This design comes from an exercise in tuning for small area on the open sky130 flow, not from production work.
Where RTL was checked, it was by simulation tests only, not by an equivalence proof against the original.
Not every run is shown, and edits may drop behaviour that the tests do not exercise.
For run 8, only the layout was checked, not whether the RTL still works.

==> flow/design.v <==
module booth_16x16(
    input   wire    a_signed,
    input   wire    b_signed,
    input   wire    [15:0]  mul_a,
    input   wire    [15:0]  mul_b,
    output  wire    [17:0]  pp1,
    output  wire    [17:0]  pp2,
    output  wire    [17:0]  pp3,
    output  wire    [17:0]  pp4,
    output  wire    [17:0]  pp5,
    output  wire    [17:0]  pp6,
    output  wire    [17:0]  pp7,
    output  wire    [17:0]  pp8,
    output  wire    [17:0]  pp9
);
wire    [1:0]   sign_a = a_signed ? {2{mul_a[15]}} : 2'b00;
wire    [1:0]   sign_b = b_signed ? {2{mul_b[15]}} : 2'b00;
wire    [17:0]  todo = {sign_a, mul_a};
wire    [17:0]  negtodo = ~todo + 1;
wire    [17:0]  doubletodo = todo << 1;
wire    [17:0]  negdoubletodo = negtodo << 1;
wire    [18:0]  b = {sign_b, mul_b, 1'b0};
assign pp1 = (b[2:0] == 3'b001 || b[2:0] == 3'b010) ? todo :
             (b[2:0] == 3'b101 || b[2:0] == 3'b110)  ? negtodo :
             (b[2:0] == 3'b011) ? doubletodo :
             (b[2:0] == 3'b100) ? negdoubletodo : 18'b0;
assign pp2 = (b[4:2] == 3'b001 || b[4:2] == 3'b010) ? todo :
             (b[4:2] == 3'b101 || b[4:2] == 3'b110)  ? negtodo :
             (b[4:2] == 3'b011) ? doubletodo :
             (b[4:2] == 3'b100) ? negdoubletodo : 18'b0;
assign pp3 = (b[6:4] == 3'b001 || b[6:4] == 3'b010) ? todo :
             (b[6:4] == 3'b101 || b[6:4] == 3'b110)  ? negtodo :
             (b[6:4] == 3'b011) ? doubletodo :
             (b[6:4] == 3'b100) ? negdoubletodo : 18'b0;
assign pp4 = (b[8:6] == 3'b001 || b[8:6] == 3'b010) ? todo :
             (b[8:6] == 3'b101 || b[8:6] == 3'b110)  ? negtodo :
             (b[8:6] == 3'b011) ? doubletodo :
             (b[8:6] == 3'b100) ? negdoubletodo : 18'b0;
assign pp5 = (b[10:8] == 3'b001 || b[10:8] == 3'b010) ? todo :
             (b[10:8] == 3'b101 || b[10:8] == 3'b110)  ? negtodo :
             (b[10:8] == 3'b011) ? doubletodo :
             (b[10:8] == 3'b100) ? negdoubletodo : 18'b0;
assign pp6 = (b[12:10] == 3'b001 || b[12:10] == 3'b010) ? todo :
             (b[12:10] == 3'b101 || b[12:10] == 3'b110)  ? negtodo :
             (b[12:10] == 3'b011) ? doubletodo :
             (b[12:10] == 3'b100) ? negdoubletodo : 18'b0;
assign pp7 = (b[14:12] == 3'b001 || b[14:12] == 3'b010) ? todo :
             (b[14:12] == 3'b101 || b[14:12] == 3'b110)  ? negtodo :
             (b[14:12] == 3'b011) ? doubletodo :
             (b[14:12] == 3'b100) ? negdoubletodo : 18'b0;
assign pp8 = (b[16:14] == 3'b001 || b[16:14] == 3'b010) ? todo :
             (b[16:14] == 3'b101 || b[16:14] == 3'b110)  ? negtodo :
             (b[16:14] == 3'b011) ? doubletodo :
             (b[16:14] == 3'b100) ? negdoubletodo : 18'b0;                                                                              
assign pp9 = (b[18:16] == 3'b001 || b[18:16] == 3'b010) ? todo :
             (b[18:16] == 3'b101 || b[18:16] == 3'b110)  ? negtodo :
             (b[18:16] == 3'b011) ? doubletodo :
             (b[18:16] == 3'b100) ? negdoubletodo : 18'b0;
endmodule
module half_adder(input   wire a,
                  input   wire b,
		  output  wire s,
		  output  wire co);
  assign s  = a ^ b;
  assign co = a & b;
endmodule
module full_adder(input   wire a,
                  input   wire b,
		  input   wire ci,
		  output  wire s,
		  output  wire co);
  assign s  = a ^ b ^ ci;
  assign co = (a & b) | (a & ci) | (b & ci);
endmodule
module wtree_3to2_16x16(
    input   wire    [17:0]  pp1,
    input   wire    [17:0]  pp2,
    input   wire    [17:0]  pp3,
    input   wire    [17:0]  pp4,
    input   wire    [17:0]  pp5,
    input   wire    [17:0]  pp6,
    input   wire    [17:0]  pp7,
    input   wire    [17:0]  pp8,
    input   wire    [17:0]  pp9,
    output  wire    [31:0]  final_p
);
wire    [21:0]  a11data, a11carry;
assign a11data[1:0] = pp1[1:0];
assign a11carry[1:0] = 2'b0;
half_adder hadd_1_1_1 (.a(pp1[ 2]), .b(pp2[ 0]),               .s(a11data[ 2]), .co(a11carry[ 2])),
           hadd_1_1_2 (.a(pp1[ 3]), .b(pp2[ 1]),               .s(a11data[ 3]), .co(a11carry[ 3]));
full_adder fadd_1_1_1 (.a(pp1[ 4]), .b(pp2[ 2]), .ci(pp3[ 0]), .s(a11data[ 4]), .co(a11carry[ 4])),
           fadd_1_1_2 (.a(pp1[ 5]), .b(pp2[ 3]), .ci(pp3[ 1]), .s(a11data[ 5]), .co(a11carry[ 5])),
           fadd_1_1_3 (.a(pp1[ 6]), .b(pp2[ 4]), .ci(pp3[ 2]), .s(a11data[ 6]), .co(a11carry[ 6])),
           fadd_1_1_4 (.a(pp1[ 7]), .b(pp2[ 5]), .ci(pp3[ 3]), .s(a11data[ 7]), .co(a11carry[ 7])),
           fadd_1_1_5 (.a(pp1[ 8]), .b(pp2[ 6]), .ci(pp3[ 4]), .s(a11data[ 8]), .co(a11carry[ 8])),
           fadd_1_1_6 (.a(pp1[ 9]), .b(pp2[ 7]), .ci(pp3[ 5]), .s(a11data[ 9]), .co(a11carry[ 9])),
           fadd_1_1_7 (.a(pp1[10]), .b(pp2[ 8]), .ci(pp3[ 6]), .s(a11data[10]), .co(a11carry[10])),
           fadd_1_1_8 (.a(pp1[11]), .b(pp2[ 9]), .ci(pp3[ 7]), .s(a11data[11]), .co(a11carry[11])),
           fadd_1_1_9 (.a(pp1[12]), .b(pp2[10]), .ci(pp3[ 8]), .s(a11data[12]), .co(a11carry[12])),
           fadd_1_1_10(.a(pp1[13]), .b(pp2[11]), .ci(pp3[ 9]), .s(a11data[13]), .co(a11carry[13])),
           fadd_1_1_11(.a(pp1[14]), .b(pp2[12]), .ci(pp3[10]), .s(a11data[14]), .co(a11carry[14])),
           fadd_1_1_12(.a(pp1[15]), .b(pp2[13]), .ci(pp3[11]), .s(a11data[15]), .co(a11carry[15])),
           fadd_1_1_13(.a(pp1[16]), .b(pp2[14]), .ci(pp3[12]), .s(a11data[16]), .co(a11carry[16])),
           fadd_1_1_14(.a(pp1[17]), .b(pp2[15]), .ci(pp3[13]), .s(a11data[17]), .co(a11carry[17])),
           fadd_1_1_15(.a(pp1[17]), .b(pp2[16]), .ci(pp3[14]), .s(a11data[18]), .co(a11carry[18])),
           fadd_1_1_16(.a(pp1[17]), .b(pp2[17]), .ci(pp3[15]), .s(a11data[19]), .co(a11carry[19])),
           fadd_1_1_17(.a(pp1[17]), .b(pp2[17]), .ci(pp3[16]), .s(a11data[20]), .co(a11carry[20])),
           fadd_1_1_18(.a(pp1[17]), .b(pp2[17]), .ci(pp3[17]), .s(a11data[21]), .co(a11carry[21]));
wire    [21:0]  a12data, a12carry;
assign a12data[1:0] = pp4[1:0];
assign a12carry[1:0] = 2'b0;
half_adder hadd_1_2_1 (.a(pp4[ 2]), .b(pp5[ 0]),               .s(a12data[ 2]), .co(a12carry[ 2])),
           hadd_1_2_2 (.a(pp4[ 3]), .b(pp5[ 1]),               .s(a12data[ 3]), .co(a12carry[ 3]));
full_adder fadd_1_2_1 (.a(pp4[ 4]), .b(pp5[ 2]), .ci(pp6[ 0]), .s(a12data[ 4]), .co(a12carry[ 4])),
           fadd_1_2_2 (.a(pp4[ 5]), .b(pp5[ 3]), .ci(pp6[ 1]), .s(a12data[ 5]), .co(a12carry[ 5])),
           fadd_1_2_3 (.a(pp4[ 6]), .b(pp5[ 4]), .ci(pp6[ 2]), .s(a12data[ 6]), .co(a12carry[ 6])),
           fadd_1_2_4 (.a(pp4[ 7]), .b(pp5[ 5]), .ci(pp6[ 3]), .s(a12data[ 7]), .co(a12carry[ 7])),
           fadd_1_2_5 (.a(pp4[ 8]), .b(pp5[ 6]), .ci(pp6[ 4]), .s(a12data[ 8]), .co(a12carry[ 8])),
           fadd_1_2_6 (.a(pp4[ 9]), .b(pp5[ 7]), .ci(pp6[ 5]), .s(a12data[ 9]), .co(a12carry[ 9])),
           fadd_1_2_7 (.a(pp4[10]), .b(pp5[ 8]), .ci(pp6[ 6]), .s(a12data[10]), .co(a12carry[10])),
           fadd_1_2_8 (.a(pp4[11]), .b(pp5[ 9]), .ci(pp6[ 7]), .s(a12data[11]), .co(a12carry[11])),
           fadd_1_2_9 (.a(pp4[12]), .b(pp5[10]), .ci(pp6[ 8]), .s(a12data[12]), .co(a12carry[12])),
           fadd_1_2_10(.a(pp4[13]), .b(pp5[11]), .ci(pp6[ 9]), .s(a12data[13]), .co(a12carry[13])),
           fadd_1_2_11(.a(pp4[14]), .b(pp5[12]), .ci(pp6[10]), .s(a12data[14]), .co(a12carry[14])),
           fadd_1_2_12(.a(pp4[15]), .b(pp5[13]), .ci(pp6[11]), .s(a12data[15]), .co(a12carry[15])),
           fadd_1_2_13(.a(pp4[16]), .b(pp5[14]), .ci(pp6[12]), .s(a12data[16]), .co(a12carry[16])),
           fadd_1_2_14(.a(pp4[17]), .b(pp5[15]), .ci(pp6[13]), .s(a12data[17]), .co(a12carry[17])),
           fadd_1_2_15(.a(pp4[17]), .b(pp5[16]), .ci(pp6[14]), .s(a12data[18]), .co(a12carry[18])),
           fadd_1_2_16(.a(pp4[17]), .b(pp5[17]), .ci(pp6[15]), .s(a12data[19]), .co(a12carry[19])),
           fadd_1_2_17(.a(pp4[17]), .b(pp5[17]), .ci(pp6[16]), .s(a12data[20]), .co(a12carry[20])),
           fadd_1_2_18(.a(pp4[17]), .b(pp5[17]), .ci(pp6[17]), .s(a12data[21]), .co(a12carry[21]));
wire    [19:0]  a13data, a13carry;
assign a13data[1:0] = pp7[1:0];
assign a13carry[1:0] = 2'b0;
half_adder hadd_1_3_1 (.a(pp7[ 2]), .b(pp8[ 0]),               .s(a13data[ 2]), .co(a13carry[ 2])),
           hadd_1_3_2 (.a(pp7[ 3]), .b(pp8[ 1]),               .s(a13data[ 3]), .co(a13carry[ 3]));
full_adder fadd_1_3_1 (.a(pp7[ 4]), .b(pp8[ 2]), .ci(pp9[ 0]), .s(a13data[ 4]), .co(a13carry[ 4])),
           fadd_1_3_2 (.a(pp7[ 5]), .b(pp8[ 3]), .ci(pp9[ 1]), .s(a13data[ 5]), .co(a13carry[ 5])),
           fadd_1_3_3 (.a(pp7[ 6]), .b(pp8[ 4]), .ci(pp9[ 2]), .s(a13data[ 6]), .co(a13carry[ 6])),
           fadd_1_3_4 (.a(pp7[ 7]), .b(pp8[ 5]), .ci(pp9[ 3]), .s(a13data[ 7]), .co(a13carry[ 7])),
           fadd_1_3_5 (.a(pp7[ 8]), .b(pp8[ 6]), .ci(pp9[ 4]), .s(a13data[ 8]), .co(a13carry[ 8])),
           fadd_1_3_6 (.a(pp7[ 9]), .b(pp8[ 7]), .ci(pp9[ 5]), .s(a13data[ 9]), .co(a13carry[ 9])),
           fadd_1_3_7 (.a(pp7[10]), .b(pp8[ 8]), .ci(pp9[ 6]), .s(a13data[10]), .co(a13carry[10])),
           fadd_1_3_8 (.a(pp7[11]), .b(pp8[ 9]), .ci(pp9[ 7]), .s(a13data[11]), .co(a13carry[11])),
           fadd_1_3_9 (.a(pp7[12]), .b(pp8[10]), .ci(pp9[ 8]), .s(a13data[12]), .co(a13carry[12])),
           fadd_1_3_10(.a(pp7[13]), .b(pp8[11]), .ci(pp9[ 9]), .s(a13data[13]), .co(a13carry[13])),
           fadd_1_3_11(.a(pp7[14]), .b(pp8[12]), .ci(pp9[10]), .s(a13data[14]), .co(a13carry[14])),
           fadd_1_3_12(.a(pp7[15]), .b(pp8[13]), .ci(pp9[11]), .s(a13data[15]), .co(a13carry[15])),
           fadd_1_3_13(.a(pp7[16]), .b(pp8[14]), .ci(pp9[12]), .s(a13data[16]), .co(a13carry[16])),
           fadd_1_3_14(.a(pp7[17]), .b(pp8[15]), .ci(pp9[13]), .s(a13data[17]), .co(a13carry[17])),
           fadd_1_3_15(.a(pp7[17]), .b(pp8[16]), .ci(pp9[14]), .s(a13data[18]), .co(a13carry[18])),
           fadd_1_3_16(.a(pp7[17]), .b(pp8[17]), .ci(pp9[15]), .s(a13data[19]), .co(a13carry[19]));
wire    [27:0]  a21data, a21carry;
assign a21data[0] = a11data[0];
assign a21carry[0] = 1'b0;
half_adder hadd_2_1_1 (.a(a11data[ 1]), .b(a11carry[ 0]),               .s(a21data[ 1]), .co(a21carry[ 1])),
           hadd_2_1_2 (.a(a11data[ 2]), .b(a11carry[ 1]),               .s(a21data[ 2]), .co(a21carry[ 2])),
           hadd_2_1_3 (.a(a11data[ 3]), .b(a11carry[ 2]),               .s(a21data[ 3]), .co(a21carry[ 3])),
           hadd_2_1_4 (.a(a11data[ 4]), .b(a11carry[ 3]),               .s(a21data[ 4]), .co(a21carry[ 4])),
           hadd_2_1_5 (.a(a11data[ 5]), .b(a11carry[ 4]),               .s(a21data[ 5]), .co(a21carry[ 5]));
full_adder fadd_2_1_1 (.a(a11data[ 6]), .b(a11carry[ 5]), .ci(a12data[ 0]), .s(a21data[ 6]), .co(a21carry[ 6])),
           fadd_2_1_2 (.a(a11data[ 7]), .b(a11carry[ 6]), .ci(a12data[ 1]), .s(a21data[ 7]), .co(a21carry[ 7])),
           fadd_2_1_3 (.a(a11data[ 8]), .b(a11carry[ 7]), .ci(a12data[ 2]), .s(a21data[ 8]), .co(a21carry[ 8])),
           fadd_2_1_4 (.a(a11data[ 9]), .b(a11carry[ 8]), .ci(a12data[ 3]), .s(a21data[ 9]), .co(a21carry[ 9])),
           fadd_2_1_5 (.a(a11data[10]), .b(a11carry[ 9]), .ci(a12data[ 4]), .s(a21data[10]), .co(a21carry[10])),
           fadd_2_1_6 (.a(a11data[11]), .b(a11carry[10]), .ci(a12data[ 5]), .s(a21data[11]), .co(a21carry[11])),
           fadd_2_1_7 (.a(a11data[12]), .b(a11carry[11]), .ci(a12data[ 6]), .s(a21data[12]), .co(a21carry[12])),
           fadd_2_1_8 (.a(a11data[13]), .b(a11carry[12]), .ci(a12data[ 7]), .s(a21data[13]), .co(a21carry[13])),
           fadd_2_1_9 (.a(a11data[14]), .b(a11carry[13]), .ci(a12data[ 8]), .s(a21data[14]), .co(a21carry[14])),
           fadd_2_1_10(.a(a11data[15]), .b(a11carry[14]), .ci(a12data[ 9]), .s(a21data[15]), .co(a21carry[15])),
           fadd_2_1_11(.a(a11data[16]), .b(a11carry[15]), .ci(a12data[10]), .s(a21data[16]), .co(a21carry[16])),
           fadd_2_1_12(.a(a11data[17]), .b(a11carry[16]), .ci(a12data[11]), .s(a21data[17]), .co(a21carry[17])),
           fadd_2_1_13(.a(a11data[18]), .b(a11carry[17]), .ci(a12data[12]), .s(a21data[18]), .co(a21carry[18])),
           fadd_2_1_14(.a(a11data[19]), .b(a11carry[18]), .ci(a12data[13]), .s(a21data[19]), .co(a21carry[19])),
           fadd_2_1_15(.a(a11data[20]), .b(a11carry[19]), .ci(a12data[14]), .s(a21data[20]), .co(a21carry[20])),
           fadd_2_1_16(.a(a11data[21]), .b(a11carry[20]), .ci(a12data[15]), .s(a21data[21]), .co(a21carry[21])),
           fadd_2_1_17(.a(a11data[21]), .b(a11carry[21]), .ci(a12data[16]), .s(a21data[22]), .co(a21carry[22])),
           fadd_2_1_18(.a(a11data[21]), .b(a11carry[21]), .ci(a12data[17]), .s(a21data[23]), .co(a21carry[23])),
           fadd_2_1_19(.a(a11data[21]), .b(a11carry[21]), .ci(a12data[18]), .s(a21data[24]), .co(a21carry[24])),
           fadd_2_1_20(.a(a11data[21]), .b(a11carry[21]), .ci(a12data[19]), .s(a21data[25]), .co(a21carry[25])),
           fadd_2_1_21(.a(a11data[21]), .b(a11carry[21]), .ci(a12data[20]), .s(a21data[26]), .co(a21carry[26])),
           fadd_2_1_22(.a(a11data[21]), .b(a11carry[21]), .ci(a12data[21]), .s(a21data[27]), .co(a21carry[27]));
wire    [24:0]  a22data, a22carry;
assign a22data[4:0] = a12carry[4:0];
assign a22carry[4:0] = 5'b0;
half_adder hadd_2_2_1 (.a(a12carry[ 5]), .b(a13data[ 0]),                    .s(a22data[ 5]), .co(a22carry[ 5]));
full_adder fadd_2_2_1 (.a(a12carry[ 6]), .b(a13data[ 1]), .ci(a13carry[ 0]), .s(a22data[ 6]), .co(a22carry[ 6])),
           fadd_2_2_2 (.a(a12carry[ 7]), .b(a13data[ 2]), .ci(a13carry[ 1]), .s(a22data[ 7]), .co(a22carry[ 7])),
           fadd_2_2_3 (.a(a12carry[ 8]), .b(a13data[ 3]), .ci(a13carry[ 2]), .s(a22data[ 8]), .co(a22carry[ 8])),
           fadd_2_2_4 (.a(a12carry[ 9]), .b(a13data[ 4]), .ci(a13carry[ 3]), .s(a22data[ 9]), .co(a22carry[ 9])),
           fadd_2_2_5 (.a(a12carry[10]), .b(a13data[ 5]), .ci(a13carry[ 4]), .s(a22data[10]), .co(a22carry[10])),
           fadd_2_2_6 (.a(a12carry[11]), .b(a13data[ 6]), .ci(a13carry[ 5]), .s(a22data[11]), .co(a22carry[11])),
           fadd_2_2_7 (.a(a12carry[12]), .b(a13data[ 7]), .ci(a13carry[ 6]), .s(a22data[12]), .co(a22carry[12])),
           fadd_2_2_8 (.a(a12carry[13]), .b(a13data[ 8]), .ci(a13carry[ 7]), .s(a22data[13]), .co(a22carry[13])),
           fadd_2_2_9 (.a(a12carry[14]), .b(a13data[ 9]), .ci(a13carry[ 8]), .s(a22data[14]), .co(a22carry[14])),
           fadd_2_2_10(.a(a12carry[15]), .b(a13data[10]), .ci(a13carry[ 9]), .s(a22data[15]), .co(a22carry[15])),
           fadd_2_2_11(.a(a12carry[16]), .b(a13data[11]), .ci(a13carry[10]), .s(a22data[16]), .co(a22carry[16])),
           fadd_2_2_12(.a(a12carry[17]), .b(a13data[12]), .ci(a13carry[11]), .s(a22data[17]), .co(a22carry[17])),
           fadd_2_2_13(.a(a12carry[18]), .b(a13data[13]), .ci(a13carry[12]), .s(a22data[18]), .co(a22carry[18])),
           fadd_2_2_14(.a(a12carry[19]), .b(a13data[14]), .ci(a13carry[13]), .s(a22data[19]), .co(a22carry[19])),
           fadd_2_2_15(.a(a12carry[20]), .b(a13data[15]), .ci(a13carry[14]), .s(a22data[20]), .co(a22carry[20])),
           fadd_2_2_16(.a(a12carry[21]), .b(a13data[16]), .ci(a13carry[15]), .s(a22data[21]), .co(a22carry[21])),
           fadd_2_2_17(.a(a12carry[21]), .b(a13data[17]), .ci(a13carry[16]), .s(a22data[22]), .co(a22carry[22])),
           fadd_2_2_18(.a(a12carry[21]), .b(a13data[18]), .ci(a13carry[17]), .s(a22data[23]), .co(a22carry[23])),
           fadd_2_2_19(.a(a12carry[21]), .b(a13data[19]), .ci(a13carry[18]), .s(a22data[24]), .co(a22carry[24]));
wire    [31:0]  a31data, a31carry;
assign a31data[0] = a21data[0];
assign a31carry[0] = 1'b0;
half_adder hadd_3_1_1 (.a(a21data[ 1]), .b(a21carry[ 0]),                   .s(a31data[ 1]), .co(a31carry[ 1])),
           hadd_3_1_2 (.a(a21data[ 2]), .b(a21carry[ 1]),                   .s(a31data[ 2]), .co(a31carry[ 2])),
           hadd_3_1_3 (.a(a21data[ 3]), .b(a21carry[ 2]),                   .s(a31data[ 3]), .co(a31carry[ 3])),
           hadd_3_1_4 (.a(a21data[ 4]), .b(a21carry[ 3]),                   .s(a31data[ 4]), .co(a31carry[ 4])),
           hadd_3_1_5 (.a(a21data[ 5]), .b(a21carry[ 4]),                   .s(a31data[ 5]), .co(a31carry[ 5])),
           hadd_3_1_6 (.a(a21data[ 6]), .b(a21carry[ 5]),                   .s(a31data[ 6]), .co(a31carry[ 6]));
full_adder fadd_3_1_1 (.a(a21data[ 7]), .b(a21carry[ 6]), .ci(a22data[ 0]), .s(a31data[ 7]), .co(a31carry[ 7])),
           fadd_3_1_2 (.a(a21data[ 8]), .b(a21carry[ 7]), .ci(a22data[ 1]), .s(a31data[ 8]), .co(a31carry[ 8])),
           fadd_3_1_3 (.a(a21data[ 9]), .b(a21carry[ 8]), .ci(a22data[ 2]), .s(a31data[ 9]), .co(a31carry[ 9])),
           fadd_3_1_4 (.a(a21data[10]), .b(a21carry[ 9]), .ci(a22data[ 3]), .s(a31data[10]), .co(a31carry[10])),
           fadd_3_1_5 (.a(a21data[11]), .b(a21carry[10]), .ci(a22data[ 4]), .s(a31data[11]), .co(a31carry[11])),
           fadd_3_1_6 (.a(a21data[12]), .b(a21carry[11]), .ci(a22data[ 5]), .s(a31data[12]), .co(a31carry[12])),
           fadd_3_1_7 (.a(a21data[13]), .b(a21carry[12]), .ci(a22data[ 6]), .s(a31data[13]), .co(a31carry[13])),
           fadd_3_1_8 (.a(a21data[14]), .b(a21carry[13]), .ci(a22data[ 7]), .s(a31data[14]), .co(a31carry[14])),
           fadd_3_1_9 (.a(a21data[15]), .b(a21carry[14]), .ci(a22data[ 8]), .s(a31data[15]), .co(a31carry[15])),
           fadd_3_1_10(.a(a21data[16]), .b(a21carry[15]), .ci(a22data[ 9]), .s(a31data[16]), .co(a31carry[16])),
           fadd_3_1_11(.a(a21data[17]), .b(a21carry[16]), .ci(a22data[10]), .s(a31data[17]), .co(a31carry[17])),
           fadd_3_1_12(.a(a21data[18]), .b(a21carry[17]), .ci(a22data[11]), .s(a31data[18]), .co(a31carry[18])),
           fadd_3_1_13(.a(a21data[19]), .b(a21carry[18]), .ci(a22data[12]), .s(a31data[19]), .co(a31carry[19])),
           fadd_3_1_14(.a(a21data[20]), .b(a21carry[19]), .ci(a22data[13]), .s(a31data[20]), .co(a31carry[20])),
           fadd_3_1_15(.a(a21data[21]), .b(a21carry[20]), .ci(a22data[14]), .s(a31data[21]), .co(a31carry[21])),
           fadd_3_1_16(.a(a21data[22]), .b(a21carry[21]), .ci(a22data[15]), .s(a31data[22]), .co(a31carry[22])),
           fadd_3_1_17(.a(a21data[23]), .b(a21carry[22]), .ci(a22data[16]), .s(a31data[23]), .co(a31carry[23])),
           fadd_3_1_18(.a(a21data[24]), .b(a21carry[23]), .ci(a22data[17]), .s(a31data[24]), .co(a31carry[24])),
           fadd_3_1_19(.a(a21data[25]), .b(a21carry[24]), .ci(a22data[18]), .s(a31data[25]), .co(a31carry[25])),
           fadd_3_1_20(.a(a21data[26]), .b(a21carry[25]), .ci(a22data[19]), .s(a31data[26]), .co(a31carry[26])),
           fadd_3_1_21(.a(a21data[27]), .b(a21carry[26]), .ci(a22data[20]), .s(a31data[27]), .co(a31carry[27])),
           fadd_3_1_22(.a(a21data[27]), .b(a21carry[27]), .ci(a22data[21]), .s(a31data[28]), .co(a31carry[28])),
           fadd_3_1_23(.a(a21data[27]), .b(a21carry[27]), .ci(a22data[22]), .s(a31data[29]), .co(a31carry[29])),
           fadd_3_1_24(.a(a21data[27]), .b(a21carry[27]), .ci(a22data[23]), .s(a31data[30]), .co(a31carry[30])),
           fadd_3_1_25(.a(a21data[27]), .b(a21carry[27]), .ci(a22data[24]), .s(a31data[31]), .co(a31carry[31]));
wire    [31:0]  a41data, a41carry;
assign a41data[0] = a31data[0];
assign a41carry[0] = 1'b0;
half_adder hadd_4_1_1 (.a(a31data[ 1]), .b(a31carry[ 0]),                    .s(a41data[ 1]), .co(a41carry[ 1])),
           hadd_4_1_2 (.a(a31data[ 2]), .b(a31carry[ 1]),                    .s(a41data[ 2]), .co(a41carry[ 2])),
           hadd_4_1_3 (.a(a31data[ 3]), .b(a31carry[ 2]),                    .s(a41data[ 3]), .co(a41carry[ 3])),
           hadd_4_1_4 (.a(a31data[ 4]), .b(a31carry[ 3]),                    .s(a41data[ 4]), .co(a41carry[ 4])),
           hadd_4_1_5 (.a(a31data[ 5]), .b(a31carry[ 4]),                    .s(a41data[ 5]), .co(a41carry[ 5])),
           hadd_4_1_6 (.a(a31data[ 6]), .b(a31carry[ 5]),                    .s(a41data[ 6]), .co(a41carry[ 6])),
           hadd_4_1_7 (.a(a31data[ 7]), .b(a31carry[ 6]),                    .s(a41data[ 7]), .co(a41carry[ 7]));
full_adder fadd_4_1_1 (.a(a31data[ 8]), .b(a31carry[ 7]), .ci(a22carry[ 0]), .s(a41data[ 8]), .co(a41carry[ 8])),
           fadd_4_1_2 (.a(a31data[ 9]), .b(a31carry[ 8]), .ci(a22carry[ 1]), .s(a41data[ 9]), .co(a41carry[ 9])),
           fadd_4_1_3 (.a(a31data[10]), .b(a31carry[ 9]), .ci(a22carry[ 2]), .s(a41data[10]), .co(a41carry[10])),
           fadd_4_1_4 (.a(a31data[11]), .b(a31carry[10]), .ci(a22carry[ 3]), .s(a41data[11]), .co(a41carry[11])),
           fadd_4_1_5 (.a(a31data[12]), .b(a31carry[11]), .ci(a22carry[ 4]), .s(a41data[12]), .co(a41carry[12])),
           fadd_4_1_6 (.a(a31data[13]), .b(a31carry[12]), .ci(a22carry[ 5]), .s(a41data[13]), .co(a41carry[13])),
           fadd_4_1_7 (.a(a31data[14]), .b(a31carry[13]), .ci(a22carry[ 6]), .s(a41data[14]), .co(a41carry[14])),
           fadd_4_1_8 (.a(a31data[15]), .b(a31carry[14]), .ci(a22carry[ 7]), .s(a41data[15]), .co(a41carry[15])),
           fadd_4_1_9 (.a(a31data[16]), .b(a31carry[15]), .ci(a22carry[ 8]), .s(a41data[16]), .co(a41carry[16])),
           fadd_4_1_10(.a(a31data[17]), .b(a31carry[16]), .ci(a22carry[ 9]), .s(a41data[17]), .co(a41carry[17])),
           fadd_4_1_11(.a(a31data[18]), .b(a31carry[17]), .ci(a22carry[10]), .s(a41data[18]), .co(a41carry[18])),
           fadd_4_1_12(.a(a31data[19]), .b(a31carry[18]), .ci(a22carry[11]), .s(a41data[19]), .co(a41carry[19])),
           fadd_4_1_13(.a(a31data[20]), .b(a31carry[19]), .ci(a22carry[12]), .s(a41data[20]), .co(a41carry[20])),
           fadd_4_1_14(.a(a31data[21]), .b(a31carry[20]), .ci(a22carry[13]), .s(a41data[21]), .co(a41carry[21])),
           fadd_4_1_15(.a(a31data[22]), .b(a31carry[21]), .ci(a22carry[14]), .s(a41data[22]), .co(a41carry[22])),
           fadd_4_1_16(.a(a31data[23]), .b(a31carry[22]), .ci(a22carry[15]), .s(a41data[23]), .co(a41carry[23])),
           fadd_4_1_17(.a(a31data[24]), .b(a31carry[23]), .ci(a22carry[16]), .s(a41data[24]), .co(a41carry[24])),
           fadd_4_1_18(.a(a31data[25]), .b(a31carry[24]), .ci(a22carry[17]), .s(a41data[25]), .co(a41carry[25])),
           fadd_4_1_19(.a(a31data[26]), .b(a31carry[25]), .ci(a22carry[18]), .s(a41data[26]), .co(a41carry[26])),
           fadd_4_1_20(.a(a31data[27]), .b(a31carry[26]), .ci(a22carry[19]), .s(a41data[27]), .co(a41carry[27])),
           fadd_4_1_21(.a(a31data[28]), .b(a31carry[27]), .ci(a22carry[20]), .s(a41data[28]), .co(a41carry[28])),
           fadd_4_1_22(.a(a31data[29]), .b(a31carry[28]), .ci(a22carry[21]), .s(a41data[29]), .co(a41carry[29])),
           fadd_4_1_23(.a(a31data[30]), .b(a31carry[29]), .ci(a22carry[22]), .s(a41data[30]), .co(a41carry[30])),
           fadd_4_1_24(.a(a31data[31]), .b(a31carry[30]), .ci(a22carry[23]), .s(a41data[31]), .co(a41carry[31]));
assign final_p = a41data + {a41carry[30:0], 1'b0};
endmodule
module multi16x16(
    input   wire    a_signed,
    input   wire    b_signed,
    input   wire    [15:0]  mula,
    input   wire    [15:0]  mulb,
    output  wire    [31:0]  out
);
wire [17:0] pp1, pp2, pp3, pp4, pp5, pp6, pp7, pp8, pp9;
booth_16x16 booth1(
    .a_signed(a_signed),
    .b_signed(b_signed),
    .mul_a(mula),
    .mul_b(mulb),
    .pp1(pp1),
    .pp2(pp2),
    .pp3(pp3),
    .pp4(pp4),
    .pp5(pp5),
    .pp6(pp6),
    .pp7(pp7),
    .pp8(pp8),
    .pp9(pp9)
    );
wtree_3to2_16x16 tree(
    .pp1(pp1),
    .pp2(pp2),
    .pp3(pp3),
    .pp4(pp4),
    .pp5(pp5),
    .pp6(pp6),
    .pp7(pp7),
    .pp8(pp8),
    .pp9(pp9),
    .final_p(out)
    );
endmodule
module mul16_top(
    input   wire            clk,
    input   wire            a_signed,
    input   wire            b_signed,
    input   wire    [15:0]  mula,
    input   wire    [15:0]  mulb,
    output  reg     [31:0]  p
);
reg             a_signed_q, b_signed_q;
reg     [15:0]  mula_q, mulb_q;
wire    [31:0]  prod;
always @(posedge clk) begin
    a_signed_q <= a_signed;
    b_signed_q <= b_signed;
    mula_q     <= mula;
    mulb_q     <= mulb;
    p          <= prod;
end
multi16x16 mult(
    .a_signed(a_signed_q),
    .b_signed(b_signed_q),
    .mula(mula_q),
    .mulb(mulb_q),
    .out(prod)
);
endmodule
==> flow/run.sh <==
#!/bin/bash
# synth_recipe.tcl (not shown) runs the flow's synth.tcl, then flattens the netlist and writes it again
# the make line also repeats each setting of config.mk as NAME=value (left out here)
make -C /OpenROAD-flow-scripts/flow DESIGN_CONFIG=/design/flow/config.mk WORK_HOME=/design/flow/orfs CLKGATE_MAP_FILE= SYNTH_SCRIPT=/design/flow/synth_recipe.tcl finish
==> flow/config.mk <==
export PLATFORM = sky130hd
export DESIGN_NAME = mul16_top
export DESIGN_NICKNAME = mul16_top
export VERILOG_FILES = /design/flow/design.v
export SDC_FILE = /design/flow/constraint.sdc
export NUM_CORES = 4
export LEC_CHECK = 0
export CAP_MARGIN = 20
export CORE_MARGIN = 2
export CORE_UTILIZATION = 40
export SLEW_MARGIN = 20
==> flow/constraint.sdc <==
create_clock -name core_clock -period 6.5 [get_ports {clk}]
set_input_delay 1.3000 -clock core_clock [delete_from_list [all_inputs] [get_ports {clk}]]
set_output_delay 1.3000 -clock core_clock [all_outputs]
set_load 0.01 [all_outputs]
Figure 1. Signal routing as the flow saved it (run 1).
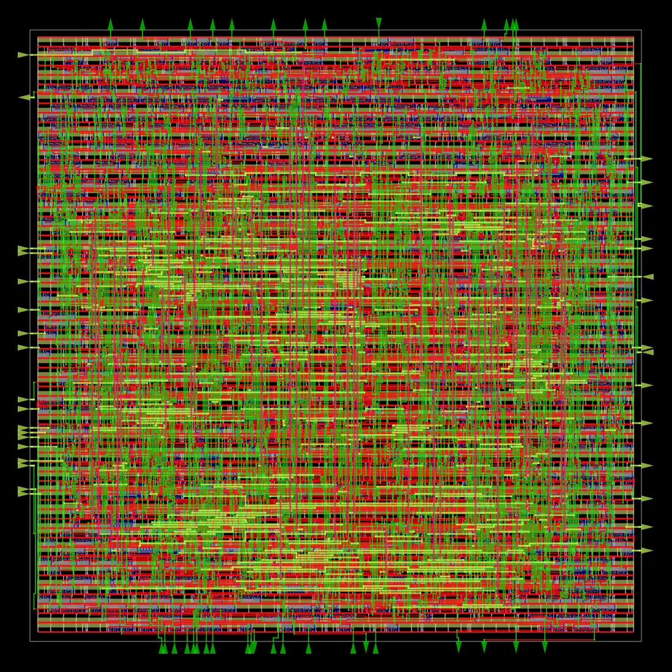
total wire length: 55400 um
vias post-DR: 12800
detailed-route wire length per cell: 26.1 um
met1 wire length: 22700 um
length of routed met3 wiring: 4750 um

Figure 2. Clock tree branches (run 1).
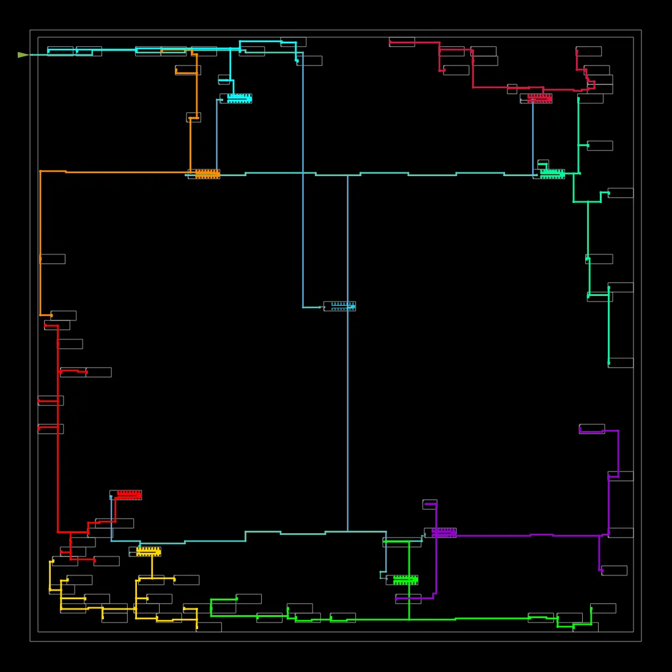
CTS sink cnt: 66
FF+latch count: 66
number of H-tree levels: 3

==> impl_metrics.json, run 1 <==
{
  "crit_top_cell": "fa_1",
  "crit_start_category": "register",
  "sequential_cell_area_sq_um": 1320,
  "final_layout_size_suffix_gt1_share_pct": 16.2,
  "dr.first_iter.drc_count": 1374,
  "post-synth-top-count-cell": "nand2_1",
  "end_kind": "register",
  "worst_r2r_path_depth": 24,
  "finalWorstPathRequiredPeriod_ps": 6280,
  "crit_slowest_cell": "fa_1",
  "design.final.nets": 1939,
  "yosysTopAreaCellShare_pct": 21.1,
  "setup_ws_ps": 219,
  "globalRoute.totalOverflow": 0,
  "final.period_utilization_pct": 96.6,
  "initial_utilization_pct": 40.3,
  "ys_types": 70,
  "final.setup.tns_ps": 0,
  "cts_root_buf": "clkbuf_16",
  "core-area_sq_um": 29400,
  "syn_to_final_growth_pct": 24.3,
  "clk_latency_ps": 380,
  "number_of_vias_per_cell": 6.04,
  "antenna_violations_before_repair": 1,
  "grt_start_max_net_pins": 37,
  "synth_area_leader_cell": "fa_1",
  "post_synth_main_area_contributors": "fa_1 (21%), dfxtp_1 (11%), nand2_1 (5.7%)",
  "netlist_area_sq_um": 11900,
  "critical_path_peak_fanout": 4,
  "top_level_ports": 67,
  "path_type_of_the_worst_min_delay_path": "reg2reg",
  "fin_skew_ps": 9.44,
  "synth_enable_flop_cells": 0,
  "floorplan.die_area_sq_um": 31000,
  "run_status": "finished clean",
  "syn-instance-count": 1569,
  "finalNonFillerCells": 2124,
  "critical-path-top-delay-family": "adder cells",
  "drt.antenna.violating_nets": 0,
  "drt-pass1-iter-count": 6,
  "share_of_async_settable_or_async_resettable_flops_after_synthesis_pct": 0,
  "pre_cts_slack_ps": -12.2,
  "cts-hold-fix-buffers": 0,
  "numCtsBuffers": 9,
  "worst_hold_path.num_cells": 1,
  "numPortBuffers": 66,
  "route.detailed.drc": 0,
  "globalplace.congestion": 1.07,
  "die-height_um": 176,
  "die_w_um": 176,
  "drv.max_cap_violation_count": 0,
  "finalSetupViolations": 0,
  "multi_input_area_sq_um": 9740,
  "grt_first_pass_wirelength_um": 82300,
  "whs_ps": 532,
  "tightest_pin_transition_ps": 920,
  "tritoncts": "done",
  "placed_cells_incl_taps": 2106,
  "floorplan.rows": 63,
  "synth.ff_latch_count": 66,
  "synth_seq_area_share_pct": 11.1,
  "worstPathRequired_ps": 6760,
  "number_of_global_route_vias_before_repair": 12700,
  "timing.critical_path.cells": "or3_1, buf_4, xnor2_1, buf_4, nor2_1, a21oi_1, o22ai_1, nand2_1, o21ai_0, fa_1, inv_1, fa_1, fa_1, inv_1, fa_1, ha_4, and4_1, nand2_1, or4b_4, a31oi_4, a21oi_2, a21oi_2, a31oi_1, xnor2_1",
  "mean_cell_area_of_the_mapped_netlist_sq_um": 7.56,
  "drv_slew": 0,
  "worst-r2r-setup-slack_ps": 220,
  "clk_transition_reported_paths_ps": 60,
  "max-slew-margin-rel_pct": 38.2,
  "critical_path_class": "reg2reg",
  "grt_setup_unrepaired": "yes",
  "crit_cells": 24,
  "clock_path_buffers": 2,
  "critical-path-max-stage-delay_ps": 700,
  "synth_top_flop_cell": "dfxtp_1",
  "crit_arrival_ps": 6540,
  "crit_path_start": "mula_q[2]",
  "dp_hpwl_um": 43000,
  "max_fclk_ghz": 0.159,
  "post-cts-setup-buffer-count": 0,
  "cp.buffers_inverters": 4,
  "min-delay-start": "mula_q[0]",
  "timing_hold_violations_final": 0,
  "synth.yosys.warnings": 1,
  "syn_nets": 1781,
  "synthTopCellsByCount": "nand2_1 (180), nor2_1 (139), inv_1 (134)",
  "source_of_the_worst_register_to_register_timing_path": "mula_q[2]"
}
Figure 3. Wiring by layer (run 1).
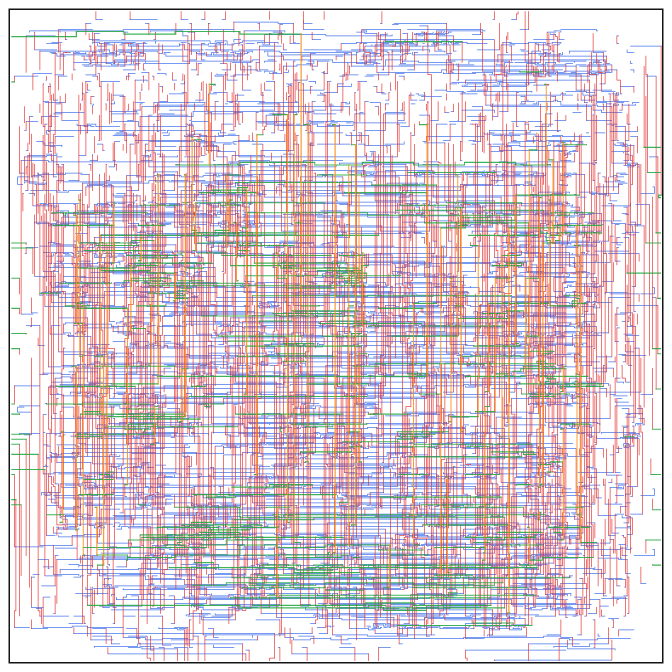
layer	color	wire length
M3	green	4750 um
M2	red	25.0 mm
M4	orange	2990 um
M1	blue	22.7 mm
GRT Total Usage: 36.6%

Figure 4. Cells colored by class (run 1).
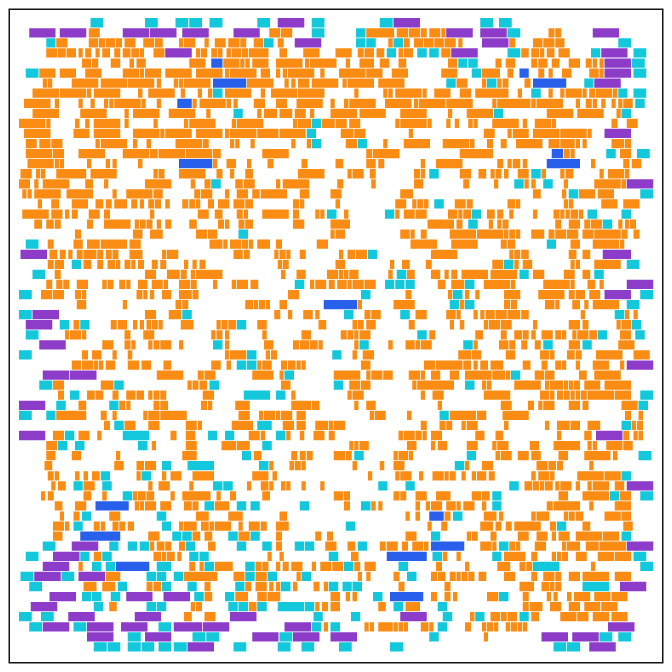
class	color	cells	share of their area
remaining logic cells	orange	1373	72%
clock drivers and dummy loads	blue	16	2.3%
registers	purple	66	9.3%
remaining buffers and delay cells	cyan	277	16%

[run 1: sequential cells by signal, summed over array words and instances, names as in the netlist]
name and count:
mula_q 16, mulb_q 16, b_signed_q 1, a_signed_q 1, p 32
[run 1: routing by layer]
layer	global-route usage (%)	routed length (um)	up-vias
met5	0	0	-
met4	17.7	2990	0
met3	7.17	4750	151
met2	58.4	25000	692
met1	47.4	22700	6241
li1	-	-	5752
[run 1: kinds of logic after synthesis]
kind of cell / after synthesis / synth area share, %
AOI/OAI and AO/OA: 498 / 27.6
DFF: 66 / 11.1
and+or+nand+nor: 428 / 15.9
muxes: 17 / 1.46
xor gates and xnor gates: 108 / 8.16
buffers and inverters: 269 / 8.71
adders and majority gates: 183 / 27.1
[run 1: layout make-up]
cell class                 count  share of cell area [%]
timing repair buffer         277                    15.8
antenna                        2                  0.0340
clock inverter                 7                   0.730
tap                          390                    3.31
multi-input combinational   1234                    66.1
sequential                    66                    8.98
inverter                     139                    3.55
clock buffer                   9                    1.53
[run 1: metrics by stage]
step / cell area [sq um] / utilization, %
floorplan: 12000 / -
global placement: 14200 / 48.5
detailed placement: 14200 / 48.5
CTS: 14600 / 49.6
global route: 14700 / 50.1
finish: 14700 / 50.1
[run 1: placed cells by master, fill, tap and decap left out, drive strengths merged, types with 5 or more instances in the layout]
master         netlist  routed
xor2                32      32
a22oi               50      50
nand3                6       6
nor2               140     140
a221o               11      11
o21ai              123     123
a221oi              44      44
a211oi              12      12
nand2b               7       7
or3                  9       9
a22o                 8       8
inv                134     138
nor2b               22      22
o221ai              10      10
o22ai               28      28
a31oi               19      19
and2                22      22
a21o                21      21
maj3                 6       6
a211o                5       5
o211ai              12      12
xnor2               75      75
mux2i               15      15
nand2              180     180
a21oi              115     115
fa                 125     125
clkdlybuf4s50        0      66
dfxtp               66      66
buf                 22     211
clkinv               5       5
nor3                17      17
ha                  52      52
clkbuf             108       9
a21boi               6       6
[run 1: repair_timing]
action	in CTS	in global routing
gates cloned	0	0
resized for setup	2	30
pin swaps	0	10
endpoints found under the setup margin	2	13
[run 1: worst paths after layout]
kind	endpoint
hold reg to reg	p[0]
hold / removal	p[0]
setup reg to reg	p[31]
setup / recovery	p[31]
## Run 2: large edit since run 1, in outline
flow/design.v: 338 -> 900 lines; modules unchanged: 1
  half_adder: edited, 7 -> 4 lines
  full_adder: edited, 8 -> 4 lines
  booth_sel: new, 3 lines
  booth_sel1: new, 3 lines
  booth_selm: new, 3 lines
  multi16x16: edited, 36 -> 857 lines
  removed: booth_16x16, wtree_3to2_16x16
==> module booth_sel as of run 2 <==
module booth_sel(input wire one, input wire two, input wire neg, input wire a, input wire am1, output wire x);
    assign x = ((one & a) | (two & am1)) ^ neg;
endmodule
==> module booth_sel1 as of run 2 <==
module booth_sel1(input wire one, input wire neg, input wire a, output wire x);
    assign x = (one & a) ^ neg;
endmodule
==> module full_adder as of run 2 <==
module full_adder(input wire a, input wire b, input wire ci, output wire s, output wire co);
    assign s  = a ^ b ^ ci;
    assign co = (a & b) | (a & ci) | (b & ci);
endmodule
==> module booth_selm as of run 2 <==
module booth_selm(input wire one, input wire two, input wire neg, input wire a, output wire xn);
    assign xn = ~(((one | two) & a) ^ neg);
endmodule
==> module half_adder as of run 2 <==
module half_adder(input wire a, input wire b, output wire s, output wire co);
    assign s  = a ^ b;
    assign co = a & b;
endmodule
--- a/flow/config.mk
+++ b/flow/config.mk
@@ -6,6 +6,8 @@
 export NUM_CORES = 4
 export LEC_CHECK = 0
+export ABC_AREA = 1
 export CAP_MARGIN = 20
 export CORE_MARGIN = 2
-export CORE_UTILIZATION = 40
+export CORE_UTILIZATION = 55
+export GPL_TIMING_DRIVEN = 0
 export SLEW_MARGIN = 20
Figure 5. Cells by drive strength (run 2).
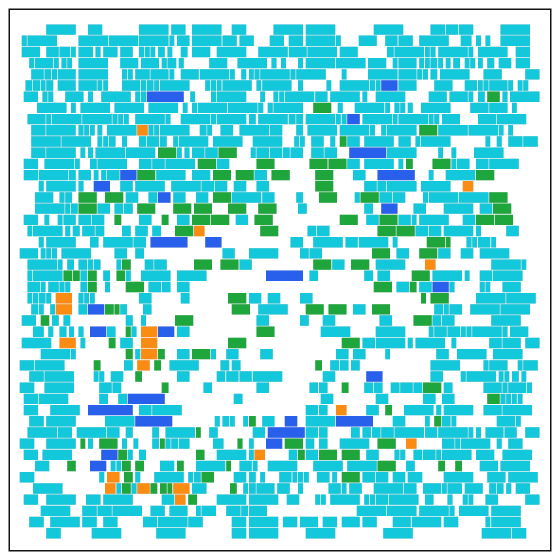
size	color	cells	share
x2	green	123	12%
x1 and smaller	cyan	829	83%
x3 and x4	orange	19	1.9%
x6 and larger	blue	26	2.6%
post-route worst setup slack: 410 ps
area added between synthesis and finish: 13.9%
post-route cell area: 10100 sq um

Figure 6. Wiring by layer (run 2).
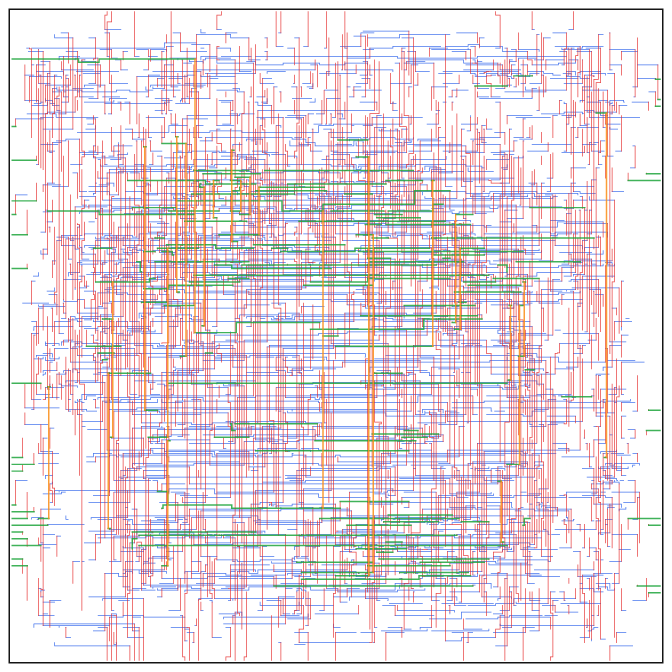
layer	color	wire length
M4	orange	838 um
M3	green	1900 um
M1	blue	10900 um
M2	red	12900 um

Figure 7. Clock tree branches (run 2).
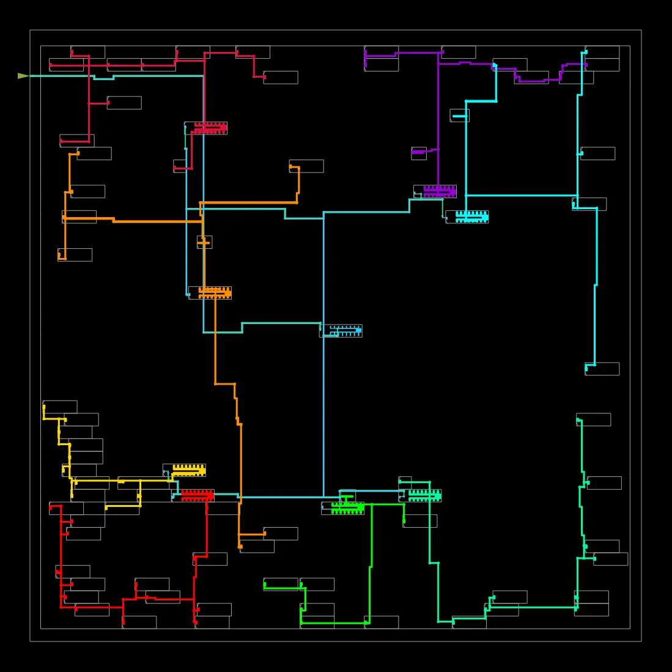
Root Buffer: clkbuf_16
number of buffers added by the clock tree synthesis step: 9

==> run 2 against run 1 <==
  * Still clean on timing, DRC and antenna
  * Worst hold slack better by 50 ps
  * Die area is 45% lower
  * Fmax rose by 3.1%
==> impl_metrics.json, run 2 <==
{
  "share_of_async_settable_or_async_resettable_flops_after_synthesis_pct": 0,
  "post-synth-top-count-cell": "inv_1",
  "clock_path_buffers": 2,
  "yosysTopAreaCellShare_pct": 28.8,
  "tightest_pin_transition_ps": 850,
  "route.detailed.drc": 0,
  "drt-met1-wl_um": 10900,
  "pre_cts_slack_ps": 457,
  "whs_ps": 582,
  "timing_hold_violations_final": 0,
  "synth-simple-area-share_pct": 6.66,
  "grt_setup_unrepaired": "no",
  "detailed_route_wire_length_per_cell_um": 21.8,
  "grt_first_pass_wirelength_um": 41600,
  "design.final.nets": 1208,
  "synth-xor-area-share_pct": 14.5,
  "drt-pass1-iter-count": 8,
  "synth_top_flop_cell": "dfxtp_1",
  "grt_start_max_net_pins": 15,
  "yosys.area_share.adder_pct": 36.2,
  "number_of_vias_per_cell": 5.68,
  "topRoutingLayerUsed": "met4",
  "antenna_violations_before_repair": 0,
  "max-slew-margin-rel_pct": 42.7,
  "drt.antenna.violating_nets": 0,
  "num_antenna_cells": 0,
  "post-cts-setup-buffer-count": 0,
  "crit_arrival_ps": 6380,
  "syn_nets": 1131,
  "drv.max_cap_violation_count": 0,
  "dr.first_iter.drc_count": 586,
  "cts_htree_levels": 3,
  "critical_path_class": "reg2reg",
  "synth_enable_flop_cells": 0,
  "netlist_area_sq_um": 8900,
  "synth.yosys.warnings": 1,
  "tritoncts": "done",
  "die_w_um": 131,
  "numPortBuffers": 66,
  "synth_compound_area_share_pct": 16.6,
  "initial_utilization_pct": 56.3,
  "end_kind": "register",
  "run_status": "finished clean",
  "globalRoute.totalOverflow": 0,
  "crit_start_category": "register",
  "floorplan.die_area_sq_um": 17200,
  "finalNonFillerCells": 1213,
  "postRouteWirelength_um": 26500,
  "clock_sink_count": 66,
  "drv_slew": 0,
  "placed_cells_incl_taps": 1197,
  "largest_registers": "p x32, mula_q x16, mulb_q x16",
  "path_type_of_the_worst_min_delay_path": "reg2reg",
  "final.setup.tns_ps": 0,
  "mean_cell_area_of_the_mapped_netlist_sq_um": 9.73,
  "routed-wl-met2_um": 12900,
  "worstPathRequired_ps": 6790,
  "finalWorstPathRequiredPeriod_ps": 6090,
  "ys_types": 34,
  "largest_family_of_logic_cells_by_synthesized_area": "adder cells",
  "synth_mux_area_share_pct": 0,
  "synthTopCellsByCount": "inv_1 (162), xor2_1 (141), fa_1 (128)",
  "final_layout_size_suffix_gt1_share_pct": 16.9,
  "max_fclk_ghz": 0.164,
  "critical_path_peak_fanout": 10,
  "fin_skew_ps": 14.9,
  "floorplan.rows": 46,
  "cts_resized": 0,
  "most-common-layout-cells": "inv_1 (162), xor2_1 (141), fa_1 (128)",
  "grt_usage_pct": 32.0,
  "dr_wl_met3_um": 1900,
  "max_flop_register": "p",
  "final.period_utilization_pct": 93.7,
  "syn-instance-count": 915,
  "die-height_um": 131,
  "largest_register_ffs": 32,
  "post_synth_main_area_contributors": "fa_1 (29%), dfxtp_1 (15%), xor2_1 (14%)",
  "top_level_ports": 67,
  "layout_commonest_cell": "inv_1",
  "number_of_global_route_vias_before_repair": 7369,
  "synth_seq_area_share_pct": 14.8,
  "clk_transition_reported_paths_ps": 60,
  "cts-hold-fix-buffers": 0,
  "dp_hpwl_um": 21000,
  "finalSetupViolations": 0,
  "synth.ff_latch_count": 66,
  "core-area_sq_um": 15800,
  "globalplace.congestion": 0.968,
  "clk_latency_ps": 360,
  "synth_area_leader_cell": "fa_1",
  "via_count": 6889
}
[run 2: cell types whose count changed after synthesis, sizes merged, moves of 26 or more]
cell    previous run  this run
nor2             140        14
clkbuf           108         2
a21oi            115        27
xor2              32       141
a221oi            44         0
o21ai            123        13
xnor2             75         6
inv              134       172
o22ai             28       125
buf               22        48
nand2            180        87
a22oi             50         0
[run 2: cell families (layout without fill, tap and decap cells)]
family	after synthesis	count (layout)
AO/OA/AOI/OAI	172	172
adder cells (fa/ha/maj)	181	181
buffers and inverters	227	309
AND/OR/NAND/NOR	122	122
XOR/XNOR	147	147
flip-flops	66	66
[run 2: metal layers]
| layer | up-vias | GRT usage (%) |
|---|---|---|
| li1 | 3071 | - |
| met1 | 3456 | 42.1 |
| met2 | 307 | 53.2 |
| met3 | 55 | 5.86 |
| met4 | 0 | 11.5 |
| met5 | - | 0 |
[run 2: final cells by class]
cell class,count,area (sq um)
timing repair buffer,66,661
inverter,177,664
fill,1297,5680
clock inverter,7,82.6
sequential,66,1320
buffer,50,335
multi-input combinational,622,6580
tap,216,270
clock buffer,9,225
[run 2: path summary, 6_finish.rpt]
kind	end	slack (ps)	depth (start not counted)	startpoint
setup / recovery	p[31]	410	27	mulb_q[7]
hold / removal	p[0]	580	2	mulb_q[1]
setup reg to reg	p[31]	410	27	mulb_q[7]
hold reg to reg	p[0]	580	2	mulb_q[1]
[run 2: worst max-delay path, stage by stage (launching register included)]
cell      delay, ps
dfxtp_1         540
inv_2           270
nand2_1         150
nand2_2         170
o22ai_1         190
xor2_1          360
fa_1            550
fa_1            430
inv_1            80
fa_1            410
inv_1            80
fa_1            410
ha_1            290
ha_1            360
nand2_1          70
nor2_1          120
inv_1            50
nor2_1           90
nand2_1          60
nand2_1         190
nand2_1          90
nand2_1         120
a21oi_1         130
fa_1            400
nand3b_1        190
nand2_1          80
nand3_1          60
nand2_1          80
[run 2: per-stage QoR]
| step | cell area (sq um) | util, % |
|---|---|---|
| floorplan | 8900 | - |
| detailed placement | 9840 | 62.1 |
| global placement | 9840 | 62.1 |
| global route | 10100 | 64.1 |
| finish | 10100 | 64.1 |
| CTS | 10100 | 64.1 |
--- run 3 (diff from run 2) ---
--- a/flow/config.mk
+++ b/flow/config.mk
@@ -10,4 +10,3 @@
 export CORE_MARGIN = 2
 export CORE_UTILIZATION = 55
-export GPL_TIMING_DRIVEN = 0
 export SLEW_MARGIN = 20
Figure 8. Cells colored by class (run 3).
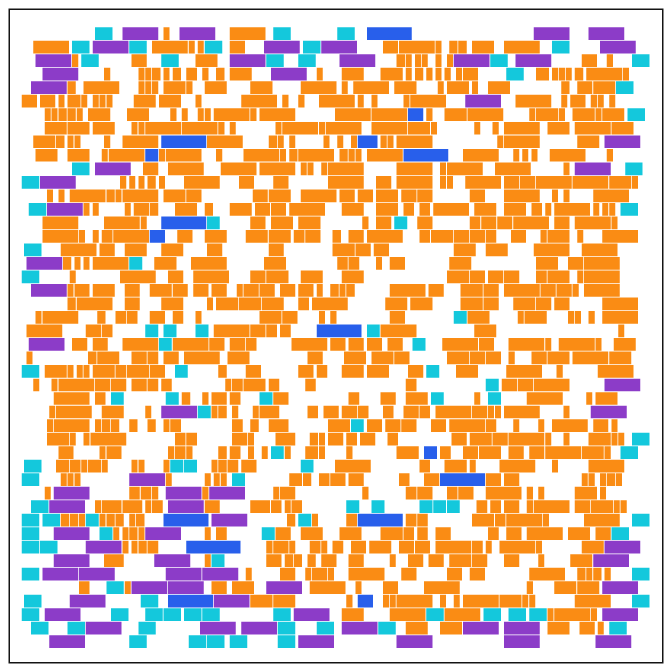
proportion of cell area occupied by registers: 13.1%
post-route cell area: 10100 sq um
standard-cell rows: 46

Figure 9. Signal routing as the flow saved it (run 3).
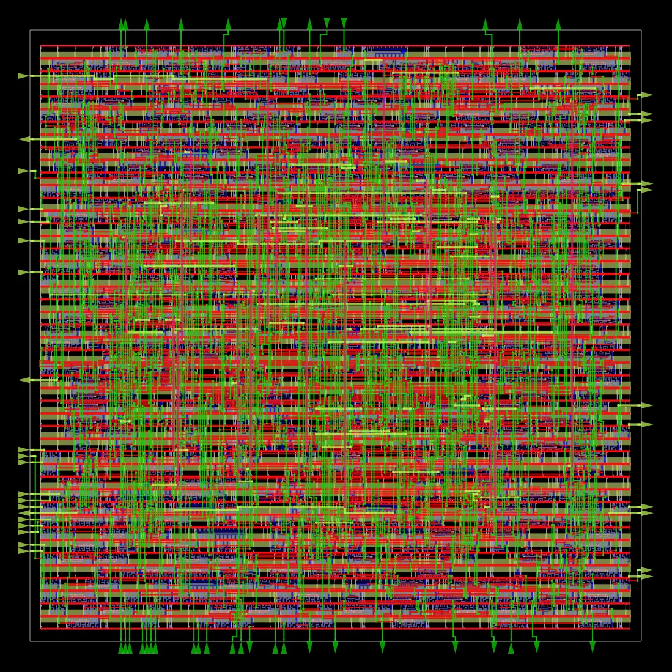
vias post-DR: 6538
GRT Total Usage: 27.4%
detailed-route wire length per cell: 18.6 um
top metal layer carrying routed signals: met4
total wire length: 22300 um

Figure 10. Clock tree branches (run 3).
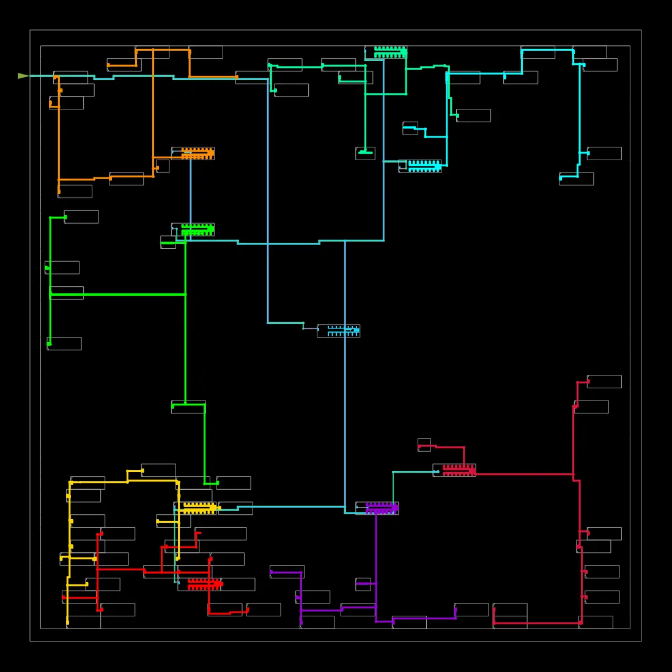

==> run 3 against run 2 <==
  * Global-route usage decreased by 4.7 points
  * Synthesized cell count stayed put
  * Non-clock buffer count shrank 15
  * Critical endpoint unchanged
  * Count of clock-buffer cells in the layout unchanged
  * Clock skew down 7.8 ps
  * Area after synthesis unchanged
  * Core utilization fell by 0.46 points
  * Wire length down 16%
==> impl_metrics.json, run 3 <==
{
  "cts_resized": 0,
  "clk_latency_ps": 360,
  "numPortBuffers": 66,
  "largest_registers": "p x32, mula_q x16, mulb_q x16",
  "syn_nets": 1131,
  "ys_types": 34,
  "synth.yosys.warnings": 1,
  "cts_htree_levels": 3,
  "clock_path_buffers": 2,
  "critical_path_class": "reg2reg",
  "clk_transition_reported_paths_ps": 60,
  "design.final.nets": 1193,
  "final.setup.tns_ps": 0,
  "worstPathRequired_ps": 6800,
  "max_flop_register": "p",
  "synth_enable_flop_cells": 0,
  "synth_top_flop_cell": "dfxtp_1",
  "number_of_global_route_vias_before_repair": 7004,
  "floorplan.die_area_sq_um": 17200,
  "path_type_of_the_worst_min_delay_path": "reg2reg",
  "max_fclk_ghz": 0.168,
  "numCtsBuffers": 9,
  "dr.first_iter.drc_count": 414,
  "post-synth-top-count-cell": "inv_1",
  "yosysTopAreaCellShare_pct": 28.8,
  "fillCellCount": 1359,
  "number_of_vias_per_cell": 5.46,
  "die_w_um": 131,
  "grt_setup_unrepaired": "no",
  "tightest_pin_transition_ps": 729,
  "run_status": "finished clean",
  "synth_seq_area_share_pct": 14.8,
  "globalRoute.totalOverflow": 0,
  "cts_root_buf": "clkbuf_16",
  "share_of_async_settable_or_async_resettable_flops_after_synthesis_pct": 0,
  "top_level_ports": 67,
  "fin_skew_ps": 7.08,
  "grt_first_pass_wirelength_um": 36500,
  "drt-pass1-iter-count": 5,
  "die-height_um": 131,
  "initial_utilization_pct": 56.3,
  "antenna_violations_before_repair": 0,
  "layout_commonest_cell": "inv_1",
  "max-slew-margin-rel_pct": 50.9,
  "globalplace.congestion": 0.946,
  "crit_start_category": "register",
  "num_antenna_cells": 0,
  "mean_cell_area_of_the_mapped_netlist_sq_um": 9.73,
  "end_kind": "register",
  "clock_sink_count": 66,
  "critical_path_peak_fanout": 10,
  "final_layout_size_suffix_gt1_share_pct": 16.2,
  "most-common-layout-cells": "inv_1 (162), xor2_1 (141), fa_1 (128)",
  "drv_slew": 0,
  "drv.max_cap_violation_count": 0,
  "finalWorstPathRequiredPeriod_ps": 5970,
  "largest_register_ffs": 32,
  "netlist_area_sq_um": 8900,
  "final.period_utilization_pct": 91.8,
  "synth.ff_latch_count": 66,
  "route.detailed.drc": 0,
  "tritoncts": "done",
  "dp_hpwl_um": 17800,
  "post-cts-setup-buffer-count": 0,
  "syn-instance-count": 915,
  "syn_to_final_growth_pct": 13.1,
  "synthTopCellsByCount": "inv_1 (162), xor2_1 (141), fa_1 (128)",
  "dpl_cell_area_sq_um": 9760,
  "grt_start_max_net_pins": 22,
  "synth_area_leader_cell": "fa_1",
  "core-area_sq_um": 15800,
  "cts-hold-fix-buffers": 0,
  "timing_hold_violations_final": 0,
  "drt.antenna.violating_nets": 0,
  "finalSetupViolations": 0,
  "post_synth_main_area_contributors": "fa_1 (29%), dfxtp_1 (15%), xor2_1 (14%)",
  "crit_arrival_ps": 6270
}
==> run 3: cell counts after synthesis <==
Identical to the previous run, type by type.
==> run 3: final cells by class <==
type                            instances  area, sq um  area share, %
Multi-Input combinational cell        622         6580           65.4
Sequential cell                        66         1320           13.1
Timing Repair Buffer                  101          923           9.17
Inverter                              177          664           6.60
Tap cell                              216          270           2.68
Clock buffer                            9          225           2.24
Clock inverter                          7         82.6          0.820
==> run 3: cells by family (layout without fill, tap and decap cells) <==
kind of cell,Yosys count,count (layout),synth area share [%]
AO/OA/AOI/OAI,172,172,16.6
XOR/XNOR,147,147,14.5
flip-flops,66,66,14.8
buffers and inverters,227,294,11.2
AND/OR/NAND/NOR,122,122,6.66
adder cells (fa/ha/maj),181,181,36.2
==> run 3: critical path: stages (launching register included) <==
cell and delay (ps):
dfxtp_1 630, nor2_4 90, o21ai_2 460, o22ai_1 160, xor2_1 380, fa_1 510
fa_1 370, inv_1 80, fa_1 410, inv_1 70, fa_1 410, ha_1 290
ha_1 350, nand2_1 70, nor2_1 120, inv_1 50, nor2_1 90, nand2_1 60
nand2_1 180, nand2_1 70, nand2_1 110, a21oi_1 130, fa_1 400, nand3b_1 190
nand2_1 90, nand3_1 70, nand2_1 60
==> run 3: metrics by stage <==
stage	std cells	hold slack, ps	util [%]	setup slack, ps
after floorplan	915	538	-	1400
after global placement	1182	678	61.7	630
after detailed placement	1182	679	61.7	519
after CTS	1198	691	63.6	509
after global routing	1198	745	63.6	147
final	1198	685	63.6	531
==> run 3: metal layers <==
| metal | vias to the layer above | track usage [%] | share of wire (%) |
|---|---|---|---|
| met1 | 3290 | 33.5 | 41 |
| met5 | - | 0 | 0 |
| met3 | 43 | 4.21 | 4.0 |
| li1 | 3037 | - | - |
| met4 | 0 | 10.5 | 3.1 |
| met2 | 168 | 48.7 | 52 |
==> run 3: worst paths after layout <==
| kind | from | endpoint | slack (ps) | cells past startpoint |
|---|---|---|---|---|
| worst max-delay path | mulb_q[1] | p[31] | 530 | 26 |
| worst min-delay path | mulb_q[0] | p[0] | 680 | 3 |
| worst max register to register | mulb_q[1] | p[31] | 530 | 26 |
| worst min register to register | mulb_q[0] | p[0] | 680 | 3 |
## Run 4: large edit since run 3, in outline
flow/design.v: 900 -> 900 lines; modules unchanged: 6
  multi16x16: edited, 857 -> 857 lines
--- a/flow/config.mk
+++ b/flow/config.mk
@@ -10,3 +10,6 @@
 export CORE_MARGIN = 2
 export CORE_UTILIZATION = 55
+export CTS_BUF_LIST = sky130_fd_sc_hd__clkbuf_4
+export CTS_CLUSTER_SIZE = 30
 export SLEW_MARGIN = 20
+export SYNTH_HIERARCHICAL = 1
Figure 11. Signal routing as the flow saved it (run 4).
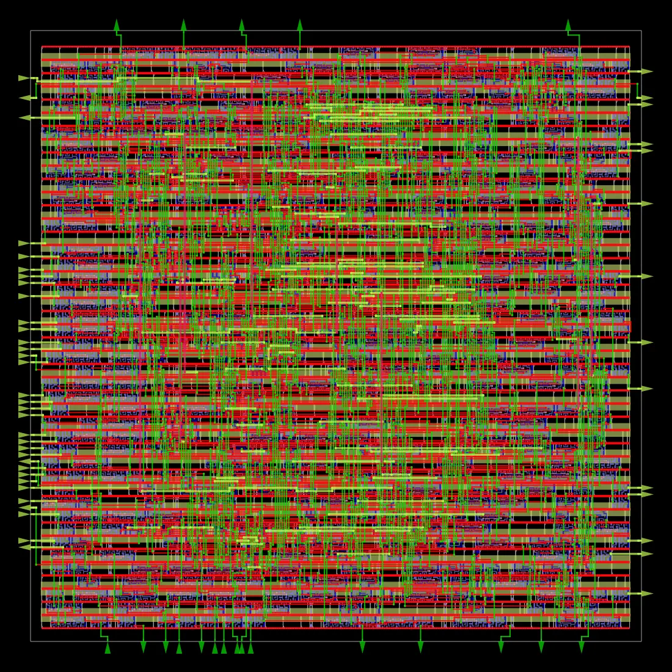
met2 wire length: 9070 um
GRT Total Usage: 26.2%

Figure 12. Wiring by layer (run 4).
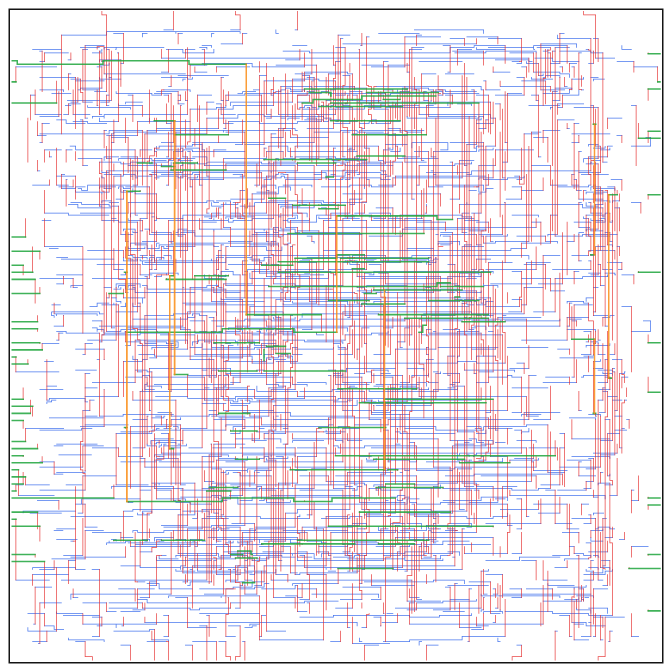
layer	color	wire length
M2	red	9070 um
M3	green	1270 um
M4	orange	322 um
M1	blue	9470 um
detailed-route wire length per cell: 19.7 um
total wire length: 20100 um
vias post-DR: 5999

Figure 13. Clock tree branches (run 4).
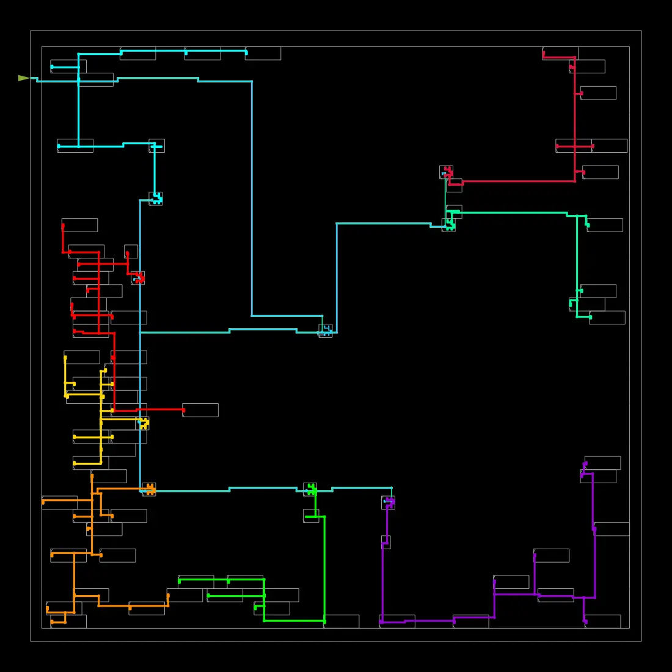
Root Buffer: clkbuf_4

==> run 4 against run 3 <==
  * Critical endpoint is now p[29]
  * Core utilization shrank 3.6 points
  * Die area shrank 8.2%
  * Final cell count shrank 15%
==> impl_metrics.json, run 4 <==
{
  "floorplan.die_area_sq_um": 15800,
  "drt.antenna.violating_nets": 0,
  "antenna_violations_before_repair": 0,
  "tightest_pin_transition_ps": 735,
  "final_layout_size_suffix_gt1_share_pct": 6.44,
  "clock_sink_count": 66,
  "cts-hold-fix-buffers": 0,
  "crit_start_category": "register",
  "min-delay-start": "mula_q[0]",
  "number_of_vias_per_cell": 5.87,
  "max_fclk_ghz": 0.168,
  "worstPathRequired_ps": 6880,
  "clk_latency_ps": 450,
  "tritoncts": "done",
  "floorplan.rows": 44,
  "most-common-layout-cells": "xor2_1 (121), fa_1 (117), o22ai_1 (101)",
  "end_kind": "register",
  "core-area_sq_um": 14500,
  "max-slew-margin-rel_pct": 50.9,
  "synth_top_flop_cell": "dfxtp_1",
  "grt_start_max_net_pins": 22,
  "final.period_utilization_pct": 91.7,
  "die_w_um": 126,
  "critical-path-max-stage-delay_ps": 580,
  "die-height_um": 126,
  "share_of_async_settable_or_async_resettable_flops_after_synthesis_pct": 0,
  "worst_r2r_path_depth": 24,
  "synth_seq_area_share_pct": 16.2,
  "dr.first_iter.drc_count": 393,
  "numCtsBuffers": 9,
  "syn_to_final_growth_pct": 6.69,
  "netlist_area_sq_um": 8150,
  "globalRoute.totalOverflow": 0,
  "drv_slew": 0,
  "route.detailed.drc": 0,
  "yosysTopAreaCellShare_pct": 28.7,
  "clock_path_buffers": 2,
  "ys_types": 30,
  "largest_registers": "p x32, mula_q x16, mulb_q x16",
  "final.setup.tns_ps": 0,
  "critical_path_class": "reg2reg",
  "timing_hold_violations_final": 0,
  "synth_enable_flop_cells": 0,
  "drv.max_cap_violation_count": 0,
  "post_synth_main_area_contributors": "fa_1 (29%), dfxtp_1 (16%), xor2_1 (13%)",
  "cts_resized": 0,
  "drt-pass1-iter-count": 5,
  "critical_path_peak_fanout": 21,
  "crit_path_start": "mulb_q[11]",
  "max_flop_register": "p",
  "crit_slowest_cell": "nand2_1",
  "top_level_ports": 67,
  "syn-instance-count": 831,
  "cts_htree_levels": 3,
  "source_of_the_worst_register_to_register_timing_path": "mulb_q[11]",
  "design.final.nets": 1056,
  "crit_cells": 24,
  "synth_area_leader_cell": "fa_1",
  "num_antenna_cells": 0,
  "critical-path-top-delay-family": "adder cells",
  "largest_register_ffs": 32,
  "initial_utilization_pct": 56.3,
  "cp.buffers_inverters": 2,
  "worst-r2r-setup-slack_ps": 540,
  "fin_skew_ps": 15.5,
  "globalplace.congestion": 0.881,
  "clk_transition_reported_paths_ps": 120,
  "synth.ff_latch_count": 66,
  "synth.yosys.warnings": 7,
  "fillCellCount": 1268,
  "crit_arrival_ps": 6340,
  "path_type_of_the_worst_min_delay_path": "reg2reg",
  "post-synth-top-count-cell": "xor2_1",
  "syn_nets": 1053,
  "post-cts-setup-buffer-count": 0,
  "timing.critical_path.cells": "buf_4, nand2_1, nand2_1, o22ai_1, xor2_1, fa_1, fa_1, fa_1, fa_1, ha_1, ha_1, nand2_1, inv_1, nand2_1, nand2_1, a21oi_1, nand2_1, nand2_1, nand2_1, nand2_1, nand2_1, ha_1, nor2_1, xor2_1",
  "worst_hold_path.num_cells": 2,
  "grt_setup_unrepaired": "no",
  "number_of_global_route_vias_before_repair": 5983,
  "mean_cell_area_of_the_mapped_netlist_sq_um": 9.81,
  "finalWorstPathRequiredPeriod_ps": 5960,
  "dp_hpwl_um": 15300,
  "grt_first_pass_wirelength_um": 32500,
  "numPortBuffers": 66,
  "finalSetupViolations": 0,
  "worst_setup_path_endpoint": "p[29]",
  "layout_commonest_cell": "xor2_1",
  "run_status": "finished clean",
  "timing.rr.end": "p[29]",
  "crit_top_cell": "nand2_1",
  "synthTopCellsByCount": "xor2_1 (121), fa_1 (117), o22ai_1 (101)"
}
[run 4: final cells by class]
cell class                      instances  area [sq um]  area share, %
Multi-Input combinational cell        628          6100           70.1
Sequential cell                        66          1320           15.2
Timing Repair Buffer                   75           728           8.38
Tap cell                              184           230           2.65
Inverter                               54           203           2.33
Clock buffer                           10          75.1          0.863
Clock inverter                          5          40.0          0.460
[run 4: per-module statistics from Yosys, one instance, submodules excluded]
module / times used / cell area (sq um) / cells / flip-flops and latches
full_adder: 117 / 20.0 / 1 / 0
mul16_top: 1 / 1320 / 66 / 66
half_adder: 57 / 12.5 / 1 / 0
multi16x16: 1 / 3770 / 591 / 0
[run 4: worst min-delay path, stage by stage, from the launching register on]
cell,delay (ps)
dfxtp_1,340
o221ai_1,190
ha_1,130
[run 4: worst min-delay path by stage]
| stage | end | slack, ps |
|---|---|---|
| global route | p[1] | 760 |
| CTS | p[1] | 690 |
| global placement | p[1] | 650 |
| floorplan | p[0] | 570 |
| detailed placement | p[1] | 650 |
| finish | p[1] | 680 |
[run 4: kinds of logic after synthesis]
group	count (synthesis)	share of synthesized area, %
xor gates and xnor gates	131	14.1
adders and majority gates	187	39.5
buffers and inverters	137	8.97
DFF	66	16.2
and+or+nand+nor	139	7.08
AOI/OAI and AO/OA	171	14.2
[run 4: per-stage QoR]
stage / cell area, sq um / util, % / hold slack [ps] / instances / setup slack (ps)
after global placement: 8580 / 59.3 / 651 / 1007 / 849
final: 8690 / 60.1 / 677 / 1022 / 543
after detailed placement: 8580 / 59.3 / 654 / 1007 / 631
after global routing: 8690 / 60.1 / 755 / 1022 / 256
after CTS: 8690 / 60.1 / 686 / 1022 / 619
after floorplan: 8150 / - / 568 / 831 / 1590
[run 4: layer usage]
metal | track usage (%) | wire length [um]
met5 | 0 | 0
met4 | 5.95 | 322
met3 | 4.08 | 1270
met2 | 40.8 | 9070
met1 | 38.9 | 9470
--- run 5 (diff from run 4) ---
--- a/flow/config.mk
+++ b/flow/config.mk
@@ -10,6 +10,4 @@
 export CORE_MARGIN = 2
 export CORE_UTILIZATION = 55
-export CTS_BUF_LIST = sky130_fd_sc_hd__clkbuf_4
-export CTS_CLUSTER_SIZE = 30
 export SLEW_MARGIN = 20
 export SYNTH_HIERARCHICAL = 1
Figure 14. Signal routing as the flow saved it (run 5).
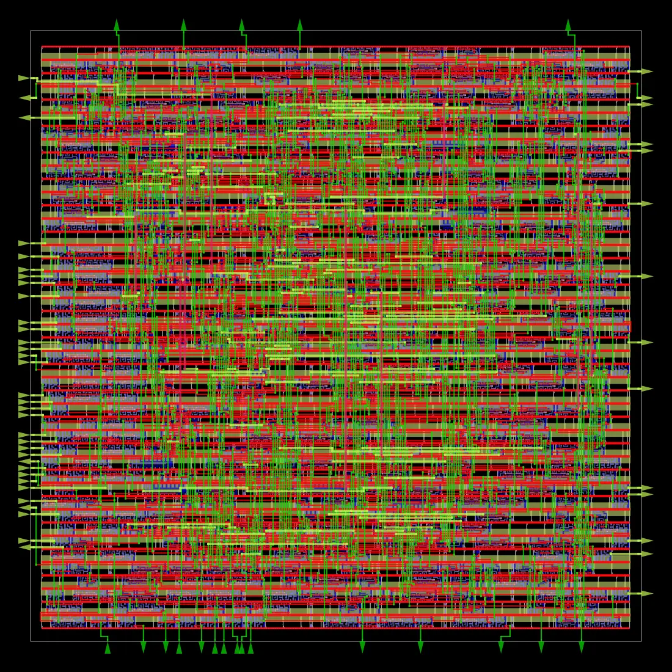
vias post-DR: 6007
met2 wire length: 9050 um
total wire length: 20100 um
detailed-route wire length per cell: 19.7 um
met1 wire length: 9240 um

Figure 15. Clock tree branches (run 5).
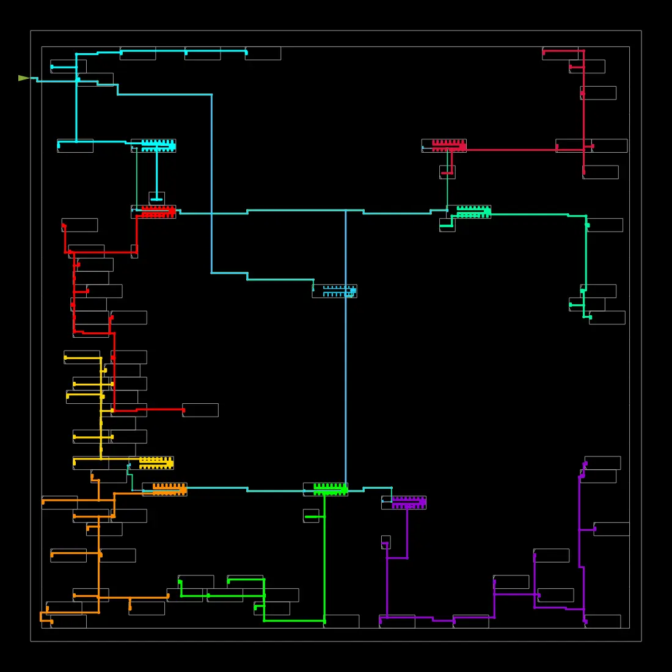
Root Buffer: clkbuf_16

Figure 16. Pin map (run 5).
Pins as bars across the die edge, other pins in gray.
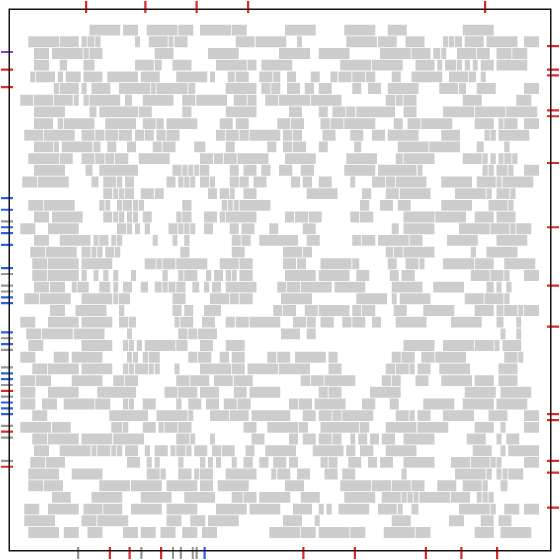
port	color	pins	direction	edge
`clk`	purple	1	input	west
`mulb`	blue	16	input	15 west, 1 south
`p`	red	32	output	14 east, 8 south, 5 west, 5 north

==> run 5 against run 4 <==
  * Worst setup slack improved by 47 ps
  * Via count increased by 0.13%
  * Die area unchanged
  * Non-clock buffer count unchanged
  * Critical endpoint unchanged
  * Largest cell class unchanged
==> impl_metrics.json, run 5 <==
{
  "globalplace.congestion": 0.881,
  "worstPathRequired_ps": 6770,
  "numPortBuffers": 66,
  "globalRoute.totalOverflow": 0,
  "min-delay-start": "mula_q[0]",
  "largest_register_ffs": 32,
  "yosysTopAreaCellShare_pct": 28.7,
  "drv_slew": 0,
  "critical_path_class": "reg2reg",
  "final_layout_size_suffix_gt1_share_pct": 6.32,
  "clk_transition_reported_paths_ps": 60,
  "crit_start_category": "register",
  "tritoncts": "done",
  "synth.yosys.warnings": 7,
  "top_level_ports": 67,
  "initial_utilization_pct": 56.3,
  "source_of_the_worst_register_to_register_timing_path": "mulb_q[11]",
  "number_of_vias_per_cell": 5.88,
  "worst_r2r_path_depth": 24,
  "num_antenna_cells": 0,
  "floorplan.die_area_sq_um": 15800,
  "grt_setup_unrepaired": "no",
  "route.detailed.drc": 0,
  "syn_to_final_growth_pct": 8.58,
  "largest_registers": "p x32, mula_q x16, mulb_q x16",
  "post-cts-setup-buffer-count": 0,
  "synth.ff_latch_count": 66,
  "ys_types": 30,
  "die_w_um": 126,
  "end_kind": "register",
  "critical_path_peak_fanout": 21,
  "worst-r2r-setup-slack_ps": 590,
  "drv.max_cap_violation_count": 0,
  "dp_hpwl_um": 15300,
  "max-slew-margin-rel_pct": 50.6,
  "number_of_global_route_vias_before_repair": 6052,
  "most-common-layout-cells": "xor2_1 (121), fa_1 (117), o22ai_1 (101)",
  "clk_latency_ps": 350,
  "synthTopCellsByCount": "xor2_1 (121), fa_1 (117), o22ai_1 (101)",
  "grt_first_pass_wirelength_um": 32700,
  "cts_htree_levels": 3,
  "timing_hold_violations_final": 0,
  "synth_top_flop_cell": "dfxtp_1",
  "finalWorstPathRequiredPeriod_ps": 5910,
  "max_fclk_ghz": 0.169,
  "drt-pass1-iter-count": 5,
  "final.period_utilization_pct": 90.9,
  "layout_commonest_cell": "xor2_1",
  "drt.antenna.violating_nets": 0,
  "synth_enable_flop_cells": 0,
  "design.final.nets": 1056,
  "dr.first_iter.drc_count": 462,
  "finalSetupViolations": 0,
  "post-synth-top-count-cell": "xor2_1",
  "fin_skew_ps": 8.40,
  "final.setup.tns_ps": 0,
  "clock_sink_count": 66,
  "whs_ps": 666,
  "mean_cell_area_of_the_mapped_netlist_sq_um": 9.81,
  "grt_start_max_net_pins": 22,
  "die-height_um": 126,
  "synth_area_leader_cell": "fa_1",
  "cts-hold-fix-buffers": 0,
  "run_status": "finished clean",
  "timing.rr.end": "p[29]",
  "worst_hold_path.num_cells": 2,
  "tightest_pin_transition_ps": 739,
  "path_type_of_the_worst_min_delay_path": "reg2reg",
  "grt_usage_pct": 26.3,
  "syn_nets": 1053,
  "timing.hold.worst_endpoint": "p[1]",
  "syn-instance-count": 831,
  "floorplan.rows": 44,
  "antenna_violations_before_repair": 0,
  "max_flop_register": "p",
  "share_of_async_settable_or_async_resettable_flops_after_synthesis_pct": 0,
  "numCtsBuffers": 9,
  "cts_resized": 0,
  "netlist_area_sq_um": 8150,
  "synth_seq_area_share_pct": 16.2,
  "post_synth_main_area_contributors": "fa_1 (29%), dfxtp_1 (16%), xor2_1 (13%)",
  "crit_arrival_ps": 6180,
  "core-area_sq_um": 14500,
  "clock_path_buffers": 2
}
[run 5: changes by cell type in the layout (fill, tap and decap cells not counted)]
cell,before,now
clkbuf_16,0,9
clkbuf_1,0,1
clkbuf_4,10,0
[run 5: final cells by class]
type / instances / area [sq um]
clock buffer: 10 / 229
clock inverter: 5 / 40.0
fill: 1243 / 5630
inverter: 54 / 203
multi-input combinational: 628 / 6100
sequential: 66 / 1320
tap: 184 / 230
timing repair buffer: 75 / 728
[run 5: logic make-up after synthesis]
group / after synthesis / synth area share, %
compound gates: 171 / 14.2
xor+xnor: 131 / 14.1
fa+ha+maj: 187 / 39.5
buf+inv: 137 / 8.97
flops: 66 / 16.2
simple gates: 139 / 7.08
[run 5: modules after synthesis, one instance, submodules excluded]
module,copies in the design,cell area (sq um),cells inside,flip-flops and latches
full_adder,117,20.0,1,0
half_adder,57,12.5,1,0
mul16_top,1,1320,66,66
multi16x16,1,3770,591,0
[run 5: worst max path at each step]
stage	start	endpoint	slack (ps)	cells after the start
finish	mulb_q[11]	p[29]	590	24
global route	mulb_q[11]	p[29]	270	24
CTS	mulb_q[11]	p[29]	620	24
detailed placement	mulb_q[11]	p[29]	630	24
global placement	mulb_q[11]	p[29]	850	24
floorplan	mulb_q[1]	p[29]	1590	26
[run 5: critical path, stage by stage (launching register included)]
cell	delay, ps
dfxtp_1	350
buf_4	390
nand2_1	160
nand2_1	590
o22ai_1	180
xor2_1	260
fa_1	470
fa_1	400
fa_1	560
fa_1	420
ha_1	280
ha_1	320
nand2_1	100
inv_1	60
nand2_1	60
nand2_1	70
a21oi_1	150
nand2_1	140
nand2_1	90
nand2_1	160
nand2_1	120
nand2_1	60
ha_1	180
nor2_1	120
xor2_1	150
[run 5: through the flow]
step / worst slack [ps] / cells / util, % / area (sq um)
floorplan: 1590 / 831 / - / 8150
global placement: 849 / 1007 / 59.3 / 8580
detailed placement: 631 / 1007 / 59.3 / 8580
CTS: 621 / 1022 / 61.1 / 8850
global route: 268 / 1022 / 61.1 / 8850
finish: 590 / 1022 / 61.1 / 8850
[run 5: metal layers]
layer	vias up	wire [um]	global-route usage (%)
li1	2775	-	-
met5	-	0	0
met3	24	1500	5.18
met1	2953	9240	38.4
met4	0	319	6.60
met2	255	9050	40.7
--- run 6 (diff from run 5) ---
--- a/flow/config.mk
+++ b/flow/config.mk
@@ -10,4 +10,5 @@
 export CORE_MARGIN = 2
 export CORE_UTILIZATION = 55
+export CTS_BUF_LIST = sky130_fd_sc_hd__clkbuf_2 sky130_fd_sc_hd__clkbuf_4 sky130_fd_sc_hd__clkbuf_8
 export SLEW_MARGIN = 20
 export SYNTH_HIERARCHICAL = 1
Figure 17. Cells by drive strength (run 6).
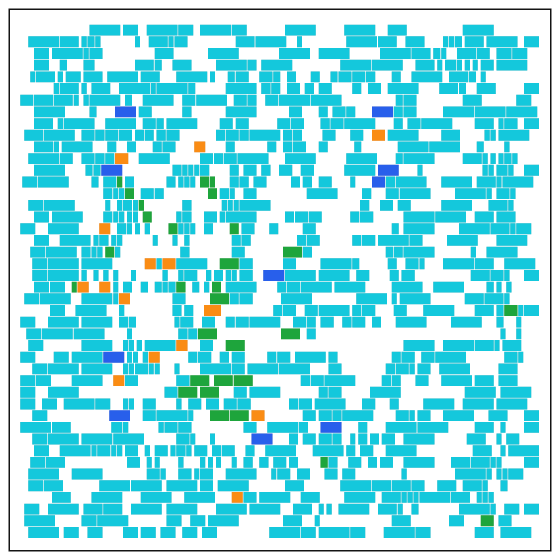
post-route cell area: 8750 sq um
post-route worst setup slack: 595 ps

Figure 18. Clock tree branches (run 6).
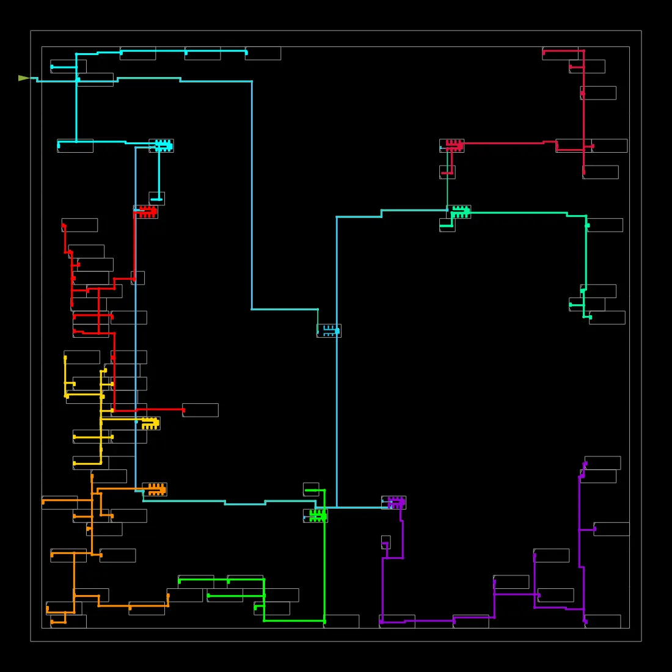
Root Buffer: clkbuf_8

Figure 19. Pin map (run 6).
Pins as bars across the die edge, other pins in gray.
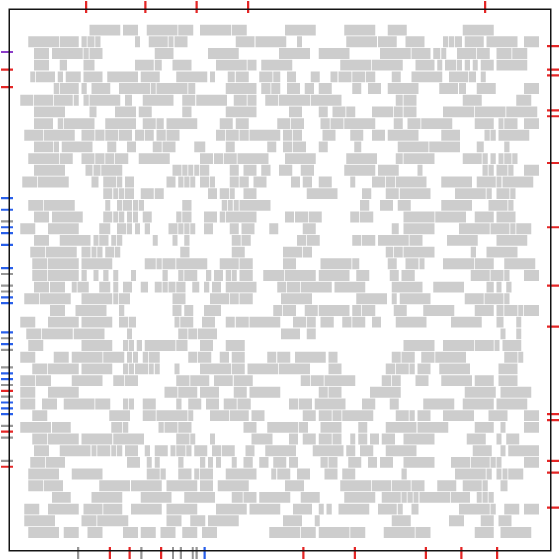
port	color	pins	direction	edge
`clk`	purple	1	input	west
`p`	red	32	output	14 east, 8 south, 5 west, 5 north
`mulb`	blue	16	input	15 west, 1 south
Die Y: 126 um
IO Port Bufs: 66
overall die width: 126 um

==> run 6 against run 5 <==
  * Still clean
  * Area after synthesis stayed put
  * Synthesized cell count did not move
  * Non-clock buffer count unchanged
  * Critical path depth unchanged
  * Sequential share of layout area rose by 0.17 points
  * Critical path type unchanged
  * Critical endpoint unchanged
==> impl_metrics.json, run 6 <==
{
  "run_status": "finished clean",
  "design.final.nets": 1056,
  "end_kind": "register",
  "num_antenna_cells": 0,
  "synth_top_flop_cell": "dfxtp_1",
  "cts-hold-fix-buffers": 0,
  "crit_arrival_ps": 6210,
  "clk_latency_ps": 380,
  "post-cts-setup-buffer-count": 0,
  "number_of_global_route_vias_before_repair": 6005,
  "grt_first_pass_wirelength_um": 32600,
  "antenna_violations_before_repair": 0,
  "grt_start_max_net_pins": 22,
  "cts_resized": 0,
  "timing_hold_violations_final": 0,
  "final.setup.tns_ps": 0,
  "mean_cell_area_of_the_mapped_netlist_sq_um": 9.81,
  "synth.yosys.warnings": 7,
  "initial_utilization_pct": 56.3,
  "layout_commonest_cell": "xor2_1",
  "clock_sink_count": 66,
  "timing.rr.end": "p[29]",
  "globalRoute.totalOverflow": 0,
  "number_of_vias_per_cell": 5.90,
  "critical-path-max-stage-delay_ps": 570,
  "syn_to_final_growth_pct": 7.39,
  "source_of_the_worst_register_to_register_timing_path": "mulb_q[11]",
  "synth_seq_area_share_pct": 16.2,
  "tritoncts": "done",
  "dp_hpwl_um": 15300,
  "share_of_async_settable_or_async_resettable_flops_after_synthesis_pct": 0,
  "finalSetupViolations": 0,
  "detailed_route_wire_length_per_cell_um": 19.7,
  "synth_enable_flop_cells": 0,
  "dr.first_iter.drc_count": 456,
  "postRouteWirelength_um": 20200,
  "top_level_ports": 67,
  "worst_setup_path_endpoint": "p[29]",
  "ys_types": 30,
  "fin_skew_ps": 12.1,
  "syn-instance-count": 831,
  "largest_register_ffs": 32,
  "syn_nets": 1053,
  "via_count": 6025,
  "most-common-layout-cells": "xor2_1 (121), fa_1 (117), o22ai_1 (101)",
  "drv_slew": 0,
  "synth.ff_latch_count": 66,
  "critical_path_class": "reg2reg",
  "post-synth-top-count-cell": "xor2_1",
  "worst_r2r_path_depth": 24,
  "largest_registers": "p x32, mula_q x16, mulb_q x16",
  "path_type_of_the_worst_min_delay_path": "reg2reg",
  "synthTopCellsByCount": "xor2_1 (121), fa_1 (117), o22ai_1 (101)",
  "synth_area_leader_cell": "fa_1",
  "post_synth_main_area_contributors": "fa_1 (29%), dfxtp_1 (16%), xor2_1 (13%)",
  "worst-r2r-setup-slack_ps": 590,
  "core-area_sq_um": 14500,
  "drt.antenna.violating_nets": 0,
  "floorplan.rows": 44,
  "crit_path_start": "mulb_q[11]",
  "netlist_area_sq_um": 8150,
  "critical_path_peak_fanout": 21,
  "max_fclk_ghz": 0.169,
  "route.detailed.drc": 0,
  "drt-pass1-iter-count": 5,
  "drv.max_cap_violation_count": 0,
  "cts_htree_levels": 3,
  "clock_path_buffers": 2,
  "crit_slowest_cell": "nand2_1",
  "final_layout_size_suffix_gt1_share_pct": 6.44,
  "finalWorstPathRequiredPeriod_ps": 5910,
  "pre_cts_slack_ps": 631,
  "grt_setup_unrepaired": "no",
  "grt_usage_pct": 26.4,
  "yosysTopAreaCellShare_pct": 28.7,
  "crit_start_category": "register",
  "crit_top_cell": "nand2_1",
  "numCtsBuffers": 9,
  "worstPathRequired_ps": 6810,
  "clk_transition_reported_paths_ps": 80,
  "globalplace.congestion": 0.881,
  "max-slew-margin-rel_pct": 51.0,
  "timing.critical_path.cells": "buf_4, nand2_1, nand2_1, o22ai_1, xor2_1, fa_1, fa_1, fa_1, fa_1, ha_1, ha_1, nand2_1, inv_1, nand2_1, nand2_1, a21oi_1, nand2_1, nand2_1, nand2_1, nand2_1, nand2_1, ha_1, nor2_1, xor2_1",
  "max_flop_register": "p",
  "tightest_pin_transition_ps": 733,
  "final.period_utilization_pct": 90.8,
  "floorplan.die_area_sq_um": 15800
}
==> run 6: cell counts after synthesis <==
Identical to the previous run, type by type.
==> run 6: kinds of logic (layout without fill, tap and decap cells) <==
| logic type | count (synthesis) | after routing | share of synthesized area (%) |
|---|---|---|---|
| adders and majority gates | 187 | 187 | 39.5 |
| AOI/OAI and AO/OA | 171 | 171 | 14.2 |
| and+or+nand+nor | 139 | 139 | 7.08 |
| buffers and inverters | 137 | 144 | 8.97 |
| xor gates and xnor gates | 131 | 131 | 14.1 |
| DFF | 66 | 66 | 16.2 |
==> run 6: worst min path at each step <==
stage,endpoint,from,cells past startpoint,slack (ps)
finish,p[1],mula_q[0],2,670
global route,p[1],mula_q[0],2,740
CTS,p[1],mula_q[0],2,680
detailed placement,p[1],mula_q[0],2,650
global placement,p[1],mula_q[0],2,650
floorplan,p[0],mulb_q[1],2,570
==> run 6: final cells by class <==
class                      count  area [sq um]
sequential                    66          1320
timing repair buffer          75           728
clock inverter                 5          40.0
multi-input combinational    628          6100
fill                        1254          5730
inverter                      54           203
tap                          184           230
clock buffer                  10           131
==> run 6: worst max-delay path, delay by kind of cell (launching register included) <==
kind,cells,cell delay [ps]
buf+inv,2,450
xor+xnor,2,400
simple gates,11,1650
compound gates,2,320
flops,1,360
fa+ha+maj,7,2630
==> run 6: modules after synthesis, one instance, submodules excluded <==
module / copies in the design / flip-flops and latches / area (sq um) / cells
multi16x16: 1 / 0 / 3770 / 591
full_adder: 117 / 0 / 20.0 / 1
half_adder: 57 / 0 / 12.5 / 1
mul16_top: 1 / 66 / 1320 / 66
==> run 6: routing by layer <==
metal  global-route usage, %  routed length, um
met1                    39.2               9260
met2                    40.7               9140
met3                    3.27               1340
met4                    7.84                405
met5                       0                  0
==> run 6: stage by stage <==
| step | hold slack [ps] | area, sq um | instances | util [%] |
|---|---|---|---|---|
| after detailed placement | 654 | 8580 | 1007 | 59.3 |
| after CTS | 676 | 8750 | 1022 | 60.4 |
| after floorplan | 568 | 8150 | 831 | - |
| final | 667 | 8750 | 1022 | 60.4 |
| after global placement | 651 | 8580 | 1007 | 59.3 |
| after global routing | 744 | 8750 | 1022 | 60.4 |
--- run 7 (diff from run 6) ---
==> flow/flow/run.sh (new file) <==
#!/bin/bash
# Standard ORFS layout (standard.sh, unchanged synthesis), except that the
# port buffers inserted before global placement are the smallest buffer cell
# instead of the resizer's default choice. Full make/tool output goes to
# standard.log; ORFS keeps each step's own log under orfs/logs/.
set -euo pipefail
export BUFFER_PORTS_ARGS="-buffer_cell sky130_fd_sc_hd__buf_1"
bash standard.sh > standard.log 2>&1
==> flow/standard.sh (new file) <==
#!/bin/bash
# synth_recipe.tcl (not shown) runs the flow's synth.tcl, then flattens the netlist and writes it again
# the make line also repeats each setting of config.mk as NAME=value (left out here)
make -C /OpenROAD-flow-scripts/flow DESIGN_CONFIG=/design/flow/config.mk WORK_HOME=/design/flow/orfs CLKGATE_MAP_FILE= SYNTH_SCRIPT=/design/flow/synth_recipe.tcl "${@:-finish}"
--- a/flow/config.mk
+++ b/flow/config.mk
@@ -10,5 +10,4 @@
 export CORE_MARGIN = 2
 export CORE_UTILIZATION = 55
-export CTS_BUF_LIST = sky130_fd_sc_hd__clkbuf_2 sky130_fd_sc_hd__clkbuf_4 sky130_fd_sc_hd__clkbuf_8
 export SLEW_MARGIN = 20
 export SYNTH_HIERARCHICAL = 1
removed: flow/run.sh
Figure 20. Signal routing as the flow saved it (run 7).
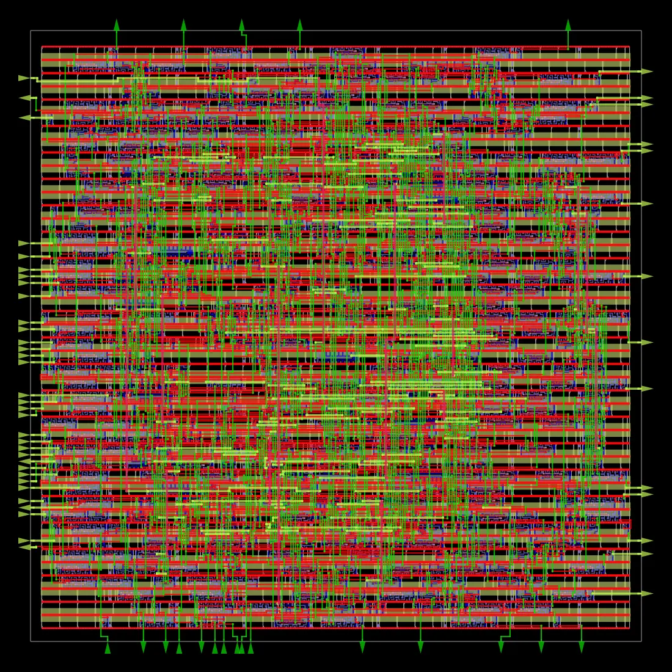
GRT Total Usage: 25.2%
met1 wire length: 8710 um
vias post-DR: 6003
met2 wire length: 8690 um

Figure 21. Clock tree branches (run 7).
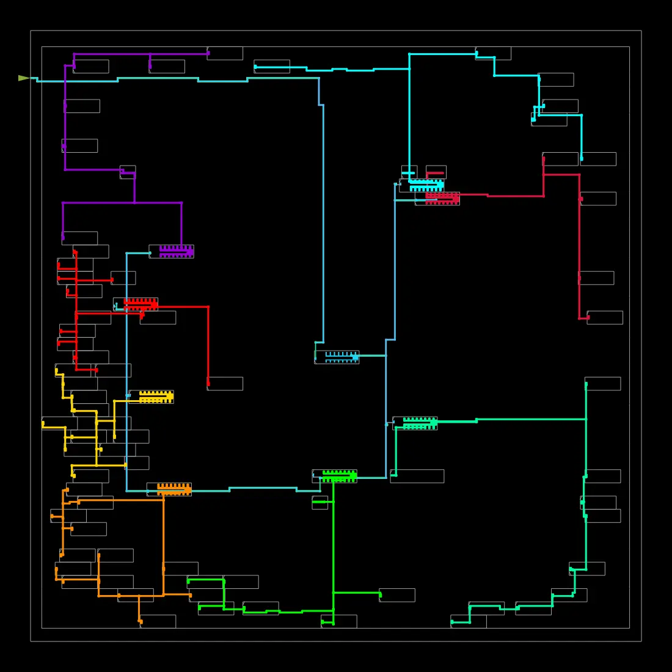
Root Buffer: clkbuf_16

Figure 22. Cells colored by class (run 7).
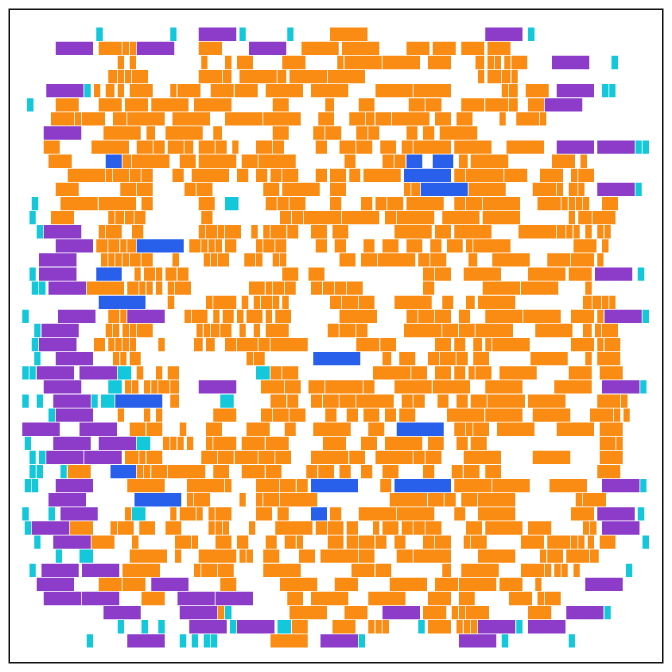
class	color	cells	share of their area
registers	purple	66	16%
clock drivers and dummy loads	blue	16	3.9%
remaining buffers and delay cells	cyan	76	3.9%
remaining logic cells	orange	682	76%

==> run 7 against run 6 <==
  * Highest routed layer unchanged
  * Worst hold slack worse by 13 ps
  * Die area did not move
  * Register-to-register slack gained 190 ps
  * Fmax rose by 3.3%
  * Critical endpoint unchanged
  * First-iteration DRC count shrank 8.8%
  * Sequential cell count stayed put
==> impl_metrics.json, run 7 <==
{
  "yosysTopAreaCellShare_pct": 28.7,
  "number_of_global_route_vias_before_repair": 6108,
  "clk_latency_ps": 340,
  "synth_enable_flop_cells": 0,
  "globalRoute.totalOverflow": 0,
  "worstPathRequired_ps": 6730,
  "die_w_um": 126,
  "grt_first_pass_wirelength_um": 31800,
  "grt_start_max_net_pins": 23,
  "drv_slew": 0,
  "crit_start_category": "register",
  "critical_path_class": "reg2reg",
  "post-cts-setup-buffer-count": 0,
  "largest_register_ffs": 32,
  "max_flop_register": "p",
  "tritoncts": "done",
  "drt-pass1-iter-count": 5,
  "number_of_vias_per_cell": 5.86,
  "critical_path_peak_fanout": 22,
  "whs_ps": 654,
  "floorplan.rows": 44,
  "core-area_sq_um": 14500,
  "netlist_area_sq_um": 8150,
  "detailed_route_wire_length_per_cell_um": 18.7,
  "initial_utilization_pct": 56.3,
  "postRouteWirelength_um": 19200,
  "share_of_async_settable_or_async_resettable_flops_after_synthesis_pct": 0,
  "dp_hpwl_um": 14700,
  "syn_to_final_growth_pct": 4.24,
  "syn_nets": 1053,
  "end_kind": "register",
  "fin_skew_ps": 5.95,
  "route.detailed.drc": 0,
  "cts_htree_levels": 3,
  "synth.ff_latch_count": 66,
  "dr.first_iter.drc_count": 416,
  "path_type_of_the_worst_min_delay_path": "reg2reg",
  "final.setup.tns_ps": 0,
  "finalSetupViolations": 0,
  "drt.antenna.violating_nets": 0,
  "clock_sink_count": 66,
  "clk_transition_reported_paths_ps": 60,
  "synth.yosys.warnings": 7,
  "grt_setup_unrepaired": "no",
  "finalWorstPathRequiredPeriod_ps": 5720,
  "floorplan.die_area_sq_um": 15800,
  "largest_registers": "p x32, mula_q x16, mulb_q x16",
  "mean_cell_area_of_the_mapped_netlist_sq_um": 9.81,
  "synthTopCellsByCount": "xor2_1 (121), fa_1 (117), o22ai_1 (101)",
  "numCtsBuffers": 9,
  "most-common-layout-cells": "xor2_1 (121), fa_1 (117), o22ai_1 (101)",
  "syn-instance-count": 831,
  "post_synth_main_area_contributors": "fa_1 (29%), dfxtp_1 (16%), xor2_1 (13%)",
  "antenna_violations_before_repair": 0,
  "max_fclk_ghz": 0.175,
  "crit_arrival_ps": 5950,
  "post-synth-top-count-cell": "xor2_1",
  "run_status": "finished clean",
  "clock_path_buffers": 2,
  "timing_hold_violations_final": 0,
  "tightest_pin_transition_ps": 983,
  "globalplace.congestion": 0.883,
  "numPortBuffers": 66,
  "final.period_utilization_pct": 87.9,
  "die-height_um": 126,
  "num_antenna_cells": 0,
  "ys_types": 30,
  "synth_area_leader_cell": "fa_1",
  "drv.max_cap_violation_count": 0,
  "synth_seq_area_share_pct": 16.2,
  "final_layout_size_suffix_gt1_share_pct": 6.67,
  "cts_resized": 0,
  "max-slew-margin-rel_pct": 34.2,
  "design.final.nets": 1057,
  "cts-hold-fix-buffers": 0,
  "layout_commonest_cell": "xor2_1"
}
run 7: worst max-delay path, cell delays in order, from the launching register on:
cell,delay (ps)
dfxtp_1,300
buf_4,370
or2_1,210
nand2_1,400
o22ai_1,360
xor2_1,230
fa_1,470
fa_1,400
fa_1,540
fa_1,410
ha_1,290
ha_1,340
nand2_1,60
inv_1,70
nand3_1,120
nor2_1,130
nand2_1,70
nand2_1,120
nand2_1,70
nand2_1,170
nand2_1,70
nand2_1,60
ha_1,140
nor2_1,50
xor2_1,130
run 7: worst paths after layout:
path / end / cells past startpoint / from / slack (ps)
max: p[29] / 24 / mulb_q[11] / 780
min: p[1] / 2 / mula_q[0] / 650
max reg2reg: p[29] / 24 / mulb_q[11] / 780
min reg2reg: p[1] / 2 / mula_q[0] / 650
run 7: cell families (layout without fill, tap and decap cells):
| family | count (synthesis) | after routing | synth area share [%] |
|---|---|---|---|
| AOI/OAI and AO/OA | 171 | 171 | 14.2 |
| xor gates and xnor gates | 131 | 131 | 14.1 |
| adders and majority gates | 187 | 187 | 39.5 |
| buffers and inverters | 137 | 146 | 8.97 |
| DFF | 66 | 66 | 16.2 |
| and+or+nand+nor | 139 | 139 | 7.08 |
run 7: cell type report:
cell class	count	area, sq um	area share [%]
multi-input combinational	628	6100	71.8
clock inverter	5	67.6	0.795
timing repair buffer	76	323	3.80
tap	184	230	2.71
sequential	66	1320	15.6
inverter	54	203	2.39
clock buffer	11	253	2.98
run 7: modules after synthesis, one instance, submodules excluded:
module      cells inside  cell area, sq um  copies in the design  flip-flops and latches
multi16x16           591              3770                     1                       0
mul16_top             66              1320                     1                      66
full_adder             1              20.0                   117                       0
half_adder             1              12.5                    57                       0
run 7: routing by layer:
metal / share of wire [%] / vias up / global-route usage [%]
li1: - / 2783 / -
met1: 45 / 2918 / 35.9
met2: 45 / 265 / 39.4
met3: 7.0 / 37 / 3.95
met4: 2.4 / 0 / 8.50
met5: 0 / - / 0
run 7: per-stage QoR:
step	utilization [%]	setup slack (ps)	cells	cell area, sq um
floorplan	-	1590	831	8150
global placement	56.5	947	1008	8170
detailed placement	56.5	845	1008	8170
CTS	58.7	827	1024	8490
global route	58.7	318	1024	8490
finish	58.7	784	1024	8490
==> run 8: too many edits to list; what changed since run 7 <==
flow/design.v: 900 -> 880 lines; modules unchanged: 6
  multi16x16: edited, 857 -> 837 lines
--- a/flow/config.mk
+++ b/flow/config.mk
@@ -10,4 +10,5 @@
 export CORE_MARGIN = 2
 export CORE_UTILIZATION = 55
+export CTS_BUF_LIST = sky130_fd_sc_hd__clkbuf_2 sky130_fd_sc_hd__clkbuf_4 sky130_fd_sc_hd__clkbuf_8
 export SLEW_MARGIN = 20
 export SYNTH_HIERARCHICAL = 1
Figure 23. Wiring by layer (run 8).
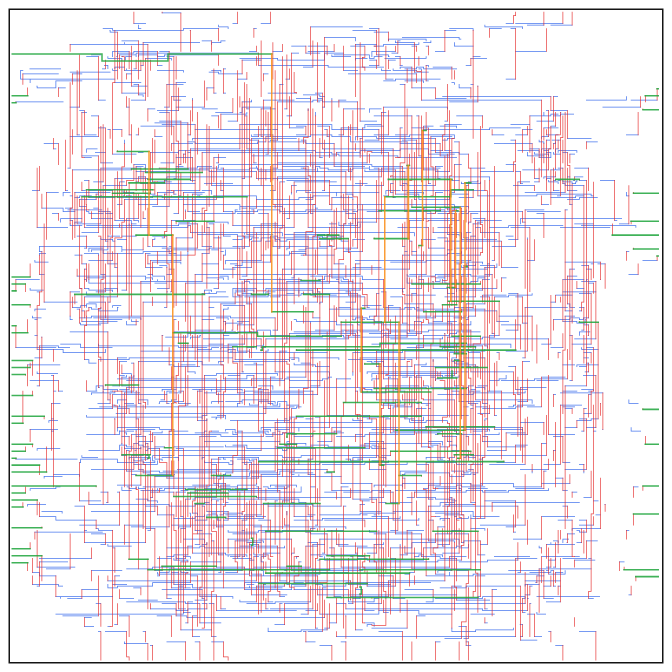
layer	color	wire length
M2	red	8960 um
M1	blue	8640 um
M4	orange	382 um
M3	green	1160 um

Figure 24. Cells colored by class (run 8).
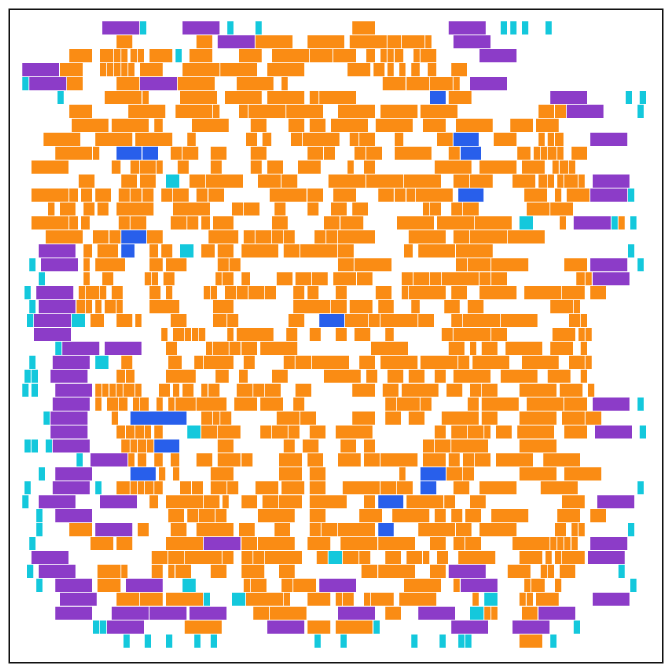
class	color	cells	share of their area
clock drivers and dummy loads	blue	16	2.5%
remaining logic cells	orange	653	78%
remaining buffers and delay cells	cyan	77	4.0%
registers	purple	66	16%
post-route cell area: 8520 sq um
standard-cell rows: 45
core region area: 15000 sq um

Figure 25. Signal routing as the flow saved it (run 8).
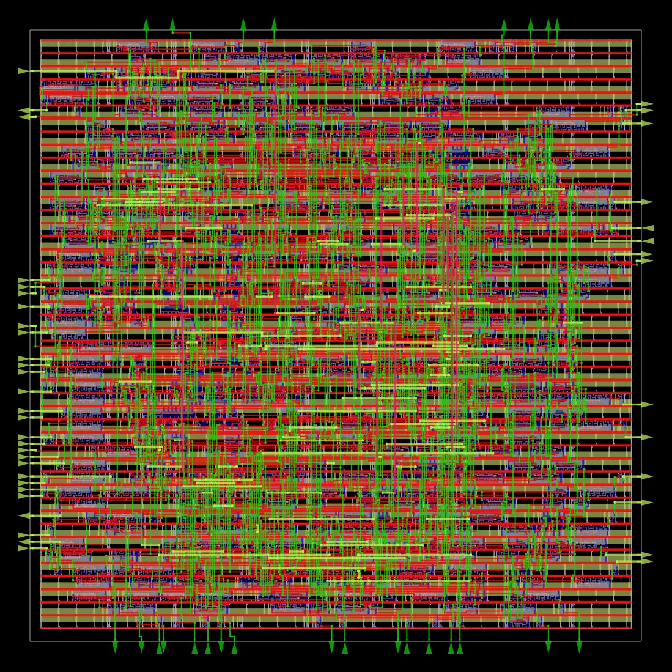
length of routed met3 wiring: 1160 um
met1 wire length: 8640 um
met2 wire length: 8960 um
detailed-route wire length per cell: 19.1 um
vias post-DR: 5843

==> run 8 against run 7 <==
  * Still clean
  * Count of clock-buffer cells in the layout down 2
  * Core utilization down 2.0 points
  * Final cell count down 2.3%
  * Global-route usage down 0.099 points
  * Highest routed layer unchanged
==> impl_metrics.json, run 8 <==
{
  "number_of_vias_per_cell": 5.84,
  "yosysTopAreaCellShare_pct": 30.0,
  "fin_skew_ps": 14.1,
  "critical-path-top-delay-family": "adder cells",
  "synth.ff_latch_count": 66,
  "worst-r2r-setup-slack_ps": 490,
  "drt.antenna.violating_nets": 0,
  "largest_registers": "p x32, mula_q x16, mulb_q x16",
  "synth_mux_area_share_pct": 0,
  "max_fclk_ghz": 0.166,
  "post-cts-setup-buffer-count": 0,
  "top_level_ports": 67,
  "worst_r2r_path_depth": 22,
  "finalSetupViolations": 0,
  "design.final.nets": 1021,
  "synth_area_leader_cell": "fa_1",
  "pre_cts_slack_ps": 558,
  "worst_hold_path.num_cells": 1,
  "syn_nets": 1017,
  "largest_register_ffs": 32,
  "layout_commonest_cell": "xor2_1",
  "synth.yosys.warnings": 7,
  "min-delay-start": "mulb[1]",
  "source_of_the_worst_register_to_register_timing_path": "mulb_q[1]",
  "timing.rr.end": "p[29]",
  "clock_path_buffers": 2,
  "grt_first_pass_wirelength_um": 31700,
  "timing.critical_path.cells": "nand2_1, o22ai_1, xor2_1, fa_1, fa_1, fa_1, fa_1, fa_1, ha_1, ha_1, nor2_1, nor2_1, nand2_1, nand2_2, nand2_1, nand3_1, nand2_1, nand2_2, nand2_1, nand2_1, ha_1, xor2_1",
  "cts_htree_levels": 3,
  "largest_family_of_logic_cells_by_synthesized_area": "adder cells",
  "final_layout_size_suffix_gt1_share_pct": 10.6,
  "final.setup.tns_ps": 0,
  "crit_path_start": "mulb_q[1]",
  "globalRoute.totalOverflow": 0,
  "finalWorstPathRequiredPeriod_ps": 6010,
  "worstPathRequired_ps": 6760,
  "grt_setup_unrepaired": "no",
  "mean_cell_area_of_the_mapped_netlist_sq_um": 10.4,
  "setup_ws_ps": 491,
  "die_w_um": 127,
  "synth_seq_area_share_pct": 15.8,
  "cp.buffers_inverters": 0,
  "share_of_async_settable_or_async_resettable_flops_after_synthesis_pct": 0,
  "final.period_utilization_pct": 92.4,
  "synth-xor-area-share_pct": 14.7,
  "dr.first_iter.drc_count": 347,
  "number_of_global_route_vias_before_repair": 6038,
  "drv.max_cap_violation_count": 0,
  "synth_enable_flop_cells": 0,
  "critical_path_peak_fanout": 24,
  "num_antenna_cells": 0,
  "netlist_area_sq_um": 8350,
  "finalNonFillerCells": 1000,
  "crit_arrival_ps": 6270,
  "postRouteWirelength_um": 19100,
  "die-height_um": 127,
  "timing_hold_violations_final": 0,
  "post-synth-top-count-cell": "xor2_1",
  "critical-path-max-stage-delay_ps": 960,
  "route.detailed.drc": 0,
  "globalplace.congestion": 0.895,
  "crit_top_cell": "nand2_1",
  "ys_types": 36,
  "antenna_violations_before_repair": 0,
  "critical_path_class": "reg2reg",
  "crit_slowest_cell": "dfxtp_1",
  "synth-simple-area-share_pct": 5.05,
  "dpl_cell_area_sq_um": 8310,
  "drv_slew": 0,
  "clk_latency_ps": 380,
  "initial_utilization_pct": 55.6,
  "crit_start_category": "register",
  "cts-hold-fix-buffers": 0,
  "synthTopCellsByCount": "xor2_1 (133), fa_1 (125), o22ai_1 (95)",
  "synth_compound_area_share_pct": 16.5,
  "cts_resized": 0,
  "floorplan.die_area_sq_um": 16200,
  "tightest_pin_transition_ps": 961,
  "path_type_of_the_worst_min_delay_path": "in2reg",
  "max-slew-margin-rel_pct": 35.8,
  "clk_transition_reported_paths_ps": 90,
  "most-common-layout-cells": "xor2_1 (133), fa_1 (125), o22ai_1 (95)",
  "placed_cells_incl_taps": 984,
  "cts_root_buf": "clkbuf_8",
  "drt-pass1-iter-count": 4,
  "tritoncts": "done",
  "synth_top_flop_cell": "dfxtp_1",
  "yosys.area_share.adder_pct": 38.0,
  "numPortBuffers": 66,
  "grt_start_max_net_pins": 25,
  "final_core_util_pct": 56.7,
  "grt_usage_pct": 25.1,
  "max_flop_register": "p",
  "run_status": "finished clean",
  "syn-instance-count": 803,
  "clock_sink_count": 66,
  "post_synth_main_area_contributors": "fa_1 (30%), dfxtp_1 (16%), xor2_1 (14%)",
  "syn_to_final_growth_pct": 1.96,
  "dp_hpwl_um": 14600,
  "end_kind": "register",
  "numCtsBuffers": 9,
  "timing.hold.worst_endpoint": "mulb_q[1]"
}
[run 8: cell count changes in the layout (fill, tap and decap cells not counted), moves of 7 or more]
cell	previous run	this run
a211oi_1	0	7
fa_1	117	125
o21ai_0	2	10
o22ai_2	13	28
o221ai_1	13	0
clkinv_1	1	9
inv_1	49	38
nand2_1	85	38
ha_1	70	54
xor2_1	121	133
clkbuf_8	2	9
clkbuf_16	9	0
[run 8: cell families after synthesis]
| family | after synthesis |
|---|---|
| xor+xnor | 140 |
| flops | 66 |
| buf+inv | 138 |
| simple gates | 92 |
| compound gates | 188 |
| fa+ha+maj | 179 |
[run 8: worst max-delay path by stage]
stage          endpoint  slack, ps  cells past startpoint
2_1_floorplan     p[29]       1680                     23
3_3_place_gp      p[31]        820                     23
3_5_place_dp      p[29]        560                     22
4_1_cts           p[29]        540                     22
5_1_grt           p[31]         90                     22
6_report          p[29]        490                     22
[run 8: routing by layer]
layer	GRT usage [%]	share of wire, %	up-vias
met3	3.48	6.0	32
met5	0	0	-
li1	-	-	2693
met1	35.3	45	2894
met2	40.2	47	224
met4	8.47	2.0	0
[run 8: cell type report]
cell class	instances	area, sq um
Clock buffer	9	124
Tap cell	188	235
Sequential cell	66	1320
Timing Repair Buffer	77	330
Fill cell	1341	6520
Multi-Input combinational cell	599	6200
Inverter	54	218
Clock inverter	7	83.8
[run 8: stage by stage]
step / hold slack (ps)
after floorplan: 647
after global placement: 1030
after detailed placement: 1010
after CTS: 994
after global routing: 998
final: 1000
[run 8: modules after synthesis (local to each module, per instance)]
module | times used | flip-flops and latches | cell area, sq um | cells inside
multi16x16 | 1 | 0 | 4020 | 571
mul16_top | 1 | 66 | 1320 | 66
half_adder | 41 | 0 | 12.5 | 1
full_adder | 125 | 0 | 20.0 | 1

==> screenshots <==
Pin map.
Pins as bars across the die edge, other pins in gray.
picture 1
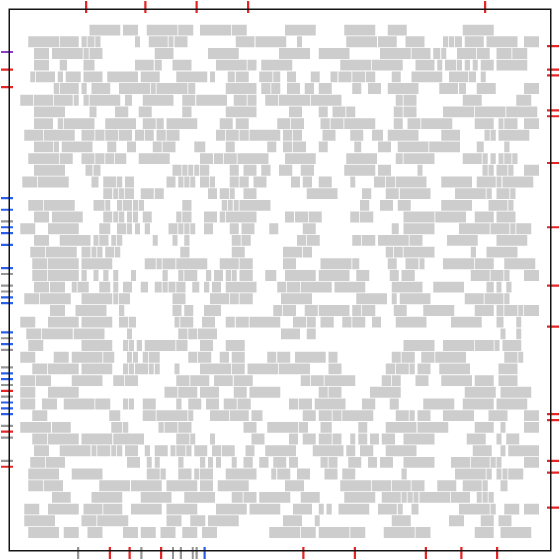
picture 2
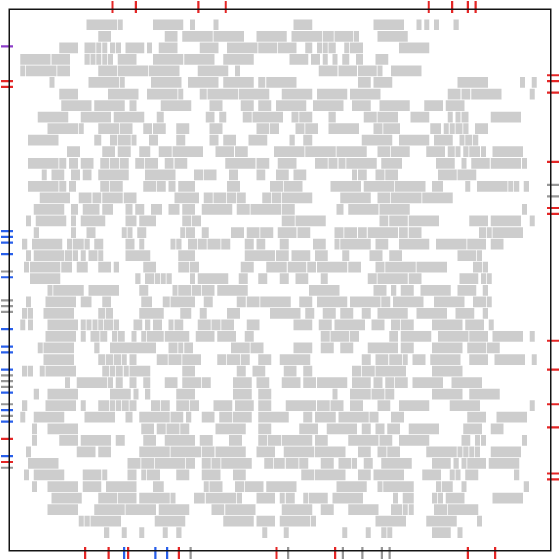
picture 3
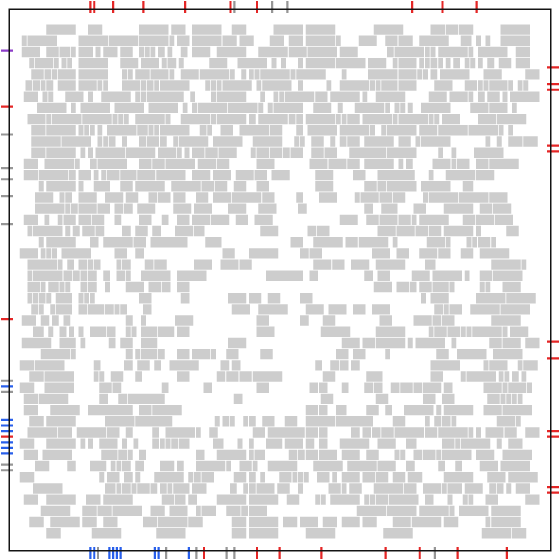
picture 4
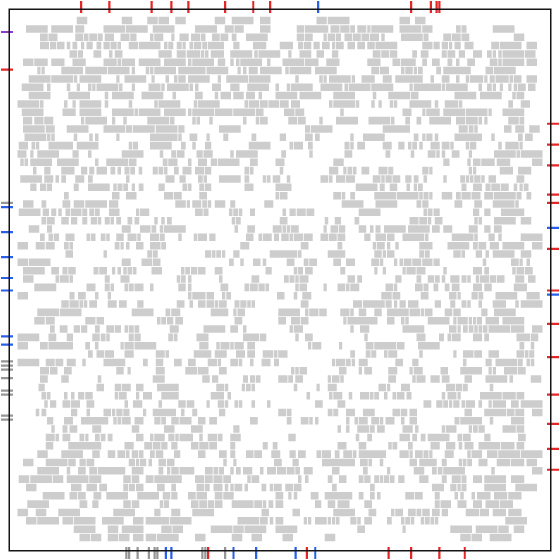
run 8 -> picture 2
run 2 -> picture 3
run 4 -> picture 1
run 1 -> picture 4


## Gallery

Cells colored by class.
panel A
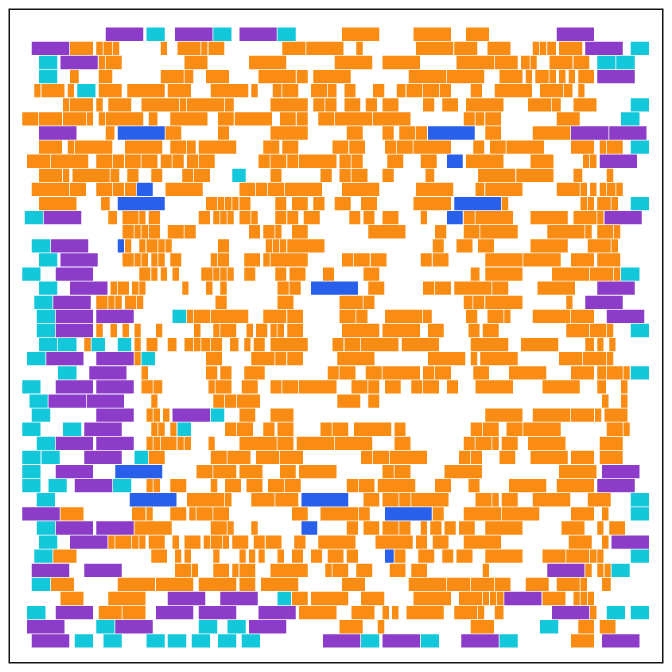
panel B
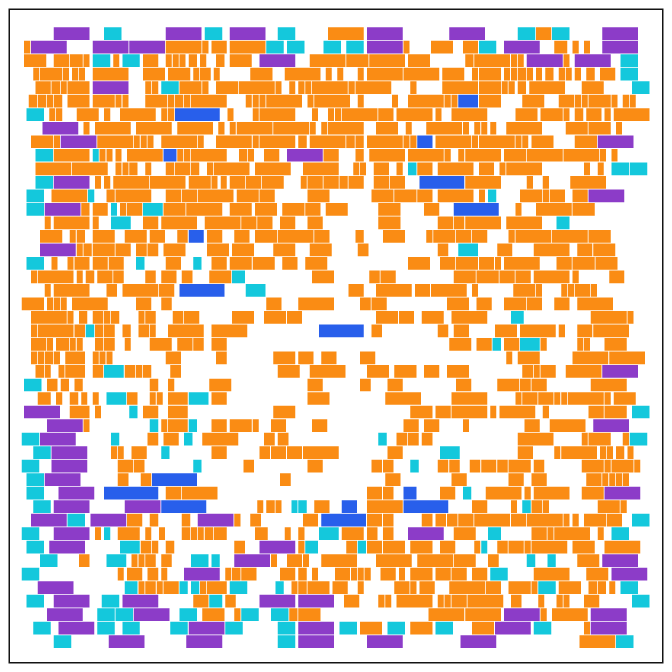
- run 5 = panel A
- run 2 = panel B

==> afterwards: timing with drivers on the ports <==
In the flow no input, the clock included, has a driving cell. The finished layouts below were timed again as built, in two steps.
Step 1, drivers: a clkbuf_16 drives clk and a buf_2 each remaining input, both assumed.
Step 2, shift: input delay + t, output delay - t, t = (earliest + latest rising clock arrival at the registers) / 2. This alone moves slack from input paths to output paths.
Three values: ideal, step 1, step 2; two values: the first two.
run | shift t [ns] | setup WS [ns] | worst hold slack (ns) | slew at the worst register clock pin (ns)
run 1 | 0.425 | 0.219 / 0.219 / 0.219 | 0.532 / 0.532 / 0.532 | 0.07 / 0.07
run 2 | 0.397 | 0.410 / 0.410 / 0.410 | 0.582 / 0.582 / 0.582 | 0.08 / 0.08
run 3 | 0.394 | 0.531 / 0.531 / 0.531 | 0.685 / 0.685 / 0.685 | 0.06 / 0.06
run 4 | 0.481 | 0.543 / 0.543 / 0.543 | 0.677 / 0.677 / 0.677 | 0.12 / 0.12
run 5 | 0.380 | 0.590 / 0.590 / 0.590 | 0.666 / 0.666 / 0.666 | 0.06 / 0.06
run 6 | 0.409 | 0.595 / 0.595 / 0.595 | 0.667 / 0.667 / 0.667 | 0.08 / 0.08
run 7 | 0.384 | 0.784 / 0.784 / 0.784 | 0.654 / 0.654 / 0.654 | 0.06 / 0.06
run 8 | 0.412 | 0.491 / 0.491 / 0.491 | 1.003 / 0.986 / 1.034 | 0.09 / 0.09
After both steps setup and hold are still met in every run listed.
